Context: an optimization exercise on an open-source flow, tuned for small area and a short achievable clock period. The choices shown serve that exercise and are no tape-out recipe. Only simulation tests tie the RTL to the original design; equivalence was not proved. Some runs may be left out. An edit can pass the tests and still lose a function that they never use. Power and IR drop assume default switching activity.

==> flow/design.v <==
module alu(A, B, selector, R, flagZ, flagN, flagC);
    parameter BUS_SIZE = 32;
    input[BUS_SIZE - 1: 0] A;
    input[BUS_SIZE - 1: 0] B;
    input[2: 0] selector;
    output flagZ;
    output flagN;
    output reg flagC;
    output reg [BUS_SIZE - 1 : 0] R;
	always @(A, B, selector)
	begin
		flagC = 1'b0;
		if (selector == 3'b000)	
			{flagC, R} = A + B;
		else if (selector == 3'b001)
			R = A - B;
		else if (selector == 3'b010)
			R = A & B;
		else if (selector == 3'b011)
			R = A | B;
		else if (selector == 3'b100)
			R = A ^ B;
		else 
			R = {BUS_SIZE{1'b0}};
	end 
	assign flagZ = ~(|R);
	assign flagN = R[BUS_SIZE - 1];
endmodule
module extend_sign(dataIn, dataOut);
	parameter BUS_IN = 16;
	parameter BUS_SIZE = 32;
	input [BUS_IN - 1 : 0] dataIn;
	output [BUS_SIZE - 1 : 0] dataOut;
	assign dataOut = {{(BUS_SIZE - BUS_IN){dataIn[BUS_IN - 1]}}, dataIn};
endmodule 
module register(D, Q, enable, clk, rst);
	parameter BUS_SIZE = 32;
	input [BUS_SIZE - 1 : 0] D;
	input enable;
	input clk;
	input rst;
	output reg [BUS_SIZE - 1 : 0] Q;
	always @(posedge clk)
	begin
		if (rst)
			Q <= {BUS_SIZE{1'b0}};
		else if(enable)
			Q <= D;
	end
endmodule
module ports(
    input [2:0] portWrite,
    input valueWrite,
    input enWrite,
    output [7:0] valuePort,
    input clk,
    input rst
    );
	reg [7:0] enable;
	always @(portWrite, valueWrite)
	begin
		case(portWrite)
			3'd0:	enable = {{7{1'b0}}, 1'b1};
			3'd1:	enable = {{6{1'b0}}, 1'b1, {1{1'b0}}};
			3'd2:	enable = {{5{1'b0}}, 1'b1, {2{1'b0}}};
			3'd3:	enable = {{4{1'b0}}, 1'b1, {3{1'b0}}};
			3'd4:	enable = {{3{1'b0}}, 1'b1, {4{1'b0}}};
			3'd5:	enable = {{2{1'b0}}, 1'b1, {5{1'b0}}};
			3'd6:	enable = {{1{1'b0}}, 1'b1, {6{1'b0}}};
			3'd7:	enable = {1'b1, {7{1'b0}}};
		endcase 	
	end
	genvar i;
	generate
		for (i = 0; i < 8; i = i + 1)
		begin: GENERATE_REGISTERS_BLOCK
			register #(.BUS_SIZE(1)) regi (
				.D(valueWrite),
				.Q(valuePort[i]),
				.enable(enable[i] & enWrite),
				.clk(clk),
				.rst(rst)
			);
		end
	endgenerate
endmodule
module port_memory(dirSelect, enWrMemory, enWrPort, selectRead, inputPorts, valueWriteMem);
    input [7:0] dirSelect;
    output reg enWrMemory;
    output reg enWrPort;
    output reg selectRead;
    input [1:0] inputPorts;
    output reg [31:0] valueWriteMem;
    always @(*) begin
        selectRead = 1'b0;
        valueWriteMem = 32'b0;
        enWrMemory = 1'b0;
        enWrPort = 1'b0;
        if (dirSelect < 7'd8)
        begin
            enWrMemory = 1'b0;
            enWrPort = 1'b1;
        end else if (dirSelect == 7'd8 || dirSelect == 7'd9) begin
            selectRead = 1'b1;
            if (dirSelect == 7'd8) begin
                valueWriteMem = {{31'b0}, inputPorts[0]};              
            end else begin
                valueWriteMem = {{31'b0}, inputPorts[1]};
            end
        end else begin
            enWrMemory = 1'b1;
            enWrPort = 1'b0;
        end
    end
endmodule
module sram(outA, outB, clk, enWrite, writeData, dirWrite, dirA, dirB);
	parameter BUS_SIZE = 32;
	parameter DIR_SIZE_INTERNAL = 5;
	parameter MEM_SIZE = 32;
	input clk;
	input enWrite;
	input [BUS_SIZE - 1 : 0] writeData;
	input [DIR_SIZE_INTERNAL - 1 : 0] dirWrite;
	input [DIR_SIZE_INTERNAL - 1 : 0] dirA;
	input [DIR_SIZE_INTERNAL - 1 : 0] dirB;
	output [BUS_SIZE - 1 : 0] outA;
	output [BUS_SIZE - 1 : 0] outB;
	reg [BUS_SIZE - 1 : 0] MEM [0 : MEM_SIZE - 1];
	assign outA = (dirA == {DIR_SIZE_INTERNAL{1'b0}}) ? {BUS_SIZE{1'b0}} : MEM[dirA];
	assign outB = (dirB == {DIR_SIZE_INTERNAL{1'b0}}) ? {BUS_SIZE{1'b0}} : MEM[dirB];
	always @(posedge clk)
	begin
		if (enWrite)
			MEM[dirWrite] <= writeData;
	end	
endmodule 
module program_counter(clk, rst, enable, dirInBranch, dirInJump, dirSel, dirOut);
	parameter DIR_SIZE = 32;
	input clk;
	input rst;
	input enable;
	input [1 : 0] dirSel;
	input [DIR_SIZE - 1 : 0] dirInBranch;
	input [DIR_SIZE - 1 : 0] dirInJump;
	output reg [DIR_SIZE - 1 : 0] dirOut;
	wire [DIR_SIZE - 1 : 0] dirBranch_src, dirJump_src, dirNormal, dirOut_src;	
	reg [DIR_SIZE - 1 : 0] dirOut_A, dirOut_B, dirBranch, dirJump;
	assign dirOut_src = dirSel[0] == 1'b1 ? dirBranch : (dirSel[1] == 1'b1 ? dirJump_src : dirNormal);
	assign dirBranch_src = dirOut_B + dirInBranch;	
	assign dirJump_src = dirOut_B + dirInJump;
	assign dirNormal = dirOut + {{(DIR_SIZE - 1){1'b0}}, 1'b1};
	always @(posedge clk) begin
	   if (rst)
	       dirOut <= {DIR_SIZE{1'b0}};
	   else
	       dirOut <= dirOut_src;
	end	
	always @(posedge clk) begin
	   if (rst) begin
	       dirOut_A <= {DIR_SIZE{1'b0}};
	       dirOut_B <= {DIR_SIZE{1'b0}};
	       dirJump <= {DIR_SIZE{1'b0}};
	       dirBranch <= {DIR_SIZE{1'b0}};
	   end else begin
	       dirOut_A <= dirOut;
	       dirOut_B <= dirOut_A;
	       dirJump <= dirJump_src;
	       dirBranch <= dirBranch_src;
	   end
	end
endmodule 
module control_path(opCode, functionCode, MemaReg, enWrSram, ALUSelector, enWriteMemory, enablePC, fteALU, clk, rst, regDst, flagZ, dirSelPC);
	parameter BUS_SIZE = 32;
	parameter DIR_SIZE = 32;
	parameter OPC_SIZE = BUS_SIZE;
	input [6 - 1 : 0] opCode;
	input [6 - 1 : 0] functionCode;
	input clk;
	input rst;
	input flagZ;
	output reg MemaReg;
	output reg enWrSram;
	output reg [2 : 0] ALUSelector;
	output reg fteALU;
	output reg enWriteMemory;
	output reg enablePC;
	output reg regDst;
	output [1:0] dirSelPC;	
	reg branch_src;
	reg branch_A;
	reg branch_B;
	reg jump;
	reg regDst_src;
	reg [2 : 0] ALUSelector_src;
	reg fteALU_src;
	reg enWriteMemory_src; 
	reg enWriteMemory_A;
	reg MemaReg_src;
	reg MemaReg_A;
	reg MemaReg_B;
	reg enWrSram_src;
	reg enWrSram_A;
	reg enWrSram_B;
	always @(posedge clk) begin
	   if (rst) begin
	       regDst <= 1'b0;
	       ALUSelector <= 3'b000;
	       fteALU <= 1'b0;
	       branch_A <= 1'b0;
	       branch_B <= 1'b0;
	       enWriteMemory_A <= 1'b0;
	       enWriteMemory <= 1'b0;
	       MemaReg_A <= 1'b0;
	       MemaReg_B <= 1'b0;
	       MemaReg <= 1'b0;
	       enWrSram <= 1'b0;
	       enWrSram_A <= 1'b0;
	       enWrSram_B <= 1'b0;
	   end else begin
	       regDst <= regDst_src;
	       fteALU <= fteALU_src;
	       ALUSelector <= ALUSelector_src;
	       branch_A <= branch_src;
	       branch_B <= branch_A;
	       enWriteMemory_A <= enWriteMemory_src;
	       enWriteMemory <= enWriteMemory_A;
	       MemaReg_A <= MemaReg_src;
	       MemaReg_B <= MemaReg_A;
	       MemaReg <= MemaReg_B;
	       enWrSram_A <= enWrSram_src;
	       enWrSram_B <= enWrSram_A;
	       enWrSram <= enWrSram_B;
	   end
	end
	assign dirSelPC = {jump, branch_B & flagZ};
	always @(opCode, functionCode)
	begin
		MemaReg_src = 1'b0;
		enWrSram_src = 1'b0;
		ALUSelector_src = 3'b000;
		enWriteMemory_src = 1'b0;
		branch_src = 1'b0;
		jump = 1'b0;
		enablePC = 1'b1;
		fteALU_src = 1'b0;
		regDst_src = 1'b0;		
		if (opCode == 6'b0) begin
			regDst_src = 1'b1;
			case (functionCode)
				6'b100000: begin  
					ALUSelector_src = 3'b000;
                    enWrSram_src = 1'b1;
                end
				6'b100010: begin  
					ALUSelector_src = 3'b001;
                    enWrSram_src = 1'b1;
                end
				6'b100100: begin 
					ALUSelector_src = 3'b010;
                    enWrSram_src = 1'b1;
                end
				6'b100101: begin 
					ALUSelector_src = 3'b011;
                    enWrSram_src = 1'b1;
                end
				6'b100110: begin 
					ALUSelector_src = 3'b100;
                    enWrSram_src = 1'b1;
                end
				6'b000000: begin 
					ALUSelector_src = 3'b000;
			     end
				default: begin
					ALUSelector_src = 3'b000;
					enWrSram_src = 1'b0;
                end
			endcase
		end
		else begin
			case(opCode)
				6'b100011: begin  
					enWrSram_src = 1'b1;	
					fteALU_src = 1'b1;
					MemaReg_src = 1'b1;
				end
				6'b101011: begin  
					fteALU_src = 1'b1;
					enWriteMemory_src = 1'b1;
					regDst_src = 1'b0;
					MemaReg_src = 1'b0;
				end
				6'b000100: begin  
					branch_src = 1'b1;
					ALUSelector_src = 3'b001;
					regDst_src = 1'b0;	
					MemaReg_src = 1'b0;
				end
				6'b000010: begin  
					jump = 1'b1;
					regDst_src = 1'b0;
					fteALU_src = 1'b0;
					branch_src = 1'b0;	
					MemaReg_src = 1'b0;
					ALUSelector_src = 3'b000;
				end
				6'b001111: begin  
					regDst_src = 1'b0;
					fteALU_src = 1'b1;
					enWrSram_src = 1'b1;
				end
				6'b001000: begin  
				    fteALU_src = 1'b1;
					ALUSelector_src = 3'b000;
					enWrSram_src = 1'b1;
					regDst_src = 1'b0;
				end
				6'b001100: begin  
				    fteALU_src = 1'b1;
					ALUSelector_src = 3'b010;	
					enWrSram_src = 1'b1;
					regDst_src = 1'b0;
				end
				6'b001101: begin  
				    fteALU_src = 1'b1;
					ALUSelector_src = 3'b011;
					enWrSram_src = 1'b1;
					regDst_src = 1'b0; 
				end
				6'b001110: begin  
				    fteALU_src = 1'b1;
					ALUSelector_src = 3'b100;	
					enWrSram_src = 1'b1;
					regDst_src = 1'b0;
				end
				default: begin
					enWrSram_src = 1'b0;
					regDst_src = 1'b0;
					fteALU_src = 1'b0;
				end
			endcase
		end
	end
endmodule 
module data_path(opCode, MemaReg, enWrSram, ALUSelector, enablePC, fteALU, clk, rst, regDst, flagZ, dirSelPC, ALU_res_memory, outMemory_memory, DRB_reg_file_memory, imem_addr, imem_data);
	parameter BUS_SIZE = 32;
	parameter DIR_SIZE = BUS_SIZE;
	parameter OPC_SIZE = BUS_SIZE; 
	parameter DIR_SIZE_INTERNAL = 5;  
	input clk;
	input rst;
	input MemaReg;
	input enWrSram;
	input [2 : 0] ALUSelector;
	input enablePC;
	input fteALU;
	input regDst;
	output reg flagZ;
	input [1:0] dirSelPC;
	output [BUS_SIZE - 1 : 0] ALU_res_memory;
	input [BUS_SIZE - 1 : 0] outMemory_memory;
	output [BUS_SIZE - 1 : 0] DRB_reg_file_memory;	
	output [7 : 0] imem_addr;
	input [OPC_SIZE - 1 : 0] imem_data;
	output [OPC_SIZE - 1 : 0] opCode;
	wire [BUS_SIZE - 1 : 0] ALU_res;
	wire [BUS_SIZE - 1 : 0] DW_reg_file;	
	wire [BUS_SIZE - 1 : 0] ALU_inB;
	wire [BUS_SIZE - 1 : 0] extendedData6;
	wire [DIR_SIZE - 1 : 0] dirPC;
	wire [DIR_SIZE_INTERNAL - 1 : 0] dirWriteRF;
	wire flagN, flagC;
	reg [OPC_SIZE - 1 : 0] opCode_reg;
	wire [OPC_SIZE - 1 : 0] opCode_src;
	reg [BUS_SIZE - 1 : 0] DRA_reg_file_reg;
    reg [BUS_SIZE - 1 : 0] DRB_reg_file_reg;
    reg [BUS_SIZE - 1 : 0] DRB_B_reg_file_reg;
	wire [BUS_SIZE - 1 : 0] DRA_reg_file_src;
	wire [BUS_SIZE - 1 : 0] DRB_reg_file_src;
	wire [BUS_SIZE - 1 : 0] ALU_res_src;
	reg [BUS_SIZE - 1 : 0] ALU_res_reg;
	reg [BUS_SIZE - 1 : 0] ALU_B_res_reg;
	wire flagZ_src;
	wire [DIR_SIZE_INTERNAL - 1 : 0] RtE_src;
	reg [DIR_SIZE_INTERNAL - 1 : 0] RtE_reg;
	wire [DIR_SIZE_INTERNAL - 1 : 0] RdE_src;
	reg [DIR_SIZE_INTERNAL - 1 : 0] RdE_reg;
	wire [DIR_SIZE_INTERNAL - 1 : 0] dirWriteRF_src;
	reg [DIR_SIZE_INTERNAL - 1 : 0] dirWriteRFA_reg;
	reg [DIR_SIZE_INTERNAL - 1 : 0] dirWriteRFB_reg;
	reg [BUS_SIZE - 1 : 0] outMemory_reg;
	wire [BUS_SIZE - 1 : 0] extendedData16_src;
	reg [BUS_SIZE - 1 : 0] extendedData16_reg;
	assign RtE_src = opCode_reg[15 : 11];
	assign RdE_src = opCode_reg[20 : 16];
	assign opCode = opCode_reg;
	assign ALU_res_memory = ALU_res_reg;
	always @(posedge clk) begin
	   if (rst) begin
	       opCode_reg <= {OPC_SIZE{1'b0}};
	       DRA_reg_file_reg <= {BUS_SIZE{1'b0}};
	       DRB_reg_file_reg <= {BUS_SIZE{1'b0}};
	       DRB_B_reg_file_reg <= {BUS_SIZE{1'b0}};
	       ALU_res_reg <= {BUS_SIZE{1'b0}};
	       ALU_B_res_reg <= {BUS_SIZE{1'b0}};
	       RtE_reg <= {DIR_SIZE_INTERNAL{1'b0}};
	       RdE_reg <= {DIR_SIZE_INTERNAL{1'b0}};
	       dirWriteRFA_reg <= {DIR_SIZE_INTERNAL{1'b0}};
	       dirWriteRFB_reg <= {DIR_SIZE_INTERNAL{1'b0}};
	       outMemory_reg <= {BUS_SIZE{1'b0}};
	       extendedData16_reg <= {BUS_SIZE{1'b0}};
	       flagZ <= 1'b0;
	   end else begin
	       opCode_reg <= opCode_src;
	       DRA_reg_file_reg <= DRA_reg_file_src;
	       DRB_reg_file_reg <= DRB_reg_file_src;
	       DRB_B_reg_file_reg <= DRB_reg_file_reg; 
	       ALU_res_reg <= ALU_res_src;
	       ALU_B_res_reg <= ALU_res_reg;
	       RdE_reg <= RdE_src;
	       RtE_reg <= RtE_src;
	       dirWriteRFA_reg <= dirWriteRF_src;
	       dirWriteRFB_reg <= dirWriteRFA_reg;
	       outMemory_reg <= outMemory_memory;
	       flagZ <= flagZ_src;
	       extendedData16_reg <= extendedData16_src;
	   end	   
	end
	assign DW_reg_file = MemaReg ? outMemory_reg : ALU_B_res_reg;
	assign ALU_inB = fteALU ? extendedData16_reg : DRB_reg_file_reg;
	assign dirWriteRF_src = regDst ? RtE_reg : RdE_reg;
	assign DRB_reg_file_memory = DRB_B_reg_file_reg; 
	sram #(.BUS_SIZE(BUS_SIZE), .DIR_SIZE_INTERNAL(DIR_SIZE_INTERNAL)) RegFile (
		.outA(DRA_reg_file_src),
		.outB(DRB_reg_file_src),
		.clk(clk),
		.enWrite(enWrSram),
		.writeData(DW_reg_file),
		.dirWrite(dirWriteRFB_reg),  
		.dirA(opCode_reg[25 : 21]),  
		.dirB(opCode_reg[20 : 16])  
	);
	assign imem_addr = dirPC[7 : 0];
	assign opCode_src = imem_data;
	alu #(.BUS_SIZE(BUS_SIZE)) MyALU (
		.A(DRA_reg_file_reg),
		.B(ALU_inB),
		.selector(ALUSelector),
		.R(ALU_res_src),
		.flagZ(flagZ_src),
		.flagN(flagN),
		.flagC(flagC)
	);
	extend_sign #(.BUS_IN(16), .BUS_SIZE(BUS_SIZE)) ex_signal16(
		.dataIn(opCode_reg[15 : 0]),
		.dataOut(extendedData16_src)
	);
	extend_sign #(.BUS_IN(26), .BUS_SIZE(BUS_SIZE)) ex_signal6(
		.dataIn(opCode_reg[25 : 0]),
		.dataOut(extendedData6)
	);
	program_counter #(.DIR_SIZE(DIR_SIZE)) MyPC(
		.clk(clk),
		.rst(rst),
		.enable(enablePC),
		.dirInBranch(extendedData16_reg),
		.dirInJump(extendedData6),
		.dirSel(dirSelPC),
		.dirOut(dirPC)
	);
endmodule 
module microprocessor(clk, rst, outputPorts, inputPorts, imem_addr, imem_data, dmem_addr, dmem_we, dmem_wdata, dmem_rdata);
	parameter BUS_SIZE = 32;
	parameter DIR_SIZE = BUS_SIZE;
	parameter OPC_SIZE = BUS_SIZE; 
	parameter DIR_SIZE_INTERNAL = 5;  
	input clk;
	input rst;
	input [1:0] inputPorts;
	output [7:0] outputPorts;
	output [7:0] imem_addr;
	input [31:0] imem_data;
	output [7:0] dmem_addr;
	output dmem_we;
	output [31:0] dmem_wdata;
	input [31:0] dmem_rdata;
	wire MemaReg;
	wire rst_n;
	wire enWrSram;
	wire [2 : 0] ALUSelector;
	wire enWriteMemory;
	wire branch;
	wire jump;
	wire enablePC;
	wire fteALU;
	wire regDst;
	wire [OPC_SIZE - 1 : 0] opCode;
	wire flagZ;
	wire [1:0] dirSelPC;
	wire [BUS_SIZE - 1 : 0] outMemory;
	wire [BUS_SIZE - 1 : 0] DRB_reg_file;
	wire [BUS_SIZE - 1 : 0] ALU_res;	
	assign rst_n = rst;
	data_path #(.BUS_SIZE(BUS_SIZE), .DIR_SIZE(DIR_SIZE)) myData(
		.opCode(opCode),
		.MemaReg(MemaReg),
		.enWrSram(enWrSram),
		.ALUSelector(ALUSelector),
		.enablePC(enablePC),
		.fteALU(fteALU),
		.clk(clk),
		.rst(rst_n),
		.regDst(regDst),
		.dirSelPC(dirSelPC),
		.flagZ(flagZ),
		.ALU_res_memory(ALU_res),
		.outMemory_memory(outMemory),
		.DRB_reg_file_memory(DRB_reg_file),
		.imem_addr(imem_addr),
		.imem_data(imem_data)
	);
	control_path #(.BUS_SIZE(BUS_SIZE), .DIR_SIZE(DIR_SIZE)) myControl(
		.opCode(opCode[31:26]),
		.functionCode(opCode[5:0]),
		.MemaReg(MemaReg),
		.enWrSram(enWrSram),
		.ALUSelector(ALUSelector),
		.enWriteMemory(enWriteMemory),
		.fteALU(fteALU),
		.enablePC(enablePC),
		.clk(clk),
		.rst(rst_n),
		.regDst(regDst),
		.dirSelPC(dirSelPC),
		.flagZ(flagZ)	
	);
	wire [7:0] dirmemory;
	wire enablePortsController;
	wire enableMemoryController;
	wire selectReadMemory;
	wire [31:0] valueWriteMemAlt, memoryOut;
	assign dirmemory = ALU_res[7:0];
	assign dmem_addr = dirmemory;
	assign dmem_we = enWriteMemory & enableMemoryController;
	assign dmem_wdata = DRB_reg_file;
	assign memoryOut = dmem_rdata;
	assign outMemory = !selectReadMemory ? memoryOut : valueWriteMemAlt;
	port_memory cont_mem(
	   .dirSelect(dirmemory),
	   .enWrMemory(enableMemoryController),
	   .enWrPort(enablePortsController),
	   .selectRead(selectReadMemory),
	   .inputPorts(inputPorts),
	   .valueWriteMem(valueWriteMemAlt)
	);
	ports pt(
        .portWrite(dirmemory[2:0]),
        .valueWrite(DRB_reg_file[0]),
        .enWrite(enablePortsController & enWriteMemory),
        .valuePort(outputPorts),
        .clk(clk),
        .rst(rst_n)
	);
endmodule 
==> flow/run.sh <==
#!/bin/bash
# synth_recipe.tcl (not shown) runs the flow's synth.tcl, then flattens the netlist and writes it again
# the make line also repeats each setting of config.mk as NAME=value (left out here)
make -C /OpenROAD-flow-scripts/flow DESIGN_CONFIG=/design/flow/config.mk WORK_HOME=/design/flow/orfs CLKGATE_MAP_FILE= SYNTH_SCRIPT=/design/flow/synth_recipe.tcl finish
==> flow/config.mk <==
export PLATFORM = sky130hd
export DESIGN_NAME = microprocessor
export DESIGN_NICKNAME = microprocessor
export VERILOG_FILES = /design/flow/design.v
export SDC_FILE = /design/flow/constraint.sdc
export NUM_CORES = 4
export LEC_CHECK = 0
export CAP_MARGIN = 20
export CORE_MARGIN = 2
export CORE_UTILIZATION = 40
export SLEW_MARGIN = 20
==> flow/constraint.sdc <==
create_clock -name core_clock -period 6.0 [get_ports {clk}]
set_input_delay 1.2000 -clock core_clock [delete_from_list [all_inputs] [get_ports {clk}]]
set_output_delay 1.2000 -clock core_clock [all_outputs]
set_load 0.01 [all_outputs]
==> results.py, run 1 <==
metrics = {
    "outcome": {
        "outcome": "finished clean",
    },
    "pwr": {
        "power_frac_comb_pct": 11.3,
        "ir_drop_mv": 0.296,
        "power_leakage_nw": 23.9,
        "p_seq_share_pct": 47.6,
        "p_clk_share_pct": 41.1,
    },
    "synth": {
        "synth_area_per_cell_um2": 13.4,
        "yosysWarnings": 8,
        "ys_seq_area_share_pct": 58.7,
        "synth_edf_count": 1024,
        "synth_flop_cell": "edfxtp_1",
        "postSynth.asyncResetShare_pct": 0,
    },
    "die": {
        "core_mm2": 0.157,
        "start_util_pct": 40.4,
        "dieWidth_um": 402,
        "die_y_um": 402,
        "ioPinCount": 125,
    },
    "detailed_routing": {
        "post_drt_wl_per_cell_um": 30.1,
        "drt-initial-drc-count": 5040,
        "firstDrtPassIters": 6,
        "vias": 42800,
        "routed_wl_um": 208000,
        "vias_per_cell": 6.18,
    },
    "placed_design": {
        "portBuffers": 124,
        "gp_congestion": 0.880,
        "dpl.hpwl_um": 126000,
    },
    "global_route": {
        "grt_first_pass_wirelength_um": 295000,
    },
    "clocking": {
        "cts.clk_slew.worst_paths_ps": 70,
        "post_cts_resized": 0,
        "clock_latency_ps": 810,
        "clock-sinks": 1343,
        "cts_made_buffers": 143,
    },
    "cells_and_area": {
        "final_common_cell": "edfxtp_1",
        "final_cell_mix": "1024 x edfxtp_1, 437 x a21oi_1, 414 x mux2i_1, 307 x dfxtp_1, 288 x nor2_1",
        "areaGrowthSynthToFinish_pct": 13.6,
        "top_register": "myData.RegFile.MEM",
    },
    "min_path": {
        "min_path_type": "reg -> reg",
    },
    "critical_path": {
        "crit_path_end_kind": "flip-flop",
    },
    "sta": {
        "slew-limit-headroom_pct": 22.8,
        "period_share_pct": 87.7,
        "skew_ps": 37.7,
        "hold_viol_final": 0,
    },
}
-- run 1: layout make-up --
cell class / instances / area (um2)
diodes: 4 / 10.0
multi-input cells: 2897 / 24600
inverters: 125 / 469
well taps: 2058 / 2570
flip-flops and latches: 1343 / 37200
repair buffers: 229 / 2320
fillers: 13800 / 84700
clock inverters: 76 / 729
clock buffers: 186 / 4010
-- run 1: per-layer routing --
layer / wire length (um) / part of all wire, % / GRT usage, %
met3: 17600 / 8.4 / 4.78
met5: 0 / 0 / 0
met4: 8020 / 3.9 / 9.63
met2: 97800 / 47 / 40.7
met1: 84700 / 41 / 33.9
-- run 1: power by group through the flow --
stage,combinational (mW),sequential [mW],clock [mW]
6_report,2.45,10.3,8.93
3_3_place_gp,2.40,10.5,0
4_1_cts,2.42,10.3,9.07
5_1_grt,2.63,10.3,9.43
3_5_place_dp,2.41,10.5,0
2_1_floorplan,1.63,10.4,0
-- run 1: per-stage QoR --
| step | cells | power (mW) | hold WS [ps] | cell area (um2) | util [%] |
|---|---|---|---|---|---|
| 4_1_cts | 6914 | 21.8 | 420 | 71900 | 45.9 |
| 5_1_grt | 6917 | 22.4 | 444 | 71900 | 45.9 |
| 3_5_place_dp | 6652 | 12.9 | 424 | 67100 | 42.9 |
| 3_3_place_gp | 6646 | 12.9 | 416 | 67000 | 42.8 |
| 2_1_floorplan | 4710 | 12.1 | 403 | 63300 | - |
| 6_report | 6918 | 21.7 | 418 | 71900 | 45.9 |
-- run 1: logic make-up (layout without fill, tap and decap cells) --
logic type,count (synthesis),after routing,synth area share [%]
flops,1343,1343,58.7
buf+inv,470,616,2.92
compound gates,1082,1082,10.5
other cells,0,4,0
mux,833,833,18.6
xor+xnor,44,44,0.609
simple gates,823,823,6.38
fa+ha+maj,115,115,2.32
-- run 1: synthesized netlist by cell type, types with 11 or more instances --
| library cell | number | area share (%) |
|---|---|---|
| a211oi_1 | 23 | 0.27 |
| a21o_1 | 19 | 0.23 |
| a21oi_1 | 437 | 3.5 |
| a31oi_1 | 14 | 0.14 |
| and2_1 | 15 | 0.15 |
| and3_1 | 38 | 0.38 |
| buf_1 | 74 | 0.44 |
| buf_4 | 18 | 0.21 |
| clkbuf_1 | 244 | 1.4 |
| dfxtp_1 | 319 | 10 |
| edfxtp_1 | 1024 | 49 |
| ha_1 | 111 | 2.2 |
| inv_1 | 124 | 0.74 |
| mux2_2 | 163 | 2.9 |
| mux2i_1 | 414 | 6.6 |
| mux4_2 | 256 | 9.1 |
| nand2_1 | 94 | 0.56 |
| nand2b_1 | 18 | 0.18 |
| nand3_1 | 36 | 0.28 |
| nand4_1 | 12 | 0.12 |
| nor2_1 | 320 | 1.9 |
| nor2b_1 | 154 | 1.5 |
| nor3_1 | 87 | 0.69 |
| o211ai_1 | 25 | 0.30 |
| o21ai_0 | 187 | 1.5 |
| o21bai_1 | 16 | 0.19 |
| o221ai_1 | 131 | 1.8 |
| o22ai_1 | 142 | 1.4 |
| o31ai_1 | 15 | 0.18 |
| xnor2_1 | 33 | 0.46 |
| xor2_1 | 11 | 0.15 |
-- run 1: worst max-delay path, stage by stage, from the launching register on --
cell and delay, ps:
dfxtp_1 770, clkinv_1 540, a21oi_1 370, ha_1 470
nor2b_1 330, a211oi_1 130, o21bai_2 200, o21ai_1 90
a2111o_1 440, o31ai_1 280, xnor2_1 140, a2111oi_0 460
nand4_1 170, or4_1 520, nor4_2 250
-- run 1: final timing paths --
check | from | end | slack (ps)
max | myControl.fteALU$_SDFF_PP0_ | myData.flagZ$_SDFF_PP0_ | 740
min | myData.ALU_res_reg[24]$_SDFF_PP0_ | myData.ALU_B_res_reg[24]$_SDFF_PP0_ | 420
max reg2reg | myControl.fteALU$_SDFF_PP0_ | myData.flagZ$_SDFF_PP0_ | 740
min reg2reg | myData.ALU_res_reg[24]$_SDFF_PP0_ | myData.ALU_B_res_reg[24]$_SDFF_PP0_ | 420
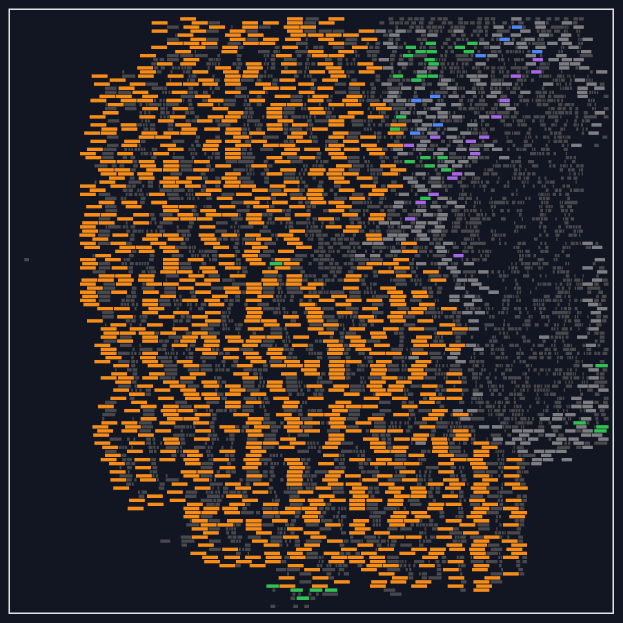
(run_1/registers.png)
Scale: 1.5 px per um.
[orange] `myData.RegFile.MEM` | flops: 1024
[green] `myData.opCode_reg` | flops: 32
[blue] `myData.MyPC.dirOut_A` | flops: 8 | where: top right
[purple] `myData.extendedData16_reg` | flops: 16 | where: top right
not colored: 263

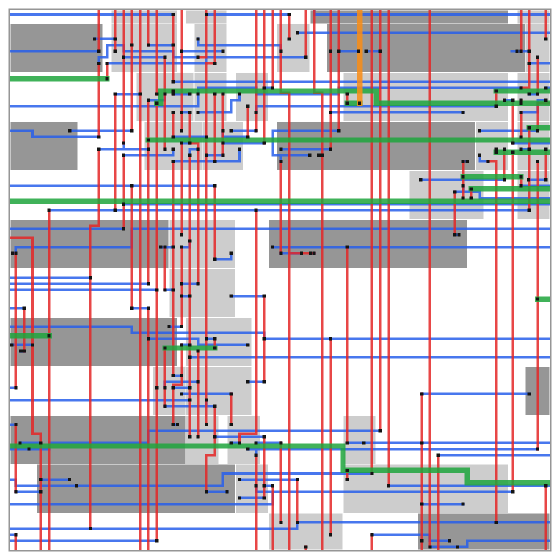
(run_1/zoom.png)
Region (85, 85) to (115, 115) um. Cells in gray, sequential cells in the stronger gray; small squares are vias.
[orange] met4
[green] met3
[red] met2
[blue] met1
most frequent: edfxtp_1 (8), a21oi_1 (6), mux2i_1 (5)
netlist names of flops here include: `myData.RegFile.MEM` (8)
sequential cells in the window: 8
cells with their middle in the window: 32

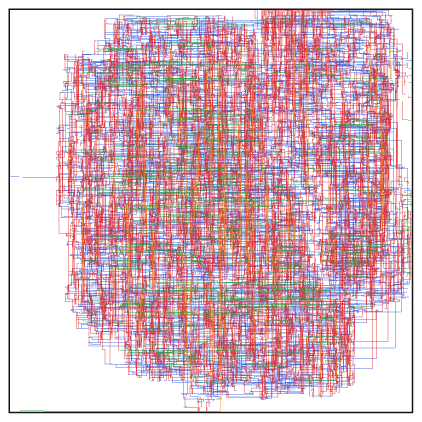
(run_1/metal_stack.png)
Scale: 1 px per um.
[green] met3 | wire length: 17600 um
[blue] met1 | wire length: 84.7 mm
[orange] met4 | wire length: 8020 um
[red] met2 | wire length: 97.8 mm

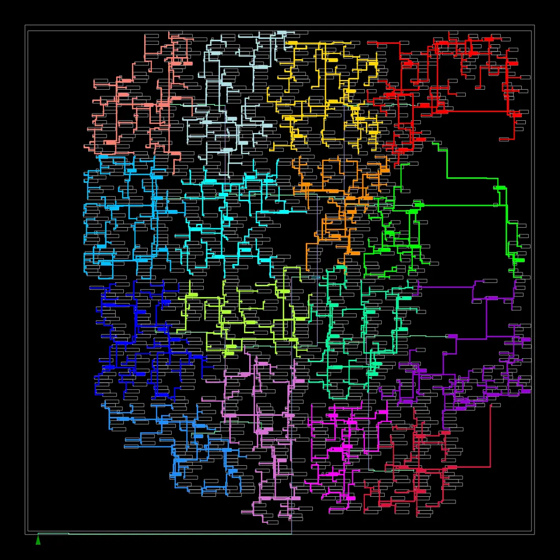
(run_1/cts_layout.png)
root buf cell: clkbuf_16
Seq cells: 1343

## Run 2: files that changed since run 1, shown whole
==> flow/design.v <==
module g_inv(input a, output y); assign y = ~a; endmodule
module g_nand2(input a, b, output y); assign y = ~(a & b); endmodule
module g_nor2(input a, b, output y); assign y = ~(a | b); endmodule
module g_aoi21(input a1, a2, b1, output y); assign y = ~((a1 & a2) | b1); endmodule
module g_oai21(input a1, a2, b1, output y); assign y = ~((a1 | a2) & b1); endmodule
module g_mux2(input a0, a1, s, output y); assign y = s ? a1 : a0; endmodule
module g_majn(input a, b, c, output y); assign y = ~((a & b) | (a & c) | (b & c)); endmodule
module alu_bit(input a, b, q, input [4:0] sel, output gn, tn, x0, x1);
	wire p = a ^ b;
	wire l = (sel[1] & a & b) | (sel[2] & (a | b)) | (sel[3] & p) | (sel[4] & q);
	assign gn = ~(a & b);
	assign tn = ~(a | b);
	assign x0 = (sel[0] & p) | l;
	assign x1 = (sel[0] & ~p) | l;
endmodule
module alu(a, b, q, ci, sel_lo, sel_hi, out, co);
	input [15:0] a, b, q;
	input ci;
	input [4:0] sel_lo, sel_hi;
	output [15:0] out;
	output co;
	wire [15:0] gn, tn, x0, x1;
	wire g0n;
	wire g_1, g_2, t_3, g_4, t_5, g_6, t_7, g_8, t_9, g_10, t_11, g_12, t_13, g_14, t_15, n_16, g_17, g_18, n_19, g_20, n_21, t_22, g_23, t_24, n_25, g_26, n_27, t_28, g_29, t_30, n_31, g_32, n_33, t_34, g_35, t_36, g_37, n_38, g_39, g_40, g_41, g_42, t_43, n_44, g_45, n_46, t_47, g_48, t_49, g_50, t_51, n_52, g_53, g_54, g_55, g_56, g_57, g_58, g_59, g_60;
	genvar i;
	generate
		for (i = 0; i < 16; i = i + 1) begin : BIT
			alu_bit u_bit(.a(a[i]), .b(b[i]), .q(q[i]), .sel(i < 8 ? sel_lo : sel_hi),
				.gn(gn[i]), .tn(tn[i]), .x0(x0[i]), .x1(x1[i]));
		end
	endgenerate
	g_majn u_c0(.a(a[0]), .b(b[0]), .c(ci), .y(g0n));
	g_oai21 u_g_1(.a1(tn[1]), .a2(g0n), .b1(gn[1]), .y(g_1));
	g_oai21 u_g_2(.a1(tn[3]), .a2(gn[2]), .b1(gn[3]), .y(g_2));
	g_nor2 u_t_3(.a(tn[3]), .b(tn[2]), .y(t_3));
	g_oai21 u_g_4(.a1(tn[5]), .a2(gn[4]), .b1(gn[5]), .y(g_4));
	g_nor2 u_t_5(.a(tn[5]), .b(tn[4]), .y(t_5));
	g_oai21 u_g_6(.a1(tn[7]), .a2(gn[6]), .b1(gn[7]), .y(g_6));
	g_nor2 u_t_7(.a(tn[7]), .b(tn[6]), .y(t_7));
	g_oai21 u_g_8(.a1(tn[9]), .a2(gn[8]), .b1(gn[9]), .y(g_8));
	g_nor2 u_t_9(.a(tn[9]), .b(tn[8]), .y(t_9));
	g_oai21 u_g_10(.a1(tn[11]), .a2(gn[10]), .b1(gn[11]), .y(g_10));
	g_nor2 u_t_11(.a(tn[11]), .b(tn[10]), .y(t_11));
	g_oai21 u_g_12(.a1(tn[13]), .a2(gn[12]), .b1(gn[13]), .y(g_12));
	g_nor2 u_t_13(.a(tn[13]), .b(tn[12]), .y(t_13));
	g_oai21 u_g_14(.a1(tn[15]), .a2(gn[14]), .b1(gn[15]), .y(g_14));
	g_nor2 u_t_15(.a(tn[15]), .b(tn[14]), .y(t_15));
	g_inv u_n_16(.a(g_1), .y(n_16));
	g_oai21 u_g_17(.a1(tn[2]), .a2(n_16), .b1(gn[2]), .y(g_17));
	g_aoi21 u_g_18(.a1(t_3), .a2(g_1), .b1(g_2), .y(g_18));
	g_inv u_n_19(.a(g_4), .y(n_19));
	g_oai21 u_g_20(.a1(tn[6]), .a2(n_19), .b1(gn[6]), .y(g_20));
	g_inv u_n_21(.a(t_5), .y(n_21));
	g_nor2 u_t_22(.a(tn[6]), .b(n_21), .y(t_22));
	g_aoi21 u_g_23(.a1(t_7), .a2(g_4), .b1(g_6), .y(g_23));
	g_nand2 u_t_24(.a(t_7), .b(t_5), .y(t_24));
	g_inv u_n_25(.a(g_8), .y(n_25));
	g_oai21 u_g_26(.a1(tn[10]), .a2(n_25), .b1(gn[10]), .y(g_26));
	g_inv u_n_27(.a(t_9), .y(n_27));
	g_nor2 u_t_28(.a(tn[10]), .b(n_27), .y(t_28));
	g_aoi21 u_g_29(.a1(t_11), .a2(g_8), .b1(g_10), .y(g_29));
	g_nand2 u_t_30(.a(t_11), .b(t_9), .y(t_30));
	g_inv u_n_31(.a(g_12), .y(n_31));
	g_oai21 u_g_32(.a1(tn[14]), .a2(n_31), .b1(gn[14]), .y(g_32));
	g_inv u_n_33(.a(t_13), .y(n_33));
	g_nor2 u_t_34(.a(tn[14]), .b(n_33), .y(t_34));
	g_aoi21 u_g_35(.a1(t_15), .a2(g_12), .b1(g_14), .y(g_35));
	g_nand2 u_t_36(.a(t_15), .b(t_13), .y(t_36));
	g_oai21 u_g_37(.a1(tn[4]), .a2(g_18), .b1(gn[4]), .y(g_37));
	g_inv u_n_38(.a(g_18), .y(n_38));
	g_aoi21 u_g_39(.a1(t_5), .a2(n_38), .b1(g_4), .y(g_39));
	g_aoi21 u_g_40(.a1(t_22), .a2(n_38), .b1(g_20), .y(g_40));
	g_oai21 u_g_41(.a1(t_24), .a2(g_18), .b1(g_23), .y(g_41));
	g_oai21 u_g_42(.a1(tn[12]), .a2(g_29), .b1(gn[12]), .y(g_42));
	g_nor2 u_t_43(.a(tn[12]), .b(t_30), .y(t_43));
	g_inv u_n_44(.a(g_29), .y(n_44));
	g_aoi21 u_g_45(.a1(t_13), .a2(n_44), .b1(g_12), .y(g_45));
	g_inv u_n_46(.a(t_30), .y(n_46));
	g_nand2 u_t_47(.a(t_13), .b(n_46), .y(t_47));
	g_aoi21 u_g_48(.a1(t_34), .a2(n_44), .b1(g_32), .y(g_48));
	g_nand2 u_t_49(.a(t_34), .b(n_46), .y(t_49));
	g_oai21 u_g_50(.a1(t_36), .a2(g_29), .b1(g_35), .y(g_50));
	g_nor2 u_t_51(.a(t_36), .b(t_30), .y(t_51));
	g_inv u_n_52(.a(g_41), .y(n_52));
	g_oai21 u_g_53(.a1(tn[8]), .a2(n_52), .b1(gn[8]), .y(g_53));
	g_aoi21 u_g_54(.a1(t_9), .a2(g_41), .b1(g_8), .y(g_54));
	g_aoi21 u_g_55(.a1(t_28), .a2(g_41), .b1(g_26), .y(g_55));
	g_oai21 u_g_56(.a1(t_30), .a2(n_52), .b1(g_29), .y(g_56));
	g_aoi21 u_g_57(.a1(t_43), .a2(g_41), .b1(g_42), .y(g_57));
	g_oai21 u_g_58(.a1(t_47), .a2(n_52), .b1(g_45), .y(g_58));
	g_oai21 u_g_59(.a1(t_49), .a2(n_52), .b1(g_48), .y(g_59));
	g_aoi21 u_g_60(.a1(t_51), .a2(g_41), .b1(g_50), .y(g_60));
	g_mux2 u_o0(.a0(x0[0]), .a1(x1[0]), .s(ci), .y(out[0]));
	g_mux2 u_o1(.a0(x1[1]), .a1(x0[1]), .s(g0n), .y(out[1]));
	g_mux2 u_o2(.a0(x0[2]), .a1(x1[2]), .s(g_1), .y(out[2]));
	g_mux2 u_o3(.a0(x0[3]), .a1(x1[3]), .s(g_17), .y(out[3]));
	g_mux2 u_o4(.a0(x1[4]), .a1(x0[4]), .s(g_18), .y(out[4]));
	g_mux2 u_o5(.a0(x0[5]), .a1(x1[5]), .s(g_37), .y(out[5]));
	g_mux2 u_o6(.a0(x1[6]), .a1(x0[6]), .s(g_39), .y(out[6]));
	g_mux2 u_o7(.a0(x1[7]), .a1(x0[7]), .s(g_40), .y(out[7]));
	g_mux2 u_o8(.a0(x0[8]), .a1(x1[8]), .s(g_41), .y(out[8]));
	g_mux2 u_o9(.a0(x0[9]), .a1(x1[9]), .s(g_53), .y(out[9]));
	g_mux2 u_o10(.a0(x1[10]), .a1(x0[10]), .s(g_54), .y(out[10]));
	g_mux2 u_o11(.a0(x1[11]), .a1(x0[11]), .s(g_55), .y(out[11]));
	g_mux2 u_o12(.a0(x0[12]), .a1(x1[12]), .s(g_56), .y(out[12]));
	g_mux2 u_o13(.a0(x1[13]), .a1(x0[13]), .s(g_57), .y(out[13]));
	g_mux2 u_o14(.a0(x0[14]), .a1(x1[14]), .s(g_58), .y(out[14]));
	g_mux2 u_o15(.a0(x0[15]), .a1(x1[15]), .s(g_59), .y(out[15]));
	assign co = ~g_60;
endmodule
module microprocessor(clk, rst, outputPorts, inputPorts, imem_addr, imem_data, dmem_addr, dmem_we, dmem_wdata, dmem_rdata);
	input clk;
	input rst;
	input [1:0] inputPorts;
	output reg [7:0] outputPorts;
	output [7:0] imem_addr;
	input [31:0] imem_data;
	output [7:0] dmem_addr;
	output dmem_we;
	output [31:0] dmem_wdata;
	input [31:0] dmem_rdata;
	reg [7:0] pc, pc_a;
	assign imem_addr = pc;
	wire [4:0] f_rs = imem_data[25:21];
	wire [4:0] f_rt = imem_data[20:16];
	wire [11:0] f_rs_dec = {4'b0001 << f_rs[4:3], 8'b00000001 << f_rs[2:0]};
	wire [11:0] f_rt_dec = {4'b0001 << f_rt[4:3], 8'b00000001 << f_rt[2:0]};
	reg [5:0] d_op;             
	reg [15:0] d_ir;            
	reg [4:0] d_rt;
	reg [11:0] d_rs_dec, d_rt_dec;
	reg d_jump;                 
	reg [7:0] d_jt;             
	wire [5:0] d_fn = d_ir[5:0];
	wire [4:0] d_rd = d_ir[15:11];
	reg d_wr, d_load, d_store, d_branch, d_imm, d_sub;
	reg [3:0] d_res;            
	always @(*) begin
		d_wr = 1'b0; d_load = 1'b0; d_store = 1'b0; d_branch = 1'b0;
		d_imm = 1'b0; d_sub = 1'b0; d_res = 4'b0001;
		case (d_op)
			6'b000000: case (d_fn)
				6'b100000: d_wr = 1'b1;
				6'b100010: begin d_wr = 1'b1; d_sub = 1'b1; end
				6'b100100: begin d_wr = 1'b1; d_res = 4'b0010; end
				6'b100101: begin d_wr = 1'b1; d_res = 4'b0100; end
				6'b100110: begin d_wr = 1'b1; d_res = 4'b1000; end
				default: ;
			endcase
			6'b100011: begin d_wr = 1'b1; d_imm = 1'b1; d_load = 1'b1; end
			6'b101011: begin d_imm = 1'b1; d_store = 1'b1; end
			6'b000100: d_branch = 1'b1;
			6'b001111, 6'b001000: begin d_wr = 1'b1; d_imm = 1'b1; end
			6'b001100: begin d_wr = 1'b1; d_imm = 1'b1; d_res = 4'b0010; end
			6'b001101: begin d_wr = 1'b1; d_imm = 1'b1; d_res = 4'b0100; end
			6'b001110: begin d_wr = 1'b1; d_imm = 1'b1; d_res = 4'b1000; end
			default: ;
		endcase
	end
	wire [4:0] d_dest = (d_op == 6'b000000) ? d_rd : d_rt;
	wire [31:0] rf [1:31];
	reg [31:0] d_a, d_b;
	integer k;
	always @(*) begin
		d_a = 32'd0;
		d_b = 32'd0;
		for (k = 1; k < 32; k = k + 1) begin
			d_a = d_a | ({32{d_rs_dec[8 + k / 8] & d_rs_dec[k % 8]}} & rf[k]);
			d_b = d_b | ({32{d_rt_dec[8 + k / 8] & d_rt_dec[k % 8]}} & rf[k]);
		end
	end
	reg [31:0] e_a, e_b;
	reg [15:0] e_i;
	reg [7:0] e_tgt;
	reg [4:0] e_dest;
	reg [3:0] e_res;
	reg e_wr, e_load, e_store, e_branch, e_imm, e_sub;
	wire [31:0] e_bop = (e_imm ? {{16{e_i[15]}}, e_i} : e_b) ^ {32{e_sub}};
	wire [4:0] e_sel_mid = e_store ? 5'b10000 : {1'b0, e_res};
	wire [15:0] e_lo;
	wire e_c16;
	alu e_alu(.a(e_a[15:0]), .b(e_bop[15:0]), .q(e_b[15:0]), .ci(e_sub),
		.sel_lo({1'b0, e_res}), .sel_hi(e_sel_mid), .out(e_lo), .co(e_c16));
	wire e_eq = (e_a == e_b);
	wire e_io = (e_lo[7:3] == 5'd0) | (e_lo[7:1] == 7'b0000100);
	reg [15:0] m_lo;            
	reg [15:0] m_a, m_b;        
	reg m_c16;
	reg [4:0] m_sel;
	reg [7:0] m_sd;             
	reg [4:0] m_dest;
	reg [7:0] m_tgt;
	reg m_wr, m_load, m_store, m_we, m_taken;
	wire [7:0] m_addr = m_lo[7:0];
	assign dmem_addr = m_addr;
	assign dmem_we = m_we;
	assign dmem_wdata = {m_b, m_lo[15:8], m_sd};
	wire [15:0] m_hi;
	alu m_alu(.a(m_a), .b(m_b), .q(m_b), .ci(m_c16), .sel_lo(m_sel), .sel_hi(m_sel), .out(m_hi), .co());
	wire m_in = (m_addr[7:1] == 7'b0000100);
	wire [31:0] m_ld = m_in ? {31'd0, inputPorts[m_addr[0]]} : dmem_rdata;
	wire [11:0] m_dest_dec = {(4'b0001 << m_dest[4:3]) & {4{m_wr}}, 8'b00000001 << m_dest[2:0]};
	reg [31:0] w_data;
	reg [3:0] w_hi;             
	reg [7:0] w_lo;
	always @(posedge clk) begin
		if (rst) begin
			pc <= 8'd0; pc_a <= 8'd0;
			d_op <= 6'h3f;     
			d_jump <= 1'b0;
			e_wr <= 1'b0; e_store <= 1'b0; e_branch <= 1'b0;
			m_wr <= 1'b0; m_we <= 1'b0; m_store <= 1'b0; m_taken <= 1'b0;
			w_hi <= 4'd0;
			outputPorts <= 8'd0;
		end else begin
			pc <= m_taken ? m_tgt : (d_jump ? d_jt : pc + 8'd1);
			pc_a <= pc;
			d_op <= imem_data[31:26];
			d_jump <= (imem_data[31:26] == 6'b000010);
			e_wr <= d_wr; e_store <= d_store; e_branch <= d_branch;
			m_wr <= e_wr; m_store <= e_store; m_taken <= e_branch & e_eq;
			m_we <= e_store & ~e_io;
			w_hi <= m_dest_dec[11:8];
			if (m_store && m_addr[7:3] == 5'd0) outputPorts[m_addr[2:0]] <= m_sd[0];
		end
	end
	always @(posedge clk) begin
		d_ir <= imem_data[15:0];
		d_jt <= pc_a + imem_data[7:0];
		d_rt <= f_rt;
		d_rs_dec <= f_rs_dec;
		d_rt_dec <= f_rt_dec;
		e_a <= d_a; e_b <= d_b; e_i <= d_ir; e_dest <= d_dest;
		e_tgt <= pc_a + d_ir[7:0];
		e_load <= d_load; e_imm <= d_imm; e_sub <= d_sub; e_res <= d_res;
		m_lo <= e_lo; m_c16 <= e_c16; m_a <= e_a[31:16];
		m_b <= e_store ? e_b[31:16] : e_bop[31:16];
		m_sel <= e_sel_mid;
		m_sd <= e_b[7:0]; m_dest <= e_dest; m_load <= e_load;
		m_tgt <= e_tgt;
		w_data <= m_load ? m_ld : {m_hi, m_lo};
		w_lo <= m_dest_dec[7:0];
	end
	genvar g;
	generate
		for (g = 1; g < 32; g = g + 1) begin : RF_WRITE
			reg [31:0] r;
			always @(posedge clk)
				if (w_hi[g / 8] & w_lo[g % 8]) r <= w_data;
			assign rf[g] = r;
		end
	endgenerate
endmodule
==> flow/config.mk <==
export PLATFORM = sky130hd
export DESIGN_NAME = microprocessor
export DESIGN_NICKNAME = microprocessor
export VERILOG_FILES = /design/flow/design.v
export SDC_FILE = /design/flow/constraint.sdc
export NUM_CORES = 4
export LEC_CHECK = 0
export CAP_MARGIN = 20
export CORE_MARGIN = 2
export CORE_UTILIZATION = 45
export CTS_CLUSTER_DIAMETER = 60
export CTS_CLUSTER_SIZE = 30
export SETUP_SLACK_MARGIN = 3.5
export SLEW_MARGIN = 20
export SYNTH_HIERARCHICAL = 1
==> run 2 against run 1 <==
Effect of this change: clock power decreased by 17%; combinational power decreased by 8%; fmax increased by 100%; setup slack improved by 2700 ps; total power increased by 0.84%; clock skew increased by 9.3 ps; utilization increased by 5.5 points; final cell count decreased by 12%; wire length increased by 7.6%; via count increased by 0.78%; global-route usage increased by 8.9 points; cell area decreased by 13%; critical endpoint is now e_a[5]$_DFF_P_.
==> results.py, run 2 <==
metrics = {
    "critical_path": {
        "crit_path_end_kind": "flip-flop",
        "cp_max_fo": 37,
        "critPathLaunchType": "flip-flop",
    },
    "placed_design": {
        "dp.cells": 5853,
        "dpl.hpwl_um": 121000,
        "gp_congestion": 0.884,
        "placed_area_mm2": 0.0583,
        "portBuffers": 124,
    },
    "pwr": {
        "powerDensity_mw_per_mm2": 350,
        "power_leakage_nw": 20.7,
        "ir_drop_mv": 0.383,
    },
    "synth": {
        "syn-cell-area_mm2": 0.0552,
        "synth_area_per_cell_um2": 12.9,
        "yosysWarnings": 7,
    },
    "clocking": {
        "clock_latency_ps": 750,
        "cts_root_buffer": "clkbuf_16",
        "cts.clk_slew.worst_paths_ps": 90,
        "cts_made_buffers": 99,
        "cts_tree": "built",
    },
    "cells_and_area": {
        "final_cell_mix": "992 x edfxtp_1, 733 x a22oi_1, 230 x nand3_1, 218 x dfxtp_1, 207 x inv_1",
        "fin_util_pct": 51.4,
        "largest_register_ffs": 992,
        "fillCellCount": 10400,
        "fin_cells": 6087,
        "top_register": "RF_WRITE.r",
        "areaGrowthSynthToFinish_pct": 13.4,
        "nets": 4521,
        "final_cell_area_mm2": 0.0626,
        "final_common_cell": "edfxtp_1",
    },
    "detailed_routing": {
        "firstDrtPassIters": 10,
        "routed_wl_um": 224000,
        "drt-initial-drc-count": 8608,
        "vias_per_cell": 7.08,
        "post_drt_wl_per_cell_um": 36.8,
        "vias": 43100,
    },
    "min_path": {
        "min_path_type": "reg -> reg",
    },
    "die": {
        "ioPinCount": 125,
        "die_y_um": 354,
        "dieWidth_um": 354,
        "core_mm2": 0.122,
        "start_util_pct": 45.3,
    },
    "sta": {
        "period_share_pct": 43.0,
        "skew_ps": 47.1,
        "hold_viol_final": 0,
        "slew-limit-headroom_pct": 24.3,
    },
    "global_route": {
        "grt-ovfl-total": 0,
        "grt_first_pass_wirelength_um": 307000,
    },
    "outcome": {
        "outcome": "finished clean",
    },
}
==> run 2: changes by cell type in the layout (fill, tap and decap cells not counted), sizes merged, moves of 139 or more <==
cell,before,now
nor2,321,85
a222oi,3,142
mux2i,414,20
mux4,256,0
a21oi,437,184
nand3,36,230
a22oi,3,733
==> run 2: path summary, 6_finish.rpt <==
kind	startpoint	to	slack (ps)	cells past startpoint
setup / recovery	d_rs_dec[6]$_SDFF_PN0_	e_a[5]$_DFF_P_	3420	5
hold reg to reg	d_ir[8]$_DFF_P_	e_i[8]$_DFF_P_	330	0
setup reg to reg	d_rs_dec[6]$_SDFF_PN0_	e_a[5]$_DFF_P_	3420	5
hold / removal	d_ir[8]$_DFF_P_	e_i[8]$_DFF_P_	330	0
==> run 2: metrics by stage <==
stage               hold WS, ps  power [mW]  worst slack, ps
floorplan                   310        13.0             3510
global placement            310        14.4             2820
detailed placement          313        14.4             2860
CTS                         326        21.7             3350
global route                330        22.4             3260
finish                      326        21.9             3420
==> run 2: repair_timing <==
action,4_1_cts,5_1_grt
hold buffers,0,0
buffers inserted,31,9
pin swaps,16,11
cloned,1,2
endpoints found under the setup margin,108,43
resized for setup,316,45
==> run 2: metal layers <==
layer	GRT usage [%]	routed length [um]
met5	0.981	185
met4	17.7	13800
met3	10.8	35400
met2	51.4	96500
met1	44.4	78000
==> run 2: worst max-delay path, cell delays in order, from the launching register on <==
cell,delay (ps)
dfxtp_4,850
buf_4,680
a22oi_1,150
a31oi_1,260
nor3_1,120
nand2_1,300
==> run 2: power breakdown <==
group | switching, mW | internal [mW]
sequential | 1.34 | 10.9
clock | 3.82 | 3.59
combinational | 1.33 | 0.926
total | 6.49 | 15.4
==> run 2: final cells by class <==
class / instances / area [um2] / share of cell area [%]
sequential: 1303 / 36200 / 57.9
multi-input combinational: 2472 / 17400 / 27.8
clock buffer: 111 / 2620 / 4.19
timing repair buffer: 270 / 2350 / 3.75
tap: 1625 / 2030 / 3.25
clock inverter: 77 / 1050 / 1.67
inverter: 226 / 873 / 1.40
antenna: 3 / 7.51 / 0.0120
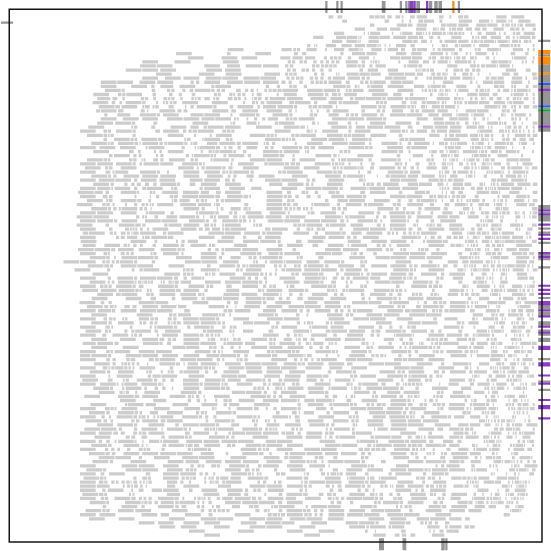
(run_2/pins.png)
Scale: 1.5 px per um. Pins as bars across the die edge, other pins in gray.
[green] `dmem_we` | pins: 1 | direction: output | edge: right
[blue] `inputPorts` | pins: 2 | direction: input | edge: right
[purple] `dmem_wdata` | pins: 32 | direction: output | edge: 28 right, 4 top
[orange] `imem_addr` | pins: 8 | direction: output | edge: 7 right, 1 top
all pins by edge: 93 right, 23 top, 8 bottom, 1 left

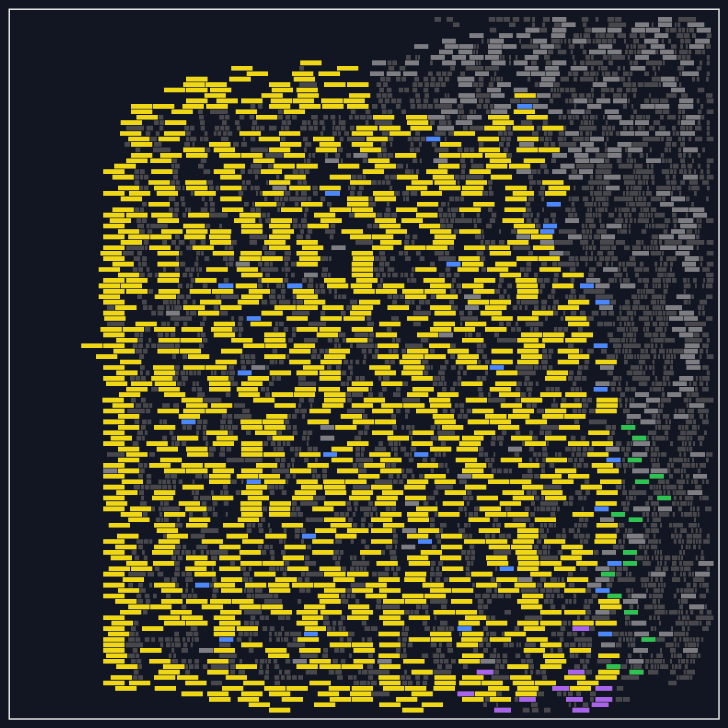
(run_2/registers.png)
Scale: 2 px per um.
[green] `m_a` | flops: 16 | where: bottom right
[purple] `d_rs_dec` | flops: 12 | where: bottom right
[yellow] `RF_WRITE.r` | flops: 992
[blue] `e_b` | flops: 32

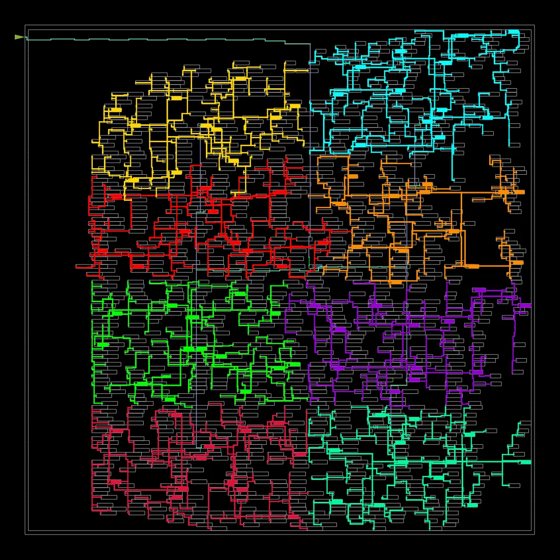
(run_2/cts_layout.png)
clock sink total: 1303
Seq cells: 1303
H-Tree Depth: 3

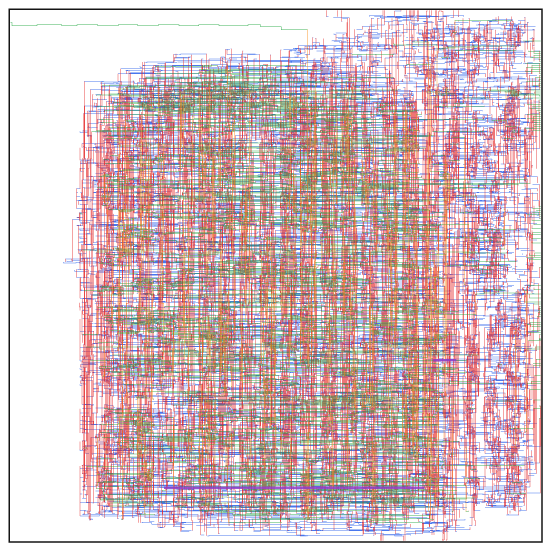
(run_2/metal_stack.png)
Scale: 1.5 px per um.
[purple] met5 | wire length: 186 um
[orange] met4 | wire length: 13800 um
[blue] met1 | wire length: 78.0 mm
[green] met3 | wire length: 35.4 mm
[red] met2 | wire length: 96.5 mm

--- run 3 (changed files replaced; the others as in run 2) ---
removed: flow/run.sh
==> flow/design.v <==
module g_inv(input a, output y); assign y = ~a; endmodule
module g_nand2(input a, b, output y); assign y = ~(a & b); endmodule
module g_nor2(input a, b, output y); assign y = ~(a | b); endmodule
module g_aoi21(input a1, a2, b1, output y); assign y = ~((a1 & a2) | b1); endmodule
module g_oai21(input a1, a2, b1, output y); assign y = ~((a1 | a2) & b1); endmodule
module g_and2(input a, b, output y); assign y = a & b; endmodule
module g_or2(input a, b, output y); assign y = a | b; endmodule
module g_xor2(input a, b, output y); assign y = a ^ b; endmodule
module g_xnor2(input a, b, output y); assign y = ~(a ^ b); endmodule
module g_maj(input a, b, c, output y); assign y = (a & b) | (a & c) | (b & c); endmodule
module g_a222oi(input a1, a2, b1, b2, c1, c2, output y);
	assign y = ~((a1 & a2) | (b1 & b2) | (c1 & c2));
endmodule
module alu_bit(input a, b, q, spx, s1, s2, s4, output g, t, x0);
	wire p, y3, yq;
	g_and2 u_g(.a(a), .b(b), .y(g));
	g_or2 u_t(.a(a), .b(b), .y(t));
	g_xor2 u_p(.a(a), .b(b), .y(p));
	g_a222oi u_l(.a1(spx), .a2(p), .b1(s1), .b2(g), .c1(s2), .c2(t), .y(y3));
	g_nand2 u_q(.a(s4), .b(q), .y(yq));
	g_nand2 u_x(.a(y3), .b(yq), .y(x0));
endmodule
module alu(a, b, q, ci, sel_lo, sel_hi, out, co);
	input [15:0] a, b, q;
	input ci;
	input [4:0] sel_lo, sel_hi;
	output [15:0] out;
	output co;
	wire [15:0] g, t, x0;
	wire g0;
	wire s0n_lo = ~sel_lo[0], s0n_hi = ~sel_hi[0];
	wire spx_lo = sel_lo[0] | sel_lo[3], spx_hi = sel_hi[0] | sel_hi[3];
	wire g_1, g_2, t_3, g_4, t_5, g_6, t_7, g_8, t_9, g_10, t_11, g_12, t_13, g_14, t_15, n_16, g_17, g_18, n_19, g_20, n_21, t_22, g_23, t_24, n_25, g_26, n_27, t_28, g_29, t_30, n_31, g_32, n_33, t_34, g_35, t_36, g_37, n_38, g_39, g_40, g_41, g_42, t_43, n_44, g_45, n_46, t_47, g_48, t_49, g_50, t_51, n_52, g_53, g_54, g_55, g_56, g_57, g_58, g_59, g_60, k_61, k_62, k_63, k_64, k_65, k_66, k_67, k_68, k_69, k_70, k_71, k_72, k_73, k_74, k_75, k_76;
	genvar i;
	generate
		for (i = 0; i < 16; i = i + 1) begin : BIT
			alu_bit u_bit(.a(a[i]), .b(b[i]), .q(q[i]),
				.spx(i < 8 ? spx_lo : spx_hi), .s1(i < 8 ? sel_lo[1] : sel_hi[1]),
				.s2(i < 8 ? sel_lo[2] : sel_hi[2]), .s4(i < 8 ? sel_lo[4] : sel_hi[4]),
				.g(g[i]), .t(t[i]), .x0(x0[i]));
		end
	endgenerate
	g_maj u_c0(.a(a[0]), .b(b[0]), .c(ci), .y(g0));
	g_aoi21 u_g_1(.a1(t[1]), .a2(g0), .b1(g[1]), .y(g_1));
	g_aoi21 u_g_2(.a1(t[3]), .a2(g[2]), .b1(g[3]), .y(g_2));
	g_nand2 u_t_3(.a(t[3]), .b(t[2]), .y(t_3));
	g_aoi21 u_g_4(.a1(t[5]), .a2(g[4]), .b1(g[5]), .y(g_4));
	g_nand2 u_t_5(.a(t[5]), .b(t[4]), .y(t_5));
	g_aoi21 u_g_6(.a1(t[7]), .a2(g[6]), .b1(g[7]), .y(g_6));
	g_nand2 u_t_7(.a(t[7]), .b(t[6]), .y(t_7));
	g_aoi21 u_g_8(.a1(t[9]), .a2(g[8]), .b1(g[9]), .y(g_8));
	g_nand2 u_t_9(.a(t[9]), .b(t[8]), .y(t_9));
	g_aoi21 u_g_10(.a1(t[11]), .a2(g[10]), .b1(g[11]), .y(g_10));
	g_nand2 u_t_11(.a(t[11]), .b(t[10]), .y(t_11));
	g_aoi21 u_g_12(.a1(t[13]), .a2(g[12]), .b1(g[13]), .y(g_12));
	g_nand2 u_t_13(.a(t[13]), .b(t[12]), .y(t_13));
	g_aoi21 u_g_14(.a1(t[15]), .a2(g[14]), .b1(g[15]), .y(g_14));
	g_nand2 u_t_15(.a(t[15]), .b(t[14]), .y(t_15));
	g_inv u_n_16(.a(g_1), .y(n_16));
	g_aoi21 u_g_17(.a1(t[2]), .a2(n_16), .b1(g[2]), .y(g_17));
	g_oai21 u_g_18(.a1(t_3), .a2(g_1), .b1(g_2), .y(g_18));
	g_inv u_n_19(.a(g_4), .y(n_19));
	g_aoi21 u_g_20(.a1(t[6]), .a2(n_19), .b1(g[6]), .y(g_20));
	g_inv u_n_21(.a(t_5), .y(n_21));
	g_nand2 u_t_22(.a(t[6]), .b(n_21), .y(t_22));
	g_oai21 u_g_23(.a1(t_7), .a2(g_4), .b1(g_6), .y(g_23));
	g_nor2 u_t_24(.a(t_7), .b(t_5), .y(t_24));
	g_inv u_n_25(.a(g_8), .y(n_25));
	g_aoi21 u_g_26(.a1(t[10]), .a2(n_25), .b1(g[10]), .y(g_26));
	g_inv u_n_27(.a(t_9), .y(n_27));
	g_nand2 u_t_28(.a(t[10]), .b(n_27), .y(t_28));
	g_oai21 u_g_29(.a1(t_11), .a2(g_8), .b1(g_10), .y(g_29));
	g_nor2 u_t_30(.a(t_11), .b(t_9), .y(t_30));
	g_inv u_n_31(.a(g_12), .y(n_31));
	g_aoi21 u_g_32(.a1(t[14]), .a2(n_31), .b1(g[14]), .y(g_32));
	g_inv u_n_33(.a(t_13), .y(n_33));
	g_nand2 u_t_34(.a(t[14]), .b(n_33), .y(t_34));
	g_oai21 u_g_35(.a1(t_15), .a2(g_12), .b1(g_14), .y(g_35));
	g_nor2 u_t_36(.a(t_15), .b(t_13), .y(t_36));
	g_aoi21 u_g_37(.a1(t[4]), .a2(g_18), .b1(g[4]), .y(g_37));
	g_inv u_n_38(.a(g_18), .y(n_38));
	g_oai21 u_g_39(.a1(t_5), .a2(n_38), .b1(g_4), .y(g_39));
	g_oai21 u_g_40(.a1(t_22), .a2(n_38), .b1(g_20), .y(g_40));
	g_aoi21 u_g_41(.a1(t_24), .a2(g_18), .b1(g_23), .y(g_41));
	g_aoi21 u_g_42(.a1(t[12]), .a2(g_29), .b1(g[12]), .y(g_42));
	g_nand2 u_t_43(.a(t[12]), .b(t_30), .y(t_43));
	g_inv u_n_44(.a(g_29), .y(n_44));
	g_oai21 u_g_45(.a1(t_13), .a2(n_44), .b1(g_12), .y(g_45));
	g_inv u_n_46(.a(t_30), .y(n_46));
	g_nor2 u_t_47(.a(t_13), .b(n_46), .y(t_47));
	g_oai21 u_g_48(.a1(t_34), .a2(n_44), .b1(g_32), .y(g_48));
	g_nor2 u_t_49(.a(t_34), .b(n_46), .y(t_49));
	g_aoi21 u_g_50(.a1(t_36), .a2(g_29), .b1(g_35), .y(g_50));
	g_nand2 u_t_51(.a(t_36), .b(t_30), .y(t_51));
	g_inv u_n_52(.a(g_41), .y(n_52));
	g_aoi21 u_g_53(.a1(t[8]), .a2(n_52), .b1(g[8]), .y(g_53));
	g_oai21 u_g_54(.a1(t_9), .a2(g_41), .b1(g_8), .y(g_54));
	g_oai21 u_g_55(.a1(t_28), .a2(g_41), .b1(g_26), .y(g_55));
	g_aoi21 u_g_56(.a1(t_30), .a2(n_52), .b1(g_29), .y(g_56));
	g_oai21 u_g_57(.a1(t_43), .a2(g_41), .b1(g_42), .y(g_57));
	g_aoi21 u_g_58(.a1(t_47), .a2(n_52), .b1(g_45), .y(g_58));
	g_aoi21 u_g_59(.a1(t_49), .a2(n_52), .b1(g_48), .y(g_59));
	g_oai21 u_g_60(.a1(t_51), .a2(g_41), .b1(g_50), .y(g_60));
	g_nand2 u_k_61(.a(ci), .b(sel_lo[0]), .y(k_61));
	g_xnor2 u_o0(.a(x0[0]), .b(k_61), .y(out[0]));
	g_nand2 u_k_62(.a(g0), .b(sel_lo[0]), .y(k_62));
	g_xnor2 u_o1(.a(x0[1]), .b(k_62), .y(out[1]));
	g_nor2 u_k_63(.a(g_1), .b(s0n_lo), .y(k_63));
	g_xor2 u_o2(.a(x0[2]), .b(k_63), .y(out[2]));
	g_nor2 u_k_64(.a(g_17), .b(s0n_lo), .y(k_64));
	g_xor2 u_o3(.a(x0[3]), .b(k_64), .y(out[3]));
	g_nand2 u_k_65(.a(g_18), .b(sel_lo[0]), .y(k_65));
	g_xnor2 u_o4(.a(x0[4]), .b(k_65), .y(out[4]));
	g_nor2 u_k_66(.a(g_37), .b(s0n_lo), .y(k_66));
	g_xor2 u_o5(.a(x0[5]), .b(k_66), .y(out[5]));
	g_nand2 u_k_67(.a(g_39), .b(sel_lo[0]), .y(k_67));
	g_xnor2 u_o6(.a(x0[6]), .b(k_67), .y(out[6]));
	g_nand2 u_k_68(.a(g_40), .b(sel_lo[0]), .y(k_68));
	g_xnor2 u_o7(.a(x0[7]), .b(k_68), .y(out[7]));
	g_nor2 u_k_69(.a(g_41), .b(s0n_hi), .y(k_69));
	g_xor2 u_o8(.a(x0[8]), .b(k_69), .y(out[8]));
	g_nor2 u_k_70(.a(g_53), .b(s0n_hi), .y(k_70));
	g_xor2 u_o9(.a(x0[9]), .b(k_70), .y(out[9]));
	g_nand2 u_k_71(.a(g_54), .b(sel_hi[0]), .y(k_71));
	g_xnor2 u_o10(.a(x0[10]), .b(k_71), .y(out[10]));
	g_nand2 u_k_72(.a(g_55), .b(sel_hi[0]), .y(k_72));
	g_xnor2 u_o11(.a(x0[11]), .b(k_72), .y(out[11]));
	g_nor2 u_k_73(.a(g_56), .b(s0n_hi), .y(k_73));
	g_xor2 u_o12(.a(x0[12]), .b(k_73), .y(out[12]));
	g_nand2 u_k_74(.a(g_57), .b(sel_hi[0]), .y(k_74));
	g_xnor2 u_o13(.a(x0[13]), .b(k_74), .y(out[13]));
	g_nor2 u_k_75(.a(g_58), .b(s0n_hi), .y(k_75));
	g_xor2 u_o14(.a(x0[14]), .b(k_75), .y(out[14]));
	g_nor2 u_k_76(.a(g_59), .b(s0n_hi), .y(k_76));
	g_xor2 u_o15(.a(x0[15]), .b(k_76), .y(out[15]));
	assign co = g_60;
endmodule
module g_nand3(input a, b, c, output y); assign y = ~(a & b & c); endmodule
module g_nand4(input a, b, c, d, output y); assign y = ~(a & b & c & d); endmodule
module g_or3(input a, b, c, output y); assign y = a | b | c; endmodule
module rdport_bit(input [31:1] sel, input [31:1] d, output q);
	wire [10:0] t;
	genvar j;
	generate
		for (j = 0; j < 10; j = j + 1) begin : T
			g_a222oi u(.a1(sel[3*j+1]), .a2(d[3*j+1]), .b1(sel[3*j+2]), .b2(d[3*j+2]),
				.c1(sel[3*j+3]), .c2(d[3*j+3]), .y(t[j]));
		end
	endgenerate
	g_nand2 u_t10(.a(sel[31]), .b(d[31]), .y(t[10]));
	wire u0, u1, u2;
	g_nand4 u_u0(.a(t[0]), .b(t[1]), .c(t[2]), .d(t[3]), .y(u0));
	g_nand4 u_u1(.a(t[4]), .b(t[5]), .c(t[6]), .d(t[7]), .y(u1));
	g_nand3 u_u2(.a(t[8]), .b(t[9]), .c(t[10]), .y(u2));
	g_or3 u_q(.a(u0), .b(u1), .c(u2), .y(q));
endmodule
module rdport(dec, rf, q);
	input [11:0] dec;
	input [32*31-1:0] rf;
	output [31:0] q;
	wire [31:1] sel;
	genvar k, b;
	generate
		for (k = 1; k < 32; k = k + 1) begin : SEL
			assign sel[k] = dec[8 + k / 8] & dec[k % 8];
		end
		for (b = 0; b < 32; b = b + 1) begin : BIT
			wire [31:1] d;
			for (k = 1; k < 32; k = k + 1) begin : D
				assign d[k] = rf[32*(k-1) + b];
			end
			rdport_bit u(.sel(sel), .d(d), .q(q[b]));
		end
	endgenerate
endmodule
module microprocessor(clk, rst, outputPorts, inputPorts, imem_addr, imem_data, dmem_addr, dmem_we, dmem_wdata, dmem_rdata);
	input clk;
	input rst;
	input [1:0] inputPorts;
	output reg [7:0] outputPorts;
	output [7:0] imem_addr;
	input [31:0] imem_data;
	output [7:0] dmem_addr;
	output dmem_we;
	output [31:0] dmem_wdata;
	input [31:0] dmem_rdata;
	reg [7:0] pc, pc_a;
	assign imem_addr = pc;
	wire [4:0] f_rs = imem_data[25:21];
	wire [4:0] f_rt = imem_data[20:16];
	wire [11:0] f_rs_dec = {4'b0001 << f_rs[4:3], 8'b00000001 << f_rs[2:0]};
	wire [11:0] f_rt_dec = {4'b0001 << f_rt[4:3], 8'b00000001 << f_rt[2:0]};
	reg [5:0] d_op;             
	reg [15:0] d_ir;            
	reg [4:0] d_rt;
	reg [11:0] d_rs_dec, d_rt_dec;
	reg d_jump;                 
	reg [7:0] d_jt;             
	wire [5:0] d_fn = d_ir[5:0];
	wire [4:0] d_rd = d_ir[15:11];
	reg d_wr, d_load, d_store, d_branch, d_imm, d_sub;
	reg [4:0] d_res;            
	always @(*) begin
		d_wr = 1'b0; d_load = 1'b0; d_store = 1'b0; d_branch = 1'b0;
		d_imm = 1'b0; d_sub = 1'b0; d_res = 5'b00001;
		case (d_op)
			6'b000000: case (d_fn)
				6'b100000: d_wr = 1'b1;
				6'b100010: begin d_wr = 1'b1; d_sub = 1'b1; end
				6'b100100: begin d_wr = 1'b1; d_res = 5'b00010; end
				6'b100101: begin d_wr = 1'b1; d_res = 5'b00100; end
				6'b100110: begin d_wr = 1'b1; d_res = 5'b01000; end
				default: ;
			endcase
			6'b100011: begin d_wr = 1'b1; d_imm = 1'b1; d_load = 1'b1; end
			6'b101011: begin d_imm = 1'b1; d_store = 1'b1; end
			6'b000100: begin d_branch = 1'b1; d_res = 5'b10000; end   
			6'b001111, 6'b001000: begin d_wr = 1'b1; d_imm = 1'b1; end
			6'b001100: begin d_wr = 1'b1; d_imm = 1'b1; d_res = 5'b00010; end
			6'b001101: begin d_wr = 1'b1; d_imm = 1'b1; d_res = 5'b00100; end
			6'b001110: begin d_wr = 1'b1; d_imm = 1'b1; d_res = 5'b01000; end
			default: ;
		endcase
	end
	wire [4:0] d_dest = (d_op == 6'b000000) ? d_rd : d_rt;
	wire [32*31-1:0] rf;        
	wire [31:0] d_a, d_b;
	rdport rd_a(.dec(d_rs_dec), .rf(rf), .q(d_a));
	rdport rd_b(.dec(d_rt_dec), .rf(rf), .q(d_b));
	reg [31:0] e_a, e_b;
	reg [15:0] e_i;
	reg [7:0] e_tgt;
	reg [4:0] e_dest;
	reg [4:0] e_res;
	reg e_wr, e_load, e_store, e_branch, e_imm, e_sub;
	wire [31:0] e_bop = (e_imm ? {{16{e_i[15]}}, e_i} : e_b) ^ {32{e_sub}};
	wire [4:0] e_sel_mid = e_store ? 5'b10000 : e_res;
	wire [15:0] e_lo;
	wire e_c16;
	alu e_alu(.a(e_a[15:0]), .b(e_bop[15:0]), .q({e_b[15:8], e_tgt}), .ci(e_sub),
		.sel_lo(e_res), .sel_hi(e_sel_mid), .out(e_lo), .co(e_c16));
	wire e_eq = (e_a == e_b);
	wire e_io = (e_lo[7:3] == 5'd0) | (e_lo[7:1] == 7'b0000100);
	reg [15:0] m_lo;            
	reg [15:0] m_a, m_b;        
	reg m_c16;
	reg [4:0] m_sel;
	reg [7:0] m_sd;             
	reg [4:0] m_dest;
	reg m_wr, m_load, m_store, m_we, m_taken;
	wire [7:0] m_addr = m_lo[7:0];
	assign dmem_addr = m_addr;
	assign dmem_we = m_we;
	assign dmem_wdata = {m_b, m_lo[15:8], m_sd};
	wire [15:0] m_hi;
	alu m_alu(.a(m_a), .b(m_b), .q(m_b), .ci(m_c16), .sel_lo(m_sel), .sel_hi(m_sel), .out(m_hi), .co());
	wire m_in = (m_addr[7:1] == 7'b0000100);
	wire [31:0] m_ld = m_in ? {31'd0, inputPorts[m_addr[0]]} : dmem_rdata;
	wire [11:0] m_dest_dec = {(4'b0001 << m_dest[4:3]) & {4{m_wr}}, 8'b00000001 << m_dest[2:0]};
	reg [31:0] w_data;
	reg [3:0] w_hi;             
	reg [7:0] w_lo;
	always @(posedge clk) begin
		if (rst) begin
			pc <= 8'd0; pc_a <= 8'd0;
			d_op <= 6'h3f;     
			d_jump <= 1'b0;
			e_wr <= 1'b0; e_store <= 1'b0; e_branch <= 1'b0;
			m_wr <= 1'b0; m_we <= 1'b0; m_store <= 1'b0; m_taken <= 1'b0;
			w_hi <= 4'd0;
			outputPorts <= 8'd0;
		end else begin
			pc <= m_taken ? m_lo[7:0] : (d_jump ? d_jt : pc + 8'd1);
			pc_a <= pc;
			d_op <= imem_data[31:26];
			d_jump <= (imem_data[31:26] == 6'b000010);
			e_wr <= d_wr; e_store <= d_store; e_branch <= d_branch;
			m_wr <= e_wr; m_store <= e_store; m_taken <= e_branch & e_eq;
			m_we <= e_store & ~e_io;
			w_hi <= m_dest_dec[11:8];
			if (m_store && m_addr[7:3] == 5'd0) outputPorts[m_addr[2:0]] <= m_sd[0];
		end
	end
	always @(posedge clk) begin
		d_ir <= imem_data[15:0];
		d_jt <= pc_a + imem_data[7:0];
		d_rt <= f_rt;
		d_rs_dec <= f_rs_dec;
		d_rt_dec <= f_rt_dec;
		e_a <= d_a; e_b <= d_b; e_i <= d_ir; e_dest <= d_dest;
		e_tgt <= pc_a + d_ir[7:0];
		e_load <= d_load; e_imm <= d_imm; e_sub <= d_sub; e_res <= d_res;
		m_lo <= e_lo; m_c16 <= e_c16; m_a <= e_a[31:16];
		m_b <= e_store ? e_b[31:16] : e_bop[31:16];
		m_sel <= e_sel_mid;
		m_sd <= e_b[7:0]; m_dest <= e_dest; m_load <= e_load;
		w_data <= m_load ? m_ld : {m_hi, m_lo};
		w_lo <= m_dest_dec[7:0];
	end
	genvar g;
	generate
		for (g = 1; g < 32; g = g + 1) begin : RF_WRITE
			reg [31:0] r;
			always @(posedge clk)
				if (w_hi[g / 8] & w_lo[g % 8]) r <= w_data;
			assign rf[32*(g-1) +: 32] = r;
		end
	endgenerate
endmodule
==> flow/flow/run.sh <==
#!/bin/bash
# The standard layout, with plain buffers (buf_4) on the ports in place of
# the delay cells buffer_ports picks by itself.
set -euo pipefail
export BUFFER_PORTS_ARGS="-buffer_cell sky130_fd_sc_hd__buf_4"
bash standard.sh > standard.log 2>&1
==> flow/standard.sh <==
#!/bin/bash
# synth_recipe.tcl (not shown) runs the flow's synth.tcl, then flattens the netlist and writes it again
# the make line also repeats each setting of config.mk as NAME=value (left out here)
make -C /OpenROAD-flow-scripts/flow DESIGN_CONFIG=/design/flow/config.mk WORK_HOME=/design/flow/orfs CLKGATE_MAP_FILE= SYNTH_SCRIPT=/design/flow/synth_recipe.tcl "${@:-finish}"
==> flow/config.mk <==
export PLATFORM = sky130hd
export DESIGN_NAME = microprocessor
export DESIGN_NICKNAME = microprocessor
export VERILOG_FILES = /design/flow/design.v
export SDC_FILE = /design/flow/constraint.sdc
export NUM_CORES = 4
export LEC_CHECK = 0
export CAP_MARGIN = 20
export CORE_MARGIN = 2
export CORE_UTILIZATION = 40
export CTS_CLUSTER_DIAMETER = 60
export CTS_CLUSTER_SIZE = 30
export PLACE_DENSITY = 0.55
export SETUP_SLACK_MARGIN = 3.5
export SLEW_MARGIN = 20
export SYNTH_HIERARCHICAL = 1
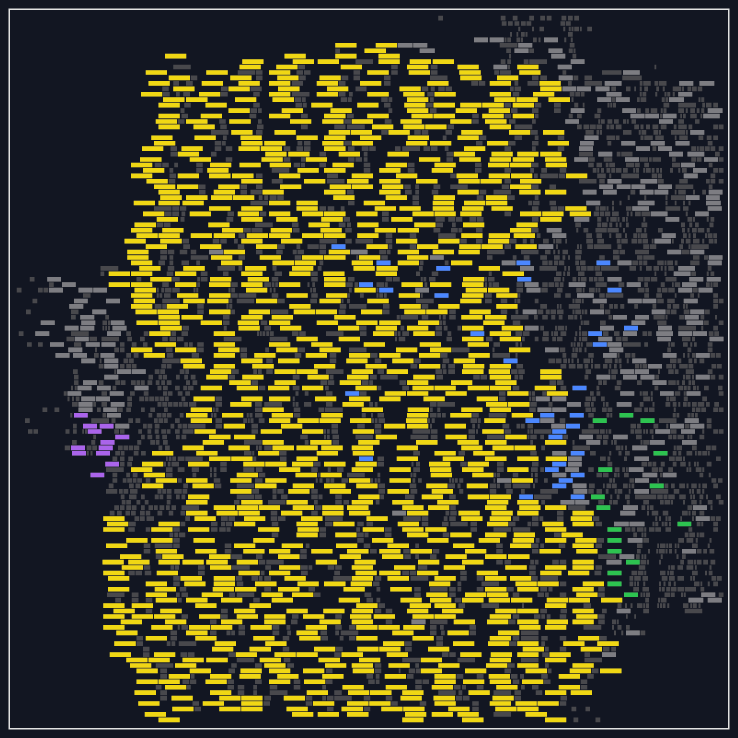
(run_3/registers.png)
Scale: 2 px per um.
[blue] `e_b` | flops: 32
[green] `m_a` | flops: 16
[yellow] `RF_WRITE.r` | flops: 992
[purple] `d_rs_dec` | flops: 12 | where: left middle
not colored: 244

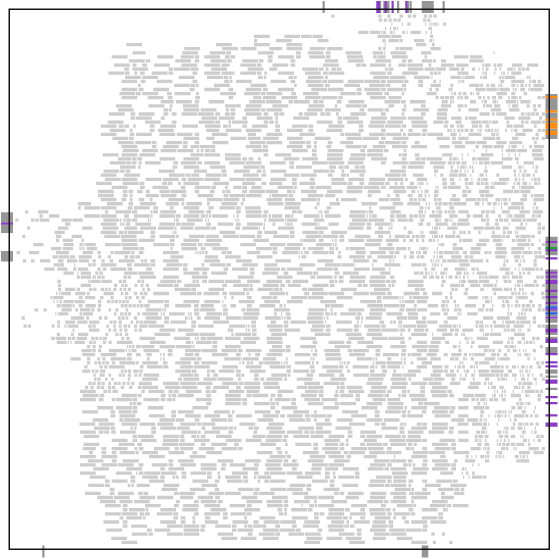
(run_3/pins.png)
Scale: 1.5 px per um. Pins as bars across the die edge, other pins in gray.
[blue] `inputPorts` | pins: 2 | direction: input | edge: right
[green] `dmem_we` | pins: 1 | direction: output | edge: right
[orange] `imem_addr` | pins: 8 | direction: output | edge: right
[purple] `dmem_wdata` | pins: 32 | direction: output | edge: 26 right, 5 top, 1 left
all pins by edge: 83 right, 22 top, 15 left, 5 bottom

==> run 3 against run 2 <==
Effect of this change: still clean; sequential share of layout area grew 3.6 points; worst hold slack better by 1.6 ps; total power up 1.3%; register-to-register slack is essentially flat; final cell count down 12%; via count fell by 15%; first-iteration DRC count shrank 7.0%; flip-flop and latch count decreased by 7; combinational power grew 33%; die area grew 2.7%; cell area down 6.6%; critical path type unchanged; highest routed layer unchanged.
==> results.py, run 3 <==
metrics = {
    "sta": {
        "period_share_pct": 43.1,
        "skew_ps": 34.1,
        "finalSetupTns_ps": 0,
        "slew-limit-headroom_pct": 20.5,
        "period_minus_slack_ps": 2590,
        "hold_viol_final": 0,
        "timing.hold.ws_ps": 328,
    },
    "critical_path": {
        "rr_endpoint": "e_b[11]$_DFF_P_",
        "regToRegSetupSlack_ps": 3410,
        "slowest_delay_ps": 570,
        "reg2regPathDepth": 5,
        "critical_path.startpoint": "d_rt_dec[10]$_SDFF_PN0_",
        "crit_path_end_kind": "flip-flop",
        "cp_data_required_time_ps": 6580,
        "cp_max_fo": 32,
        "path_cells": "and2_1 -> buf_4 -> a222oi_1 -> nand4_1 -> or3_4",
        "cp_slowest_cell": "or3_4",
        "critical_path_arrival_ps": 3170,
        "r2r_start": "d_rt_dec[10]$_SDFF_PN0_",
        "critPathLaunchType": "flip-flop",
        "cp-endpoint": "e_b[11]$_DFF_P_",
    },
    "clocking": {
        "ctsHtreeMaxLevel": 3,
        "clk_path_buf_depth": 3,
        "cts_tree": "built",
        "cts_root_buffer": "clkbuf_16",
        "cts.clk_slew.worst_paths_ps": 80,
        "clock_latency_ps": 730,
    },
    "placed_design": {
        "dp.cells": 5135,
        "gp_congestion": 0.873,
        "placed_area_mm2": 0.0542,
        "portBuffers": 124,
        "dpl.hpwl_um": 108000,
    },
    "detailed_routing": {
        "drt-initial-drc-count": 8007,
        "vias_per_cell": 6.82,
        "firstDrtPassIters": 14,
        "drtAntennaViolNets": 0,
        "routed_wl_um": 189000,
        "post_drt_wl_per_cell_um": 35.4,
        "drc": 0,
        "vias": 36500,
    },
    "pwr": {
        "power_leakage_nw": 19.5,
        "powerDensity_mw_per_mm2": 380,
        "ir_drop_mv": 0.225,
        "p_total_mw": 22.2,
    },
    "outcome": {
        "outcome": "finished clean",
    },
    "cells_and_area": {
        "final_common_cell": "edfxtp_1",
        "nets": 3687,
        "fin_cells": 5346,
        "final_cell_mix": "992 x edfxtp_1, 672 x a222oi_1, 259 x dfxtp_1, 242 x buf_4, 238 x nand2_1",
        "largest_register_ffs": 992,
        "top_register": "RF_WRITE.r",
        "areaGrowthSynthToFinish_pct": 15.9,
        "final_cell_area_mm2": 0.0584,
    },
    "synth": {
        "yosysWarnings": 7,
        "syn-cell-area_mm2": 0.0504,
        "synth_area_per_cell_um2": 15.4,
    },
    "die": {
        "ioPinCount": 125,
        "die_y_um": 359,
        "dieWidth_um": 359,
        "core_mm2": 0.125,
        "start_util_pct": 40.2,
    },
    "global_route": {
        "grt_first_pass_wirelength_um": 260000,
        "grt_use_total_pct": 28.2,
        "antenna_found_initial": 7,
        "grt-ovfl-total": 0,
    },
    "min_path": {
        "min_path_type": "reg -> reg",
    },
}
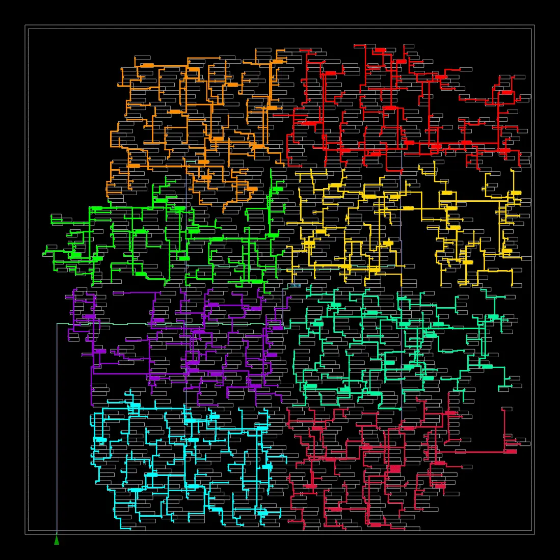
(run_3/cts_layout.png)
Seq cells: 1296
clock sink total: 1296
Num CTS Buffers: 106

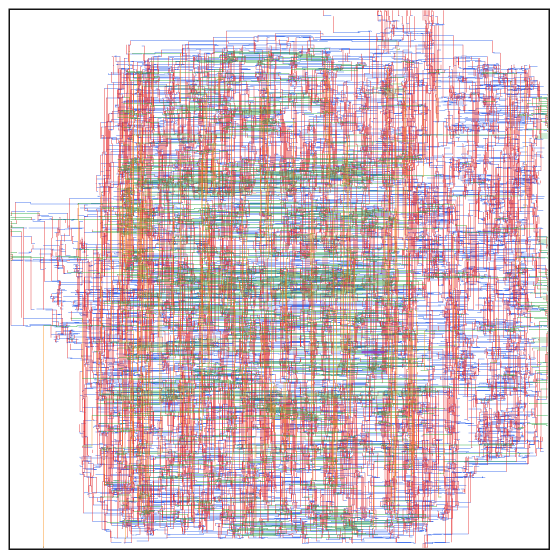
(run_3/metal_stack.png)
Scale: 1.5 px per um.
[red] met2 | wire length: 82.0 mm
[green] met3 | wire length: 26.9 mm
[orange] met4 | wire length: 10000 um
[blue] met1 | wire length: 70.5 mm
[purple] met5 | wire length: 13.8 um

==> run 3: cell count changes in the layout (fill, tap and decap cells not counted), sizes merged, moves of 57 or more <==
cell           delta
buf              +61
a222oi          +530
nand2            +57
or3              +65
a21oi           -127
nand4           +102
a22o             -71
inv             -137
nand3           -150
o22ai            -69
ha               -61
and2             +91
a22oi           -732
clkdlybuf4s50    -67
==> run 3: how the worst min path moves through the flow <==
stage	endpoint	cells after the start	startpoint	slack [ps]
after global placement	m_dest[0]$_DFF_P_	0	e_dest[0]$_DFF_P_	310
after global routing	e_i[9]$_DFF_P_	0	d_ir[9]$_DFF_P_	340
after floorplan	e_i[10]$_DFF_P_	0	d_ir[10]$_DFF_P_	310
after CTS	m_dest[1]$_DFF_P_	0	e_dest[1]$_DFF_P_	330
final	m_dest[3]$_DFF_P_	0	e_dest[3]$_DFF_P_	330
after detailed placement	m_dest[1]$_DFF_P_	0	e_dest[1]$_DFF_P_	310
==> run 3: power by group <==
part / total (mW) / switching [mW] / internal (mW)
Sequential: 11.6 / 0.571 / 11.0
Combinational: 3.00 / 2.13 / 0.867
Clock: 7.59 / 3.68 / 3.91
Total: 22.2 / 6.38 / 15.8
==> run 3: layout make-up <==
type	count	area, um2
repair buffers	250	1920
diodes	3	7.51
clock buffers	127	3070
inverters	77	289
clock inverters	75	823
fillers	10900	67000
multi-input cells	1868	14300
flip-flops and latches	1296	36000
well taps	1650	2060
==> run 3: routing by layer <==
metal,share of wire [%],vias to the layer above,GRT usage (%)
met4,5.3,2,13.8
met3,14,427,9.39
met5,0.0069,-,0
li1,-,15100,-
met2,43,2852,42.2
met1,37,18100,36.8
==> run 3: metrics by stage <==
stage          setup WS, ps  util, %
3_3_place_gp           2610     43.2
2_1_floorplan          3590        -
6_report               3410     46.6
4_1_cts                3420     46.5
5_1_grt                3390     46.6
3_5_place_dp           2570     43.2
==> run 3: what timing repair did <==
action | CTS | global route
cloned | 0 | 0
resized for setup | 62 | 32
pin swaps | 1 | 18
buffers inserted | 4 | 2
setup endpoints to repair | 78 | 28
hold buffers | 0 | 0
==> run 3: critical path: cells and delay by family, from the launching register on <==
family | cells | cell delay, ps
flip-flops | 1 | 410
AO/OA/AOI/OAI | 1 | 490
buffers and inverters | 1 | 320
AND/OR/NAND/NOR | 3 | 1230
==> run_3/zoom.png <==
Region (75, 75) to (105, 105) um. Cells in gray, sequential cells in the stronger gray; small squares are vias.
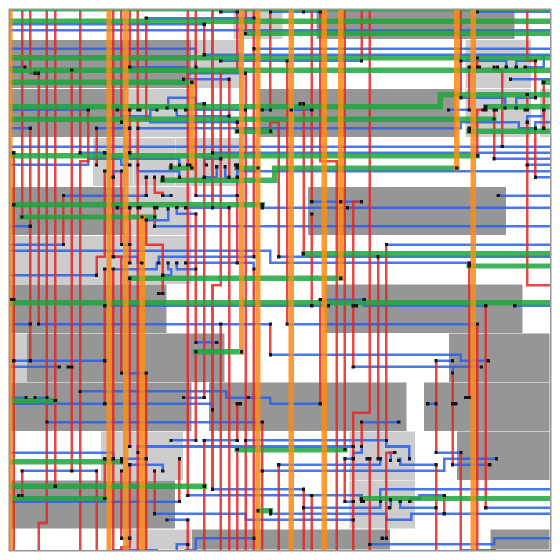

==> run 3 -> run 4 <==
==> flow/run.sh (new file) <==
#!/bin/bash
# synth_recipe.tcl (not shown) runs the flow's synth.tcl, then flattens the netlist and writes it again
# the make line also repeats each setting of config.mk as NAME=value (left out here)
make -C /OpenROAD-flow-scripts/flow DESIGN_CONFIG=/design/flow/config.mk WORK_HOME=/design/flow/orfs CLKGATE_MAP_FILE= SYNTH_SCRIPT=/design/flow/synth_recipe.tcl finish
removed: flow/flow/run.sh
removed: flow/standard.sh
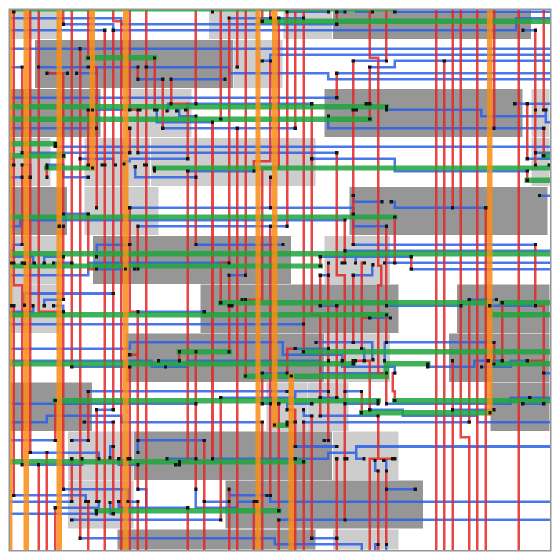
(run_4/zoom.png)
Region (75, 75) to (105, 105) um. Cells in gray, sequential cells in the stronger gray; small squares are vias.
[red] met2
[green] met3
[blue] met1
[orange] met4
cells with their middle in the window: 28
netlist names of flops here include: `RF_WRITE.r` (10)
sequential cells in the window: 10
most frequent: edfxtp_1 (10), a222oi_1 (9), buf_4 (4)

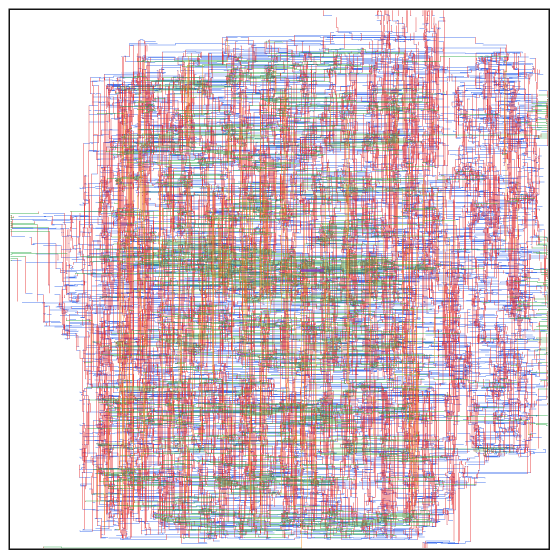
(run_4/metal_stack.png)
Scale: 1.5 px per um.
[red] met2 | wire length: 84.7 mm
[purple] met5 | wire length: 13.8 um
[orange] met4 | wire length: 9390 um
[green] met3 | wire length: 26.4 mm
[blue] met1 | wire length: 72.2 mm

==> run 4 against run 3 <==
Effect of this change: global-route usage increased by 0.53 points; combinational power is 3% higher; clock skew grew 13 ps; wire length rose by 1.8%; die area is the same; total power is 1.6% higher; largest cell class unchanged; clock power rose by 3.4%; still clean on timing, DRC and antenna; critical path depth did not move.
==> results.py, run 4 <==
metrics = {
    "outcome": {
        "outcome": "finished clean",
    },
    "global_route": {
        "grt_first_pass_wirelength_um": 265000,
        "grt-ovfl-total": 0,
        "grt_use_met1_pct": 38.3,
        "use_met3_pct": 7.85,
        "grt_use_total_pct": 28.7,
        "grt-busiest-layer": "met2",
        "grt_max_degree": 41,
        "use_met2_pct": 43.8,
        "antenna_found_initial": 11,
    },
    "pwr": {
        "power_frac_comb_pct": 13.7,
        "power_leakage_nw": 19.6,
        "p_seq_share_pct": 51.5,
        "ir_drop_mv": 0.226,
        "p_sw_mw": 6.52,
        "p_clk_share_pct": 34.9,
        "netSwitchingFraction_pct": 28.9,
        "p_int_mw": 16.0,
        "powerDensity_mw_per_mm2": 382,
    },
    "die": {
        "ioPinCount": 125,
        "core_mm2": 0.125,
        "dieWidth_um": 359,
        "die_y_um": 359,
        "fp.dieArea_mm2": 0.129,
        "rows": 130,
        "start_util_pct": 40.2,
    },
    "detailed_routing": {
        "vias": 37100,
        "drtAntennaViolNets": 0,
        "drc": 0,
        "post_drt_wl_per_cell_um": 35.8,
        "routed_wl_um": 193000,
        "firstDrtPassIters": 14,
        "vias_per_cell": 6.89,
        "drt-initial-drc-count": 8602,
    },
    "sta": {
        "skew_ps": 47.5,
        "setup_viol": 0,
        "finalSetupTns_ps": 0,
        "period_minus_slack_ps": 2600,
        "slew-limit-headroom_pct": 29.0,
        "period_share_pct": 43.3,
        "clock.fmax_mhz": 385,
        "hold_viol_final": 0,
        "rsz0062_at_grt": "true",
        "drv_slew": 0,
    },
    "critical_path": {
        "crit_path_end_kind": "flip-flop",
        "cp_data_required_time_ps": 6540,
        "critical_path_arrival_ps": 3130,
        "cp_max_fo": 32,
        "critPathLaunchType": "flip-flop",
        "worstSetupPathType": "reg -> reg",
    },
    "run": {
        "timing.max_cap.violations": 0,
    },
    "cells_and_area": {
        "nets": 3721,
        "register_area_mm2": 0.0360,
        "drive_above_1_share_pct": 15.5,
        "areaGrowthSynthToFinish_pct": 16.9,
        "top_register": "RF_WRITE.r",
        "final_cell_area_mm2": 0.0589,
        "largest_register_ffs": 992,
        "final_cell_mix": "992 x edfxtp_1, 672 x a222oi_1, 252 x dfxtp_1, 238 x nand2_1, 142 x buf_4",
        "final_common_cell": "edfxtp_1",
        "fillCellCount": 10900,
        "multi_input_area_mm2": 0.0143,
    },
    "min_path": {
        "min_path_type": "reg -> reg",
    },
    "clocking": {
        "clock_latency_ps": 740,
        "clk_path_buf_depth": 3,
        "cts_root_buffer": "clkbuf_16",
        "clock-sinks": 1296,
        "cts_tree": "built",
        "hold_buffers": 0,
        "ctsHtreeMaxLevel": 3,
        "cts.clk_slew.worst_paths_ps": 80,
    },
    "synth": {
        "yosysWarnings": 7,
        "synth_area_per_cell_um2": 15.4,
        "syn-cell-area_mm2": 0.0504,
    },
    "placed_design": {
        "gp_congestion": 0.862,
        "portBuffers": 124,
        "placed_area_mm2": 0.0546,
        "dpl.hpwl_um": 110000,
    },
}
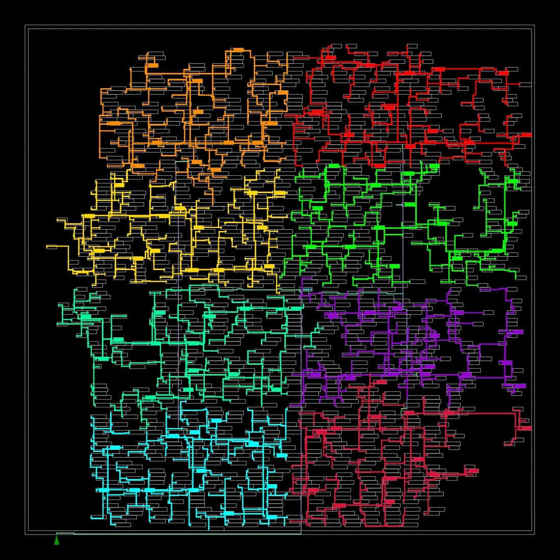
(run_4/cts_layout.png)
Num CTS Buffers: 112

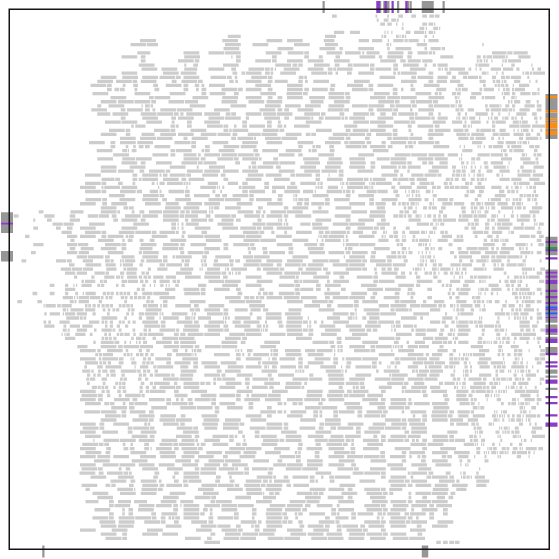
(run_4/pins.png)
Scale: 1.5 px per um. Pins as bars across the die edge, other pins in gray.
[green] `dmem_we` | pins: 1 | direction: output | edge: right
[purple] `dmem_wdata` | pins: 32 | direction: output | edge: 26 right, 5 top, 1 left
[blue] `inputPorts` | pins: 2 | direction: input | edge: right
[orange] `imem_addr` | pins: 8 | direction: output | edge: right

-- run 4: changes by cell type in the layout (fill, tap and decap cells not counted), sizes merged --
cell	previous run	this run
clkdlybuf4s50	0	66
buf	250	200
clkdlybuf4s15	0	9
bufinv	1	7
clkinvlp	1	6
clkbuf	127	131
clkinv	29	33
inv	121	117
diode	3	5
-- run 4: final timing paths --
path / slack, ps / endpoint / startpoint / cells after the start
setup / recovery: 3400 / e_b[24]$_DFF_P_ / d_rt_dec[9]$_SDFF_PP0_ / 5
hold / removal: 330 / m_dest[1]$_DFF_P_ / e_dest[1]$_DFF_P_ / 0
setup reg to reg: 3400 / e_b[24]$_DFF_P_ / d_rt_dec[9]$_SDFF_PP0_ / 5
hold reg to reg: 330 / m_dest[1]$_DFF_P_ / e_dest[1]$_DFF_P_ / 0
-- run 4: timing repair --
| item | 4_1_cts | 5_1_grt |
|---|---|---|
| resized for setup | 299 | 36 |
| buffers inserted | 29 | 3 |
| endpoints found under the setup margin | 70 | 36 |
| pin swaps | 10 | 21 |
-- run 4: area by class of cell --
type	instances	share of cell area, %
sequential	1296	61.1
multi-input combinational	1868	24.3
clock buffer	128	5.08
timing repair buffer	278	3.77
tap	1650	3.50
clock inverter	86	1.74
inverter	77	0.490
antenna	5	0.0212
-- run 4: layer usage --
layer  up-vias  wire length (um)
li1      15100                 -
met3       417             26400
met5         -                13
met2      2965             84700
met4         2              9390
met1     18600             72200
-- run 4: stage by stage --
step	total power, mW	cells	setup slack [ps]	utilization, %	hold WS [ps]
after floorplan	12.9	3269	3590	-	310
after global placement	14.7	5137	2960	43.5	313
after detailed placement	14.7	5137	3000	43.5	314
after CTS	22.5	5380	3420	46.9	330
after global routing	23.1	5383	3450	47.0	334
final	22.5	5388	3400	47.0	328
-- run 4: power by group through the flow --
stage / sequential, mW / clock, mW / combinational [mW]
after global placement: 11.8 / 0 / 2.89
after CTS: 11.6 / 7.92 / 2.98
after detailed placement: 11.8 / 0 / 2.91
after global routing: 11.6 / 8.27 / 3.23
after floorplan: 11.9 / 0 / 1.05
final: 11.6 / 7.85 / 3.08
-- run 4: worst max-delay path: stages (launching register included) --
cell,delay (ps)
dfxtp_1,400
and2_1,230
buf_4,340
a222oi_1,460
nand4_1,360
or3_1,610
==> run 4 -> run 5 <==
--- a/flow/design.v
+++ b/flow/design.v
@@ -156,12 +156,8 @@
 endmodule
-module rdport(dec, rf, q);
-	input [11:0] dec;
+module rdport(sel, rf, q);
+	input [31:1] sel;
 	input [32*31-1:0] rf;
 	output [31:0] q;
-	wire [31:1] sel;
 	genvar k, b;
 	generate
-		for (k = 1; k < 32; k = k + 1) begin : SEL
-			assign sel[k] = dec[8 + k / 8] & dec[k % 8];
-		end
 		for (b = 0; b < 32; b = b + 1) begin : BIT
@@ -190,4 +186,4 @@
 	wire [4:0] f_rt = imem_data[20:16];
-	wire [11:0] f_rs_dec = {4'b0001 << f_rs[4:3], 8'b00000001 << f_rs[2:0]};
-	wire [11:0] f_rt_dec = {4'b0001 << f_rt[4:3], 8'b00000001 << f_rt[2:0]};
+	wire [31:0] f_rs_sel = 32'd1 << f_rs;
+	wire [31:0] f_rt_sel = 32'd1 << f_rt;
 	reg [5:0] d_op;             
@@ -195,3 +191,3 @@
 	reg [4:0] d_rt;
-	reg [11:0] d_rs_dec, d_rt_dec;
+	reg [31:1] d_rs_sel, d_rt_sel;
 	reg d_jump;                 
@@ -227,4 +223,4 @@
 	wire [31:0] d_a, d_b;
-	rdport rd_a(.dec(d_rs_dec), .rf(rf), .q(d_a));
-	rdport rd_b(.dec(d_rt_dec), .rf(rf), .q(d_b));
+	rdport rd_a(.sel(d_rs_sel), .rf(rf), .q(d_a));
+	rdport rd_b(.sel(d_rt_sel), .rf(rf), .q(d_b));
 	reg [31:0] e_a, e_b;
@@ -287,4 +283,4 @@
 		d_rt <= f_rt;
-		d_rs_dec <= f_rs_dec;
-		d_rt_dec <= f_rt_dec;
+		d_rs_sel <= f_rs_sel[31:1];
+		d_rt_sel <= f_rt_sel[31:1];
 		e_a <= d_a; e_b <= d_b; e_i <= d_ir; e_dest <= d_dest;
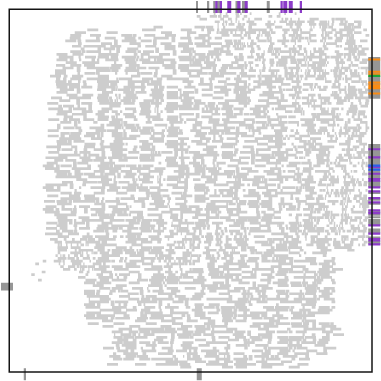
(run_5/pins.png)
Scale: 1 px per um. Pins as bars across the die edge, other pins in gray.
[green] `dmem_we` | pins: 1 | direction: output | edge: right
[purple] `dmem_wdata` | pins: 32 | direction: output | edge: 17 right, 15 top
[blue] `inputPorts` | pins: 2 | direction: input | edge: right
[orange] `imem_addr` | pins: 8 | direction: output | edge: right

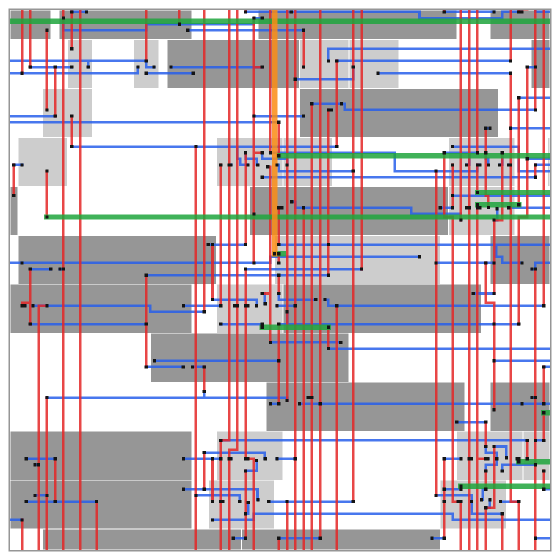
(run_5/zoom.png)
Region (75, 75) to (105, 105) um. Cells in gray, sequential cells in the stronger gray; small squares are vias.
[red] met2
[green] met3
[blue] met1
[orange] met4
netlist names of flops here include: `RF_WRITE.r` (10), `d_rs_sel` (2)
most frequent: edfxtp_1 (10), a222oi_1 (8), buf_4 (4)
sequential cells in the window: 12
cells with their middle in the window: 29

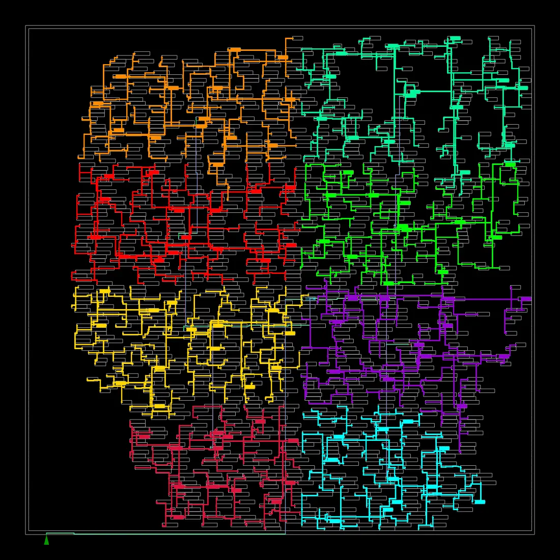
(run_5/cts_layout.png)
Num CTS Buffers: 107
clock sink total: 1334
Seq cells: 1334

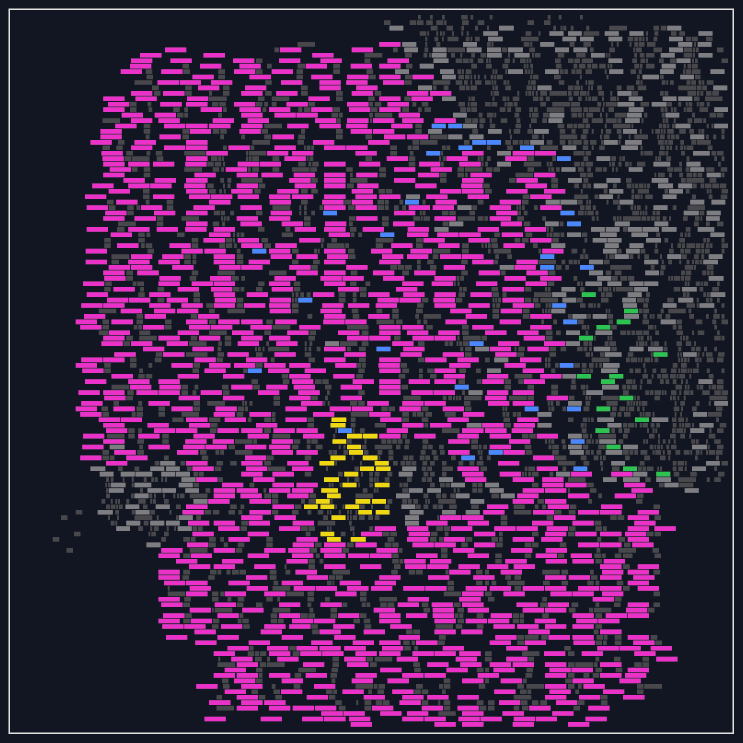
(run_5/registers.png)
Scale: 2 px per um.
[blue] `e_b` | flops: 32
[yellow] `d_rt_sel` | flops: 31
[green] `m_a` | flops: 16 | where: right middle
[magenta] `RF_WRITE.r` | flops: 992
not colored: 263

==> run 5 against run 4 <==
Effect of this change: via count down 1.3%; die area increased by 1.3%; critical endpoint is now e_b[4]$_DFF_P_; non-clock buffer count decreased by 6; combinational power fell by 6%; fmax increased by 2.2%; largest cell class unchanged; cell area increased by 0.47%; setup slack gained 55 ps; synthesized cell count grew 1.8%; utilization down 0.44 points.
==> results.py, run 5 <==
metrics = {
    "clocking": {
        "cts_root_buffer": "clkbuf_16",
        "ctsHtreeMaxLevel": 3,
        "cts.clk_slew.worst_paths_ps": 80,
        "cts_tree": "built",
        "hold_buffers": 0,
        "clock_latency_ps": 760,
        "clk_path_buf_depth": 3,
    },
    "cells_and_area": {
        "top_register": "RF_WRITE.r",
        "final_common_cell": "edfxtp_1",
        "fillCellCount": 11100,
        "final_cell_area_mm2": 0.0592,
        "fin_cells": 5434,
        "drive_above_1_share_pct": 15.5,
        "areaGrowthSynthToFinish_pct": 16.0,
        "largest_register_ffs": 992,
        "nets": 3757,
        "final_cell_mix": "992 x edfxtp_1, 672 x a222oi_1, 261 x dfxtp_1, 240 x nand2_1, 147 x buf_4",
    },
    "detailed_routing": {
        "routed_wl_um": 189000,
        "post_drt_wl_per_cell_um": 34.9,
        "firstDrtPassIters": 11,
        "drc": 0,
        "vias_per_cell": 6.74,
        "vias": 36600,
        "drt-initial-drc-count": 7583,
        "drtAntennaViolNets": 0,
    },
    "sta": {
        "fin_ws_ps": 3460,
        "clock.fmax_mhz": 393,
        "setup_viol": 0,
        "slew-limit-headroom_pct": 17.1,
        "period_share_pct": 42.4,
        "finalSetupTns_ps": 0,
        "worstMarginPinSlew_ps": 1240,
        "rsz0062_at_grt": "true",
        "skew_ps": 62.5,
        "period_minus_slack_ps": 2540,
        "hold_viol_final": 0,
        "drv_slew": 0,
    },
    "die": {
        "die_y_um": 361,
        "fp.dieArea_mm2": 0.131,
        "core_mm2": 0.127,
        "start_util_pct": 40.1,
        "rows": 131,
        "ioPinCount": 125,
        "dieWidth_um": 361,
    },
    "global_route": {
        "grt_first_pass_wirelength_um": 260000,
        "antenna_found_initial": 9,
        "grt-ovfl-total": 0,
        "grt_use_total_pct": 28.0,
        "grt_pass1_vias": 35000,
        "grt_max_degree": 41,
    },
    "run": {
        "timing.max_cap.violations": 0,
    },
    "placed_design": {
        "gp_congestion": 0.853,
        "portBuffers": 124,
        "dp.cells": 5183,
        "placed_area_mm2": 0.0551,
        "dp_slack_ps": 2950,
        "dpl.hpwl_um": 109000,
    },
    "critical_path": {
        "cp_data_required_time_ps": 6610,
        "cp_max_fo": 26,
        "critical_path_arrival_ps": 3150,
        "critPathLaunchType": "flip-flop",
        "worstSetupPathType": "reg -> reg",
        "crit_path_end_kind": "flip-flop",
    },
    "pwr": {
        "p_total_mw": 22.4,
        "power_leakage_nw": 19.7,
        "ir_drop_mv": 0.240,
        "powerDensity_mw_per_mm2": 378,
    },
    "min_path": {
        "min_path_type": "reg -> reg",
    },
    "synth": {
        "synth_area_per_cell_um2": 15.3,
        "syn-cell-area_mm2": 0.0511,
        "syn_inst": 3327,
        "yosysWarnings": 7,
    },
    "outcome": {
        "outcome": "finished clean",
    },
}
run 5: changes by cell type in the layout (fill, tap and decap cells not counted), sizes merged, moves of 7 or more:
cell,delta
inv,-8
nor2,+58
nor3b,-7
and2,-64
dfxtp,+38
clkbuf,-10
nor3,+14
clkdlybuf4s15,-9
run 5: final cells by class:
type / instances / area [um2] / share of cell area [%]
clock inverters: 83 / 928 / 1.57
diodes: 10 / 25.0 / 0.0423
inverters: 77 / 289 / 0.488
flip-flops and latches: 1334 / 36800 / 62.2
multi-input cells: 1877 / 14100 / 23.8
repair buffers: 272 / 2130 / 3.60
clock buffers: 119 / 2850 / 4.81
well taps: 1662 / 2080 / 3.51
run 5: worst paths after layout:
check / from / to / slack (ps) / depth (start not counted)
worst max-delay path: d_rt_sel[18]$_SDFF_PN0_ / e_b[4]$_DFF_P_ / 3460 / 4
worst min-delay path: e_dest[3]$_DFF_P_ / m_dest[3]$_DFF_P_ / 320 / 0
worst max register to register: d_rt_sel[18]$_SDFF_PN0_ / e_b[4]$_DFF_P_ / 3460 / 4
worst min register to register: e_dest[3]$_DFF_P_ / m_dest[3]$_DFF_P_ / 320 / 0
run 5: timing repair:
action,in CTS,in global routing
gates cloned,0,2
resized for setup,310,24
pin swaps,3,16
buffers inserted,26,11
setup endpoints to repair,69,28
run 5: report_power, final:
group          switching (mW)  total [mW]  internal [mW]
registers               0.649        11.9           11.3
logic                    2.05        2.91          0.860
clock network            3.70        7.56           3.85
run 5: metrics by stage:
| stage | hold slack (ps) | util, % |
|---|---|---|
| 2_1_floorplan | 310 | - |
| 3_3_place_gp | 311 | 43.3 |
| 3_5_place_dp | 317 | 43.3 |
| 4_1_cts | 321 | 46.4 |
| 5_1_grt | 330 | 46.5 |
| 6_report | 320 | 46.6 |
run 5: worst max-delay path, cell delays in order (launching register included):
cell	delay [ps]
dfxtp_1	430
buf_4	330
a222oi_1	650
nand4_1	450
or3_1	490
run 5: routing by layer:
layer / global-route usage (%) / routed length [um] / up-vias
li1: - / - / 15200
met5: 0 / 13 / -
met3: 6.25 / 22600 / 443
met4: 15.8 / 11900 / 2
met2: 43.9 / 84700 / 2558
met1: 36.1 / 70300 / 18400
==> run 5 -> run 6 <==
==> flow/flow/run.sh (new file) <==
#!/bin/bash
# The standard layout, with plain buffers (buf_4) on the ports in place of
# the delay cells buffer_ports picks by itself.
set -euo pipefail
export BUFFER_PORTS_ARGS="-buffer_cell sky130_fd_sc_hd__buf_4"
bash standard.sh > standard.log 2>&1
==> flow/standard.sh (new file) <==
#!/bin/bash
# synth_recipe.tcl (not shown) runs the flow's synth.tcl, then flattens the netlist and writes it again
# the make line also repeats each setting of config.mk as NAME=value (left out here)
make -C /OpenROAD-flow-scripts/flow DESIGN_CONFIG=/design/flow/config.mk WORK_HOME=/design/flow/orfs CLKGATE_MAP_FILE= SYNTH_SCRIPT=/design/flow/synth_recipe.tcl "${@:-finish}"
removed: flow/run.sh
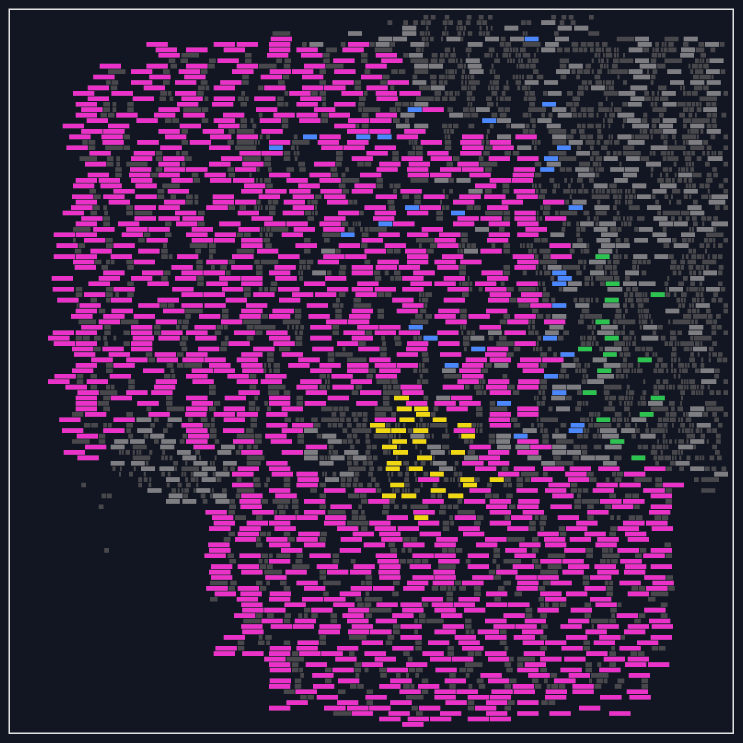
(run_6/registers.png)
Scale: 2 px per um.
[yellow] `d_rt_sel` | flops: 31 | where: middle
[magenta] `RF_WRITE.r` | flops: 992
[green] `m_a` | flops: 16 | where: right middle
[blue] `e_b` | flops: 32

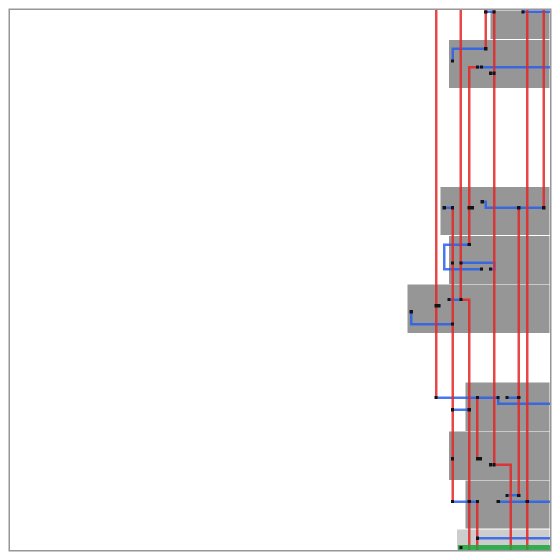
(run_6/zoom.png)
Region (75, 75) to (105, 105) um. Cells in gray, sequential cells in the stronger gray; small squares are vias.
[red] met2
[blue] met1
[green] met3
sequential cells in the window: 5
cells with their middle in the window: 5
most frequent: edfxtp_1 (5)
netlist names of flops here include: `RF_WRITE.r` (5)

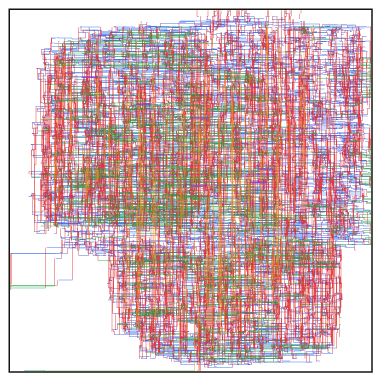
(run_6/metal_stack.png)
Scale: 1 px per um.
[blue] met1 | wire length: 70.7 mm
[red] met2 | wire length: 84.8 mm
[purple] met5 | wire length: 87.4 um
[green] met3 | wire length: 24.4 mm
[orange] met4 | wire length: 11700 um

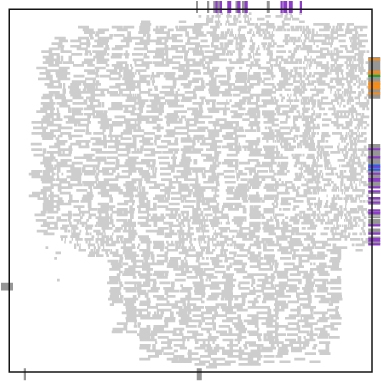
(run_6/pins.png)
Scale: 1 px per um. Pins as bars across the die edge, other pins in gray.
[green] `dmem_we` | pins: 1 | direction: output | edge: right
[orange] `imem_addr` | pins: 8 | direction: output | edge: right
[purple] `dmem_wdata` | pins: 32 | direction: output | edge: 17 right, 15 top
[blue] `inputPorts` | pins: 2 | direction: input | edge: right
all pins by edge: 88 right, 28 top, 5 left, 4 bottom

==> run 6 against run 5 <==
Effect of this change: non-clock buffer count down 12; sequential power about the same; setup slack better by 57 ps.
==> results.py, run 6 <==
metrics = {
    "outcome": {
        "outcome": "finished clean",
    },
    "clocking": {
        "cts_tree": "built",
        "clk_path_buf_depth": 3,
        "clock_latency_ps": 740,
        "cts_made_buffers": 113,
        "ctsHtreeMaxLevel": 3,
        "clock-sinks": 1334,
        "cts.clk_slew.worst_paths_ps": 80,
        "cts_root_buffer": "clkbuf_16",
    },
    "critical_path": {
        "rr_endpoint": "e_b[16]$_DFF_P_",
        "crit_path_end_kind": "flip-flop",
        "cp-endpoint": "e_b[16]$_DFF_P_",
        "reg2regPathDepth": 4,
        "cp_data_required_time_ps": 6570,
        "critPathLaunchType": "flip-flop",
        "path_cells": "buf_6 -> a222oi_1 -> nand4_1 -> or3_1",
        "regToRegSetupSlack_ps": 3510,
        "critical_path.startpoint": "d_rt_sel[21]$_SDFF_PN0_",
        "worstSetupPathType": "reg -> reg",
        "r2r_start": "d_rt_sel[21]$_SDFF_PN0_",
        "slowest_delay_ps": 610,
        "cp_slowest_cell": "or3_1",
        "cp_max_fo": 22,
        "critical_path_arrival_ps": 3050,
    },
    "pwr": {
        "p_int_mw": 16.3,
        "power_frac_comb_pct": 13.7,
        "p_seq_share_pct": 50.8,
        "powerDensity_mw_per_mm2": 389,
        "ir_drop_mv": 0.234,
        "p_sw_mw": 6.83,
        "power_leakage_nw": 19.9,
        "p_clk_share_pct": 35.5,
        "netSwitchingFraction_pct": 29.6,
    },
    "placed_design": {
        "gp_congestion": 0.891,
        "dp_slack_ps": 2660,
        "portBuffers": 124,
        "dpl.hpwl_um": 110000,
    },
    "cells_and_area": {
        "top_register": "RF_WRITE.r",
        "areaGrowthSynthToFinish_pct": 16.5,
        "nets": 3751,
        "drive_above_1_share_pct": 16.8,
        "final_cell_mix": "992 x edfxtp_1, 672 x a222oi_1, 281 x dfxtp_1, 252 x buf_4, 241 x nand2_1",
        "final_common_cell": "edfxtp_1",
        "fillCellCount": 11100,
        "multi_input_area_mm2": 0.0141,
        "register_area_mm2": 0.0368,
        "largest_register_ffs": 992,
    },
    "synth": {
        "syn-cell-area_mm2": 0.0511,
        "synth_area_per_cell_um2": 15.3,
        "yosysWarnings": 7,
        "syn_inst": 3327,
    },
    "die": {
        "start_util_pct": 40.1,
        "die_y_um": 361,
        "dieWidth_um": 361,
        "ioPinCount": 125,
        "rows": 131,
        "core_mm2": 0.127,
        "fp.dieArea_mm2": 0.131,
    },
    "sta": {
        "finalSetupTns_ps": 0,
        "skew_ps": 35.7,
        "rsz0062_at_grt": "true",
        "period_share_pct": 41.4,
        "period_minus_slack_ps": 2490,
        "hold_viol_final": 0,
        "fin_ws_ps": 3510,
        "slew-limit-headroom_pct": 12.8,
        "setup_viol": 0,
        "worstMarginPinSlew_ps": 1310,
        "drv_slew": 0,
        "clock.fmax_mhz": 402,
    },
    "global_route": {
        "grt-ovfl-total": 0,
        "antenna_found_initial": 16,
        "grt_first_pass_wirelength_um": 262000,
        "grt_pass1_vias": 35000,
        "grt_max_degree": 53,
        "grt_use_total_pct": 28.4,
    },
    "detailed_routing": {
        "vias": 36900,
        "vias_per_cell": 6.78,
        "post_drt_wl_per_cell_um": 35.3,
        "firstDrtPassIters": 11,
        "drt-initial-drc-count": 7637,
        "drc": 0,
        "drtAntennaViolNets": 0,
        "routed_wl_um": 192000,
    },
    "min_path": {
        "min_path_type": "reg -> reg",
        "hold_path_depth": 0,
    },
    "run": {
        "timing.max_cap.violations": 0,
    },
}
[run 6: final cells by class]
cell class,instances,area share (%)
Sequential cell,1334,61.8
Inverter,77,0.486
Multi-Input combinational cell,1877,23.6
Tap cell,1662,3.49
Clock inverter,98,2.15
Antenna cell,11,0.0463
Timing Repair Buffer,260,3.43
Clock buffer,118,4.93
[run 6: repair_timing]
item	4_1_cts	5_1_grt
resized for setup	65	18
pin swaps	0	5
setup endpoints to repair	50	22
setup buffers	15	5
hold buffers	0	0
[run 6: worst max-delay path, delay by kind of cell (launching register included)]
family,cells,cell delay (ps)
AOI/OAI and AO/OA,1,460
and+or+nand+nor,2,1010
buffers and inverters,1,320
DFF,1,520
[run 6: per-layer routing]
layer | global-route usage, % | share of wire [%] | routed length (um)
met3 | 6.72 | 13 | 24400
met2 | 43.3 | 44 | 84800
met5 | 0 | 0.045 | 87
met4 | 16.8 | 6.1 | 11700
met1 | 36.9 | 37 | 70700
[run 6: per-stage QoR]
step	utilization, %	hold slack, ps	cells	power (mW)	area (um2)
2_1_floorplan	-	310	3327	13.2	51100
3_3_place_gp	43.1	311	5186	14.9	54800
3_5_place_dp	43.1	312	5188	14.9	54900
4_1_cts	46.6	332	5419	23.1	59300
5_1_grt	46.8	338	5430	23.8	59500
6_report	46.8	332	5437	23.1	59500
[run 6: power groups by stage]
stage / clock network [mW] / registers (mW) / logic (mW)
after floorplan: 0 / 12.2 / 1.01
after global placement: 0 / 12.0 / 2.94
after detailed placement: 0 / 12.0 / 2.97
after CTS: 8.32 / 11.7 / 3.07
after global routing: 8.67 / 11.8 / 3.34
final: 8.22 / 11.7 / 3.16
[run 6: worst min path at each step]
stage | startpoint | to | slack (ps)
after floorplan | d_ir[10]$_DFF_P_ | e_i[10]$_DFF_P_ | 310
after global placement | e_dest[3]$_DFF_P_ | m_dest[3]$_DFF_P_ | 310
after detailed placement | e_dest[4]$_DFF_P_ | m_dest[4]$_DFF_P_ | 310
after CTS | e_dest[3]$_DFF_P_ | m_dest[3]$_DFF_P_ | 330
after global routing | e_dest[3]$_DFF_P_ | m_dest[3]$_DFF_P_ | 340
final | e_dest[3]$_DFF_P_ | m_dest[3]$_DFF_P_ | 330
==> run 6 -> run 7 <==
--- a/flow/design.v
+++ b/flow/design.v
@@ -254,6 +254,5 @@
 	wire [31:0] m_ld = m_in ? {31'd0, inputPorts[m_addr[0]]} : dmem_rdata;
-	wire [11:0] m_dest_dec = {(4'b0001 << m_dest[4:3]) & {4{m_wr}}, 8'b00000001 << m_dest[2:0]};
 	reg [31:0] w_data;
-	reg [3:0] w_hi;             
-	reg [7:0] w_lo;
+	reg [4:0] w_dest;
+	reg w_wr;
 	always @(posedge clk) begin
@@ -265,3 +264,3 @@
 			m_wr <= 1'b0; m_we <= 1'b0; m_store <= 1'b0; m_taken <= 1'b0;
-			w_hi <= 4'd0;
+			w_wr <= 1'b0;
 			outputPorts <= 8'd0;
@@ -275,3 +274,3 @@
 			m_we <= e_store & ~e_io;
-			w_hi <= m_dest_dec[11:8];
+			w_wr <= m_wr;
 			if (m_store && m_addr[7:3] == 5'd0) outputPorts[m_addr[2:0]] <= m_sd[0];
@@ -293,3 +292,3 @@
 		w_data <= m_load ? m_ld : {m_hi, m_lo};
-		w_lo <= m_dest_dec[7:0];
+		w_dest <= m_dest;
 	end
@@ -300,3 +299,3 @@
 			always @(posedge clk)
-				if (w_hi[g / 8] & w_lo[g % 8]) r <= w_data;
+				if (w_wr && w_dest == g) r <= w_data;
 			assign rf[32*(g-1) +: 32] = r;
==> flow/flow/run.sh (replaced) <==
#!/bin/bash
# The standard layout, with the port buffers chosen in flow/ports.tcl (run
# just before global placement) in place of the delay cells that
# buffer_ports picks by itself.
set -euo pipefail
export DONT_BUFFER_PORTS=1
export PRE_GLOBAL_PLACE_TCL="$PWD/flow/ports.tcl"
bash standard.sh > standard.log 2>&1
==> flow/flow/ports.tcl (new file) <==
# Port buffers, placed before global placement in place of the standard
# flow's buffer_ports call: small buffers on the inputs, which have slack,
# and plain buf_4 buffers on the outputs.
buffer_ports -inputs -buffer_cell sky130_fd_sc_hd__buf_1
buffer_ports -outputs -buffer_cell sky130_fd_sc_hd__buf_4
==> run 7 against run 6 <==
Effect of this change: still clean; global-route usage fell by 2.3 points; flip-flop and latch count fell by 6; cell area fell by 2.9%; largest cell class unchanged; largest power group unchanged.
==> results.py, run 7 <==
metrics = {
    "die": {
        "core_mm2": 0.126,
        "die_y_um": 360,
        "fp.dieArea_mm2": 0.130,
        "ioPinCount": 125,
        "rows": 130,
        "dieWidth_um": 360,
        "start_util_pct": 40.4,
    },
    "detailed_routing": {
        "post_drt_wl_per_cell_um": 33.7,
        "vias": 35500,
        "drt-initial-drc-count": 6763,
        "vias_per_cell": 6.77,
        "firstDrtPassIters": 15,
        "drc": 0,
        "drtAntennaViolNets": 0,
        "routed_wl_um": 177000,
    },
    "sta": {
        "slew-limit-headroom_pct": 28.8,
        "drv_slew": 0,
        "hold_viol_final": 0,
        "period_minus_slack_ps": 2450,
        "rsz0062_at_grt": "true",
        "setup_viol": 0,
        "fin_ws_ps": 3550,
        "period_share_pct": 40.9,
        "finalSetupTns_ps": 0,
        "skew_ps": 47.4,
        "timing.hold.ws_ps": 329,
        "worstMarginPinSlew_ps": 1070,
        "clock.fmax_mhz": 408,
    },
    "critical_path": {
        "crit_path_end_kind": "flip-flop",
        "critPathLaunchType": "flip-flop",
        "cp_max_fo": 19,
        "critical_path_arrival_ps": 3010,
        "cp_slowest_cell": "or3_1",
        "slowest_delay_ps": 550,
        "cp_top_family": "simple AND/OR/NAND/NOR gates",
        "crit_buf_inv": 1,
        "worstSetupPathType": "reg -> reg",
        "path_cells": "buf_4 -> a222oi_1 -> nand4_1 -> or3_1",
        "cp_data_required_time_ps": 6560,
    },
    "cells_and_area": {
        "top_register": "RF_WRITE.r",
        "fin_cells": 5241,
        "fin_util_pct": 45.9,
        "drive_above_1_share_pct": 12.4,
        "largest_register_ffs": 992,
        "areaGrowthSynthToFinish_pct": 13.6,
        "final_common_cell": "edfxtp_1",
        "nets": 3582,
        "final_cell_mix": "992 x edfxtp_1, 672 x a222oi_1, 297 x dfxtp_1, 243 x nand2_1, 137 x nand4_1",
        "final_cell_area_mm2": 0.0578,
    },
    "global_route": {
        "grt-ovfl-total": 0,
        "grt_use_met1_pct": 33.8,
        "grt_use_total_pct": 26.1,
        "antenna_found_initial": 14,
        "grt_pass1_vias": 33800,
        "use_met3_pct": 9.03,
        "grt_max_degree": 65,
        "grt-busiest-layer": "met2",
        "grt_first_pass_wirelength_um": 246000,
        "use_met2_pct": 40.9,
    },
    "clocking": {
        "cts_root_buffer": "clkbuf_16",
        "cts.clk_slew.worst_paths_ps": 80,
        "ctsHtreeMaxLevel": 3,
        "clk_path_buf_depth": 3,
        "cts_tree": "built",
        "hold_buffers": 0,
        "clock_latency_ps": 720,
    },
    "pwr": {
        "p_clk_share_pct": 34.4,
        "netSwitchingFraction_pct": 29.2,
        "power_frac_comb_pct": 9.0,
        "p_sw_mw": 6.42,
        "powerDensity_mw_per_mm2": 381,
        "p_int_mw": 15.6,
        "p_seq_share_pct": 56.6,
        "power_leakage_nw": 18.9,
        "ir_drop_mv": 0.226,
        "p_total_mw": 22.0,
    },
    "synth": {
        "yosysWarnings": 7,
        "syn_inst": 3314,
        "syn-cell-area_mm2": 0.0508,
        "synth_area_per_cell_um2": 15.3,
    },
    "placed_design": {
        "dp_slack_ps": 2700,
        "dpl.hpwl_um": 105000,
        "dp.cells": 5029,
        "placed_area_mm2": 0.0538,
        "gp_congestion": 0.902,
        "portBuffers": 123,
    },
    "min_path": {
        "min_path_type": "reg -> reg",
    },
    "run": {
        "timing.max_cap.violations": 0,
    },
    "outcome": {
        "outcome": "finished clean",
    },
}
==> run 7: path summary, 6_finish.rpt <==
kind                                         to               startpoint  slack [ps]  depth (start not counted)
worst min register to register   e_i[8]$_DFF_P_          d_ir[8]$_DFF_P_         330                          0
worst min-delay path             e_i[8]$_DFF_P_          d_ir[8]$_DFF_P_         330                          0
worst max register to register  e_a[25]$_DFF_P_  d_rs_sel[12]$_SDFF_PP0_        3550                          4
worst max-delay path            e_a[25]$_DFF_P_  d_rs_sel[12]$_SDFF_PP0_        3550                          4
==> run 7: cell type report <==
type                    instances  area (um2)
diodes                          6        15.0
clock inverters                85        1090
inverters                      75         282
fillers                     11000       68100
well taps                    1650        2060
repair buffers                113         877
clock buffers                 113        2720
multi-input cells            1871       14100
flip-flops and latches       1328       36600
==> run 7: power by group through the flow <==
| stage | Combinational, mW | Clock (mW) | Sequential [mW] |
|---|---|---|---|
| after detailed placement | 1.91 | 0 | 12.6 |
| after global placement | 1.90 | 0 | 12.6 |
| after global routing | 2.13 | 8.00 | 12.5 |
| final | 1.99 | 7.57 | 12.4 |
| after CTS | 1.93 | 7.66 | 12.4 |
| after floorplan | 1.02 | 0 | 12.1 |
==> run 7: metal layers <==
layer / up-vias / wire length (um)
li1: 14900 / -
met1: 17800 / 66200
met2: 2462 / 80000
met3: 356 / 24800
met4: 0 / 5690
met5: - / 0
==> run 7: repair_timing <==
action | in CTS | in global routing
buffers inserted | 3 | 5
pin swaps | 0 | 11
endpoints found under the setup margin | 23 | 43
gates resized for setup | 13 | 12
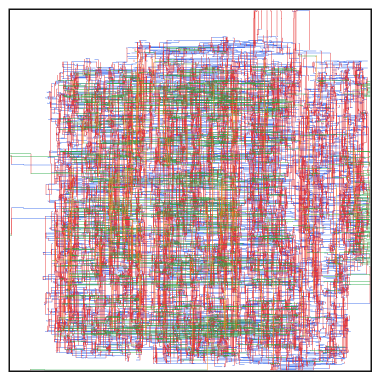
(run_7/metal_stack.png)
Scale: 1 px per um.
[blue] met1 | wire length: 66.2 mm
[red] met2 | wire length: 80.0 mm
[green] met3 | wire length: 24.8 mm
[orange] met4 | wire length: 5690 um

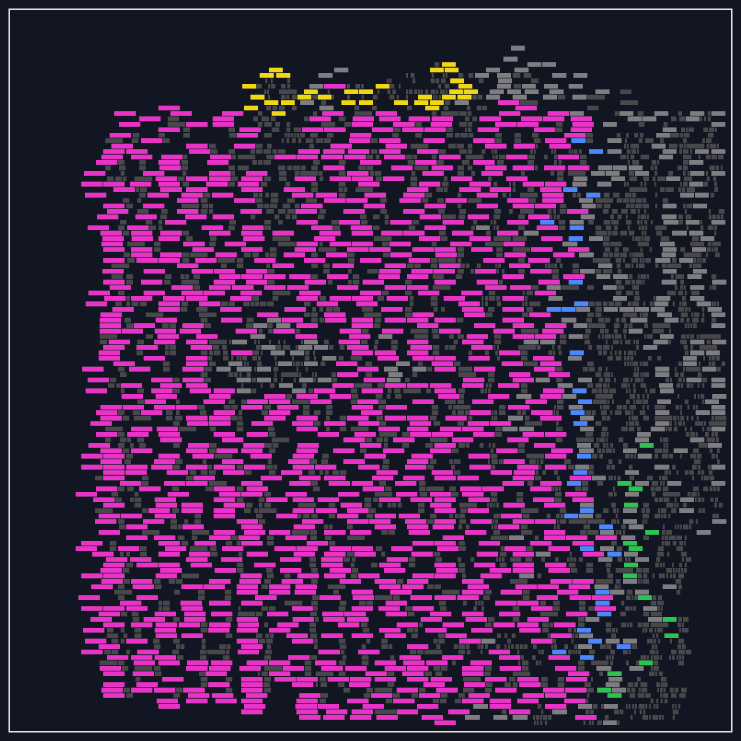
(run_7/registers.png)
Scale: 2 px per um.
[yellow] `d_rt_sel` | flops: 31 | where: top middle
[magenta] `RF_WRITE.r` | flops: 992
[green] `m_a` | flops: 16 | where: bottom right
[blue] `e_b` | flops: 32 | where: a vertical strip on the right
not colored: 257

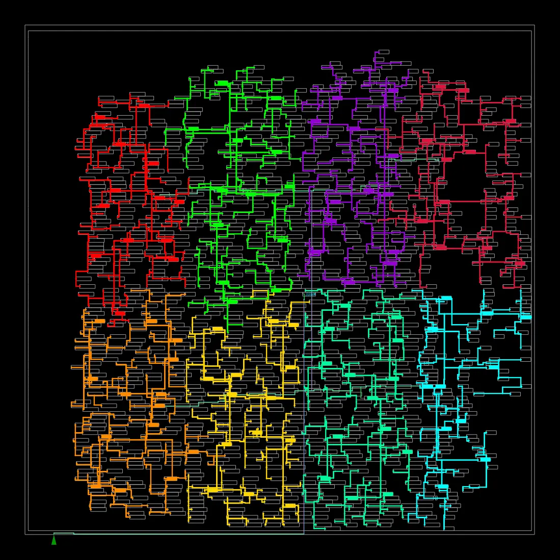
(run_7/cts_layout.png)
Seq cells: 1328
clock sink total: 1328
Num CTS Buffers: 105

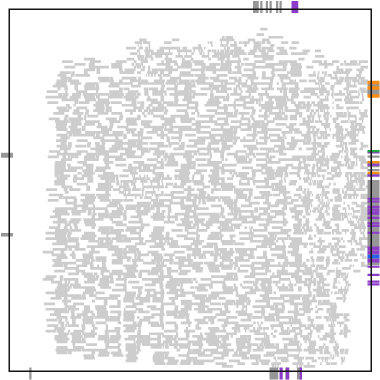
(run_7/pins.png)
Scale: 1 px per um. Pins as bars across the die edge, other pins in gray.
[green] `dmem_we` | pins: 1 | direction: output | edge: right
[orange] `imem_addr` | pins: 8 | direction: output | edge: right
[purple] `dmem_wdata` | pins: 32 | direction: output | edge: 23 right, 5 bottom, 4 top
[blue] `inputPorts` | pins: 2 | direction: input | edge: right

[port drivers added, routing unchanged]
The flow's constraints put no driver on any port. The routed layouts listed below were extracted and timed again, unchanged, in two steps.
Step 1 (the two cells are an assumption about what drives the block):
set clk [get_ports {clk}]
set_driving_cell -lib_cell sky130_fd_sc_hd__clkbuf_16 $clk
set_driving_cell -lib_cell sky130_fd_sc_hd__buf_2 [delete_from_list [all_inputs] $clk]
Step 2 adds t to the input delays and takes it off the output delays; t is the mean of the earliest and latest rising clock arrival at the registers after step 1. Input paths then give back, and output paths get back, about the clock's delay inside the block.
a / b / c = ideal ports / drivers / drivers and shift; a / b = the first two.
| run | t, ns | setup WS [ns] | clock arrival spread, ns | worst register clock-pin slew, ns | worst slew at a driven data input, ns |
|---|---|---|---|---|---|
| run 1 | 0.871 | 0.740 / 0.740 / 0.740 | 0.040 / 0.041 | 0.07 / 0.07 | 0.12 |
| run 2 | 0.797 | 3.418 / 3.418 / 2.910 | 0.048 / 0.049 | 0.11 / 0.11 | 0.07 |
| run 3 | 0.789 | 3.412 / 3.412 / 3.279 | 0.039 / 0.038 | 0.09 / 0.09 | 0.06 |
| run 4 | 0.786 | 3.403 / 3.403 / 2.956 | 0.050 / 0.049 | 0.10 / 0.10 | 0.06 |
| run 5 | 0.797 | 3.458 / 3.458 / 2.940 | 0.065 / 0.065 | 0.10 / 0.10 | 0.10 |
| run 6 | 0.790 | 3.515 / 3.478 / 3.337 | 0.038 / 0.037 | 0.09 / 0.09 | 0.12 |
| run 7 | 0.769 | 3.548 / 3.486 / 3.423 | 0.049 / 0.050 | 0.10 / 0.10 | 0.79 |
After both steps every run listed still meets setup and hold. For run 5, which loses most, drivers alone change the setup slack by 0.000 ns; drivers and shift together by -0.518 ns.
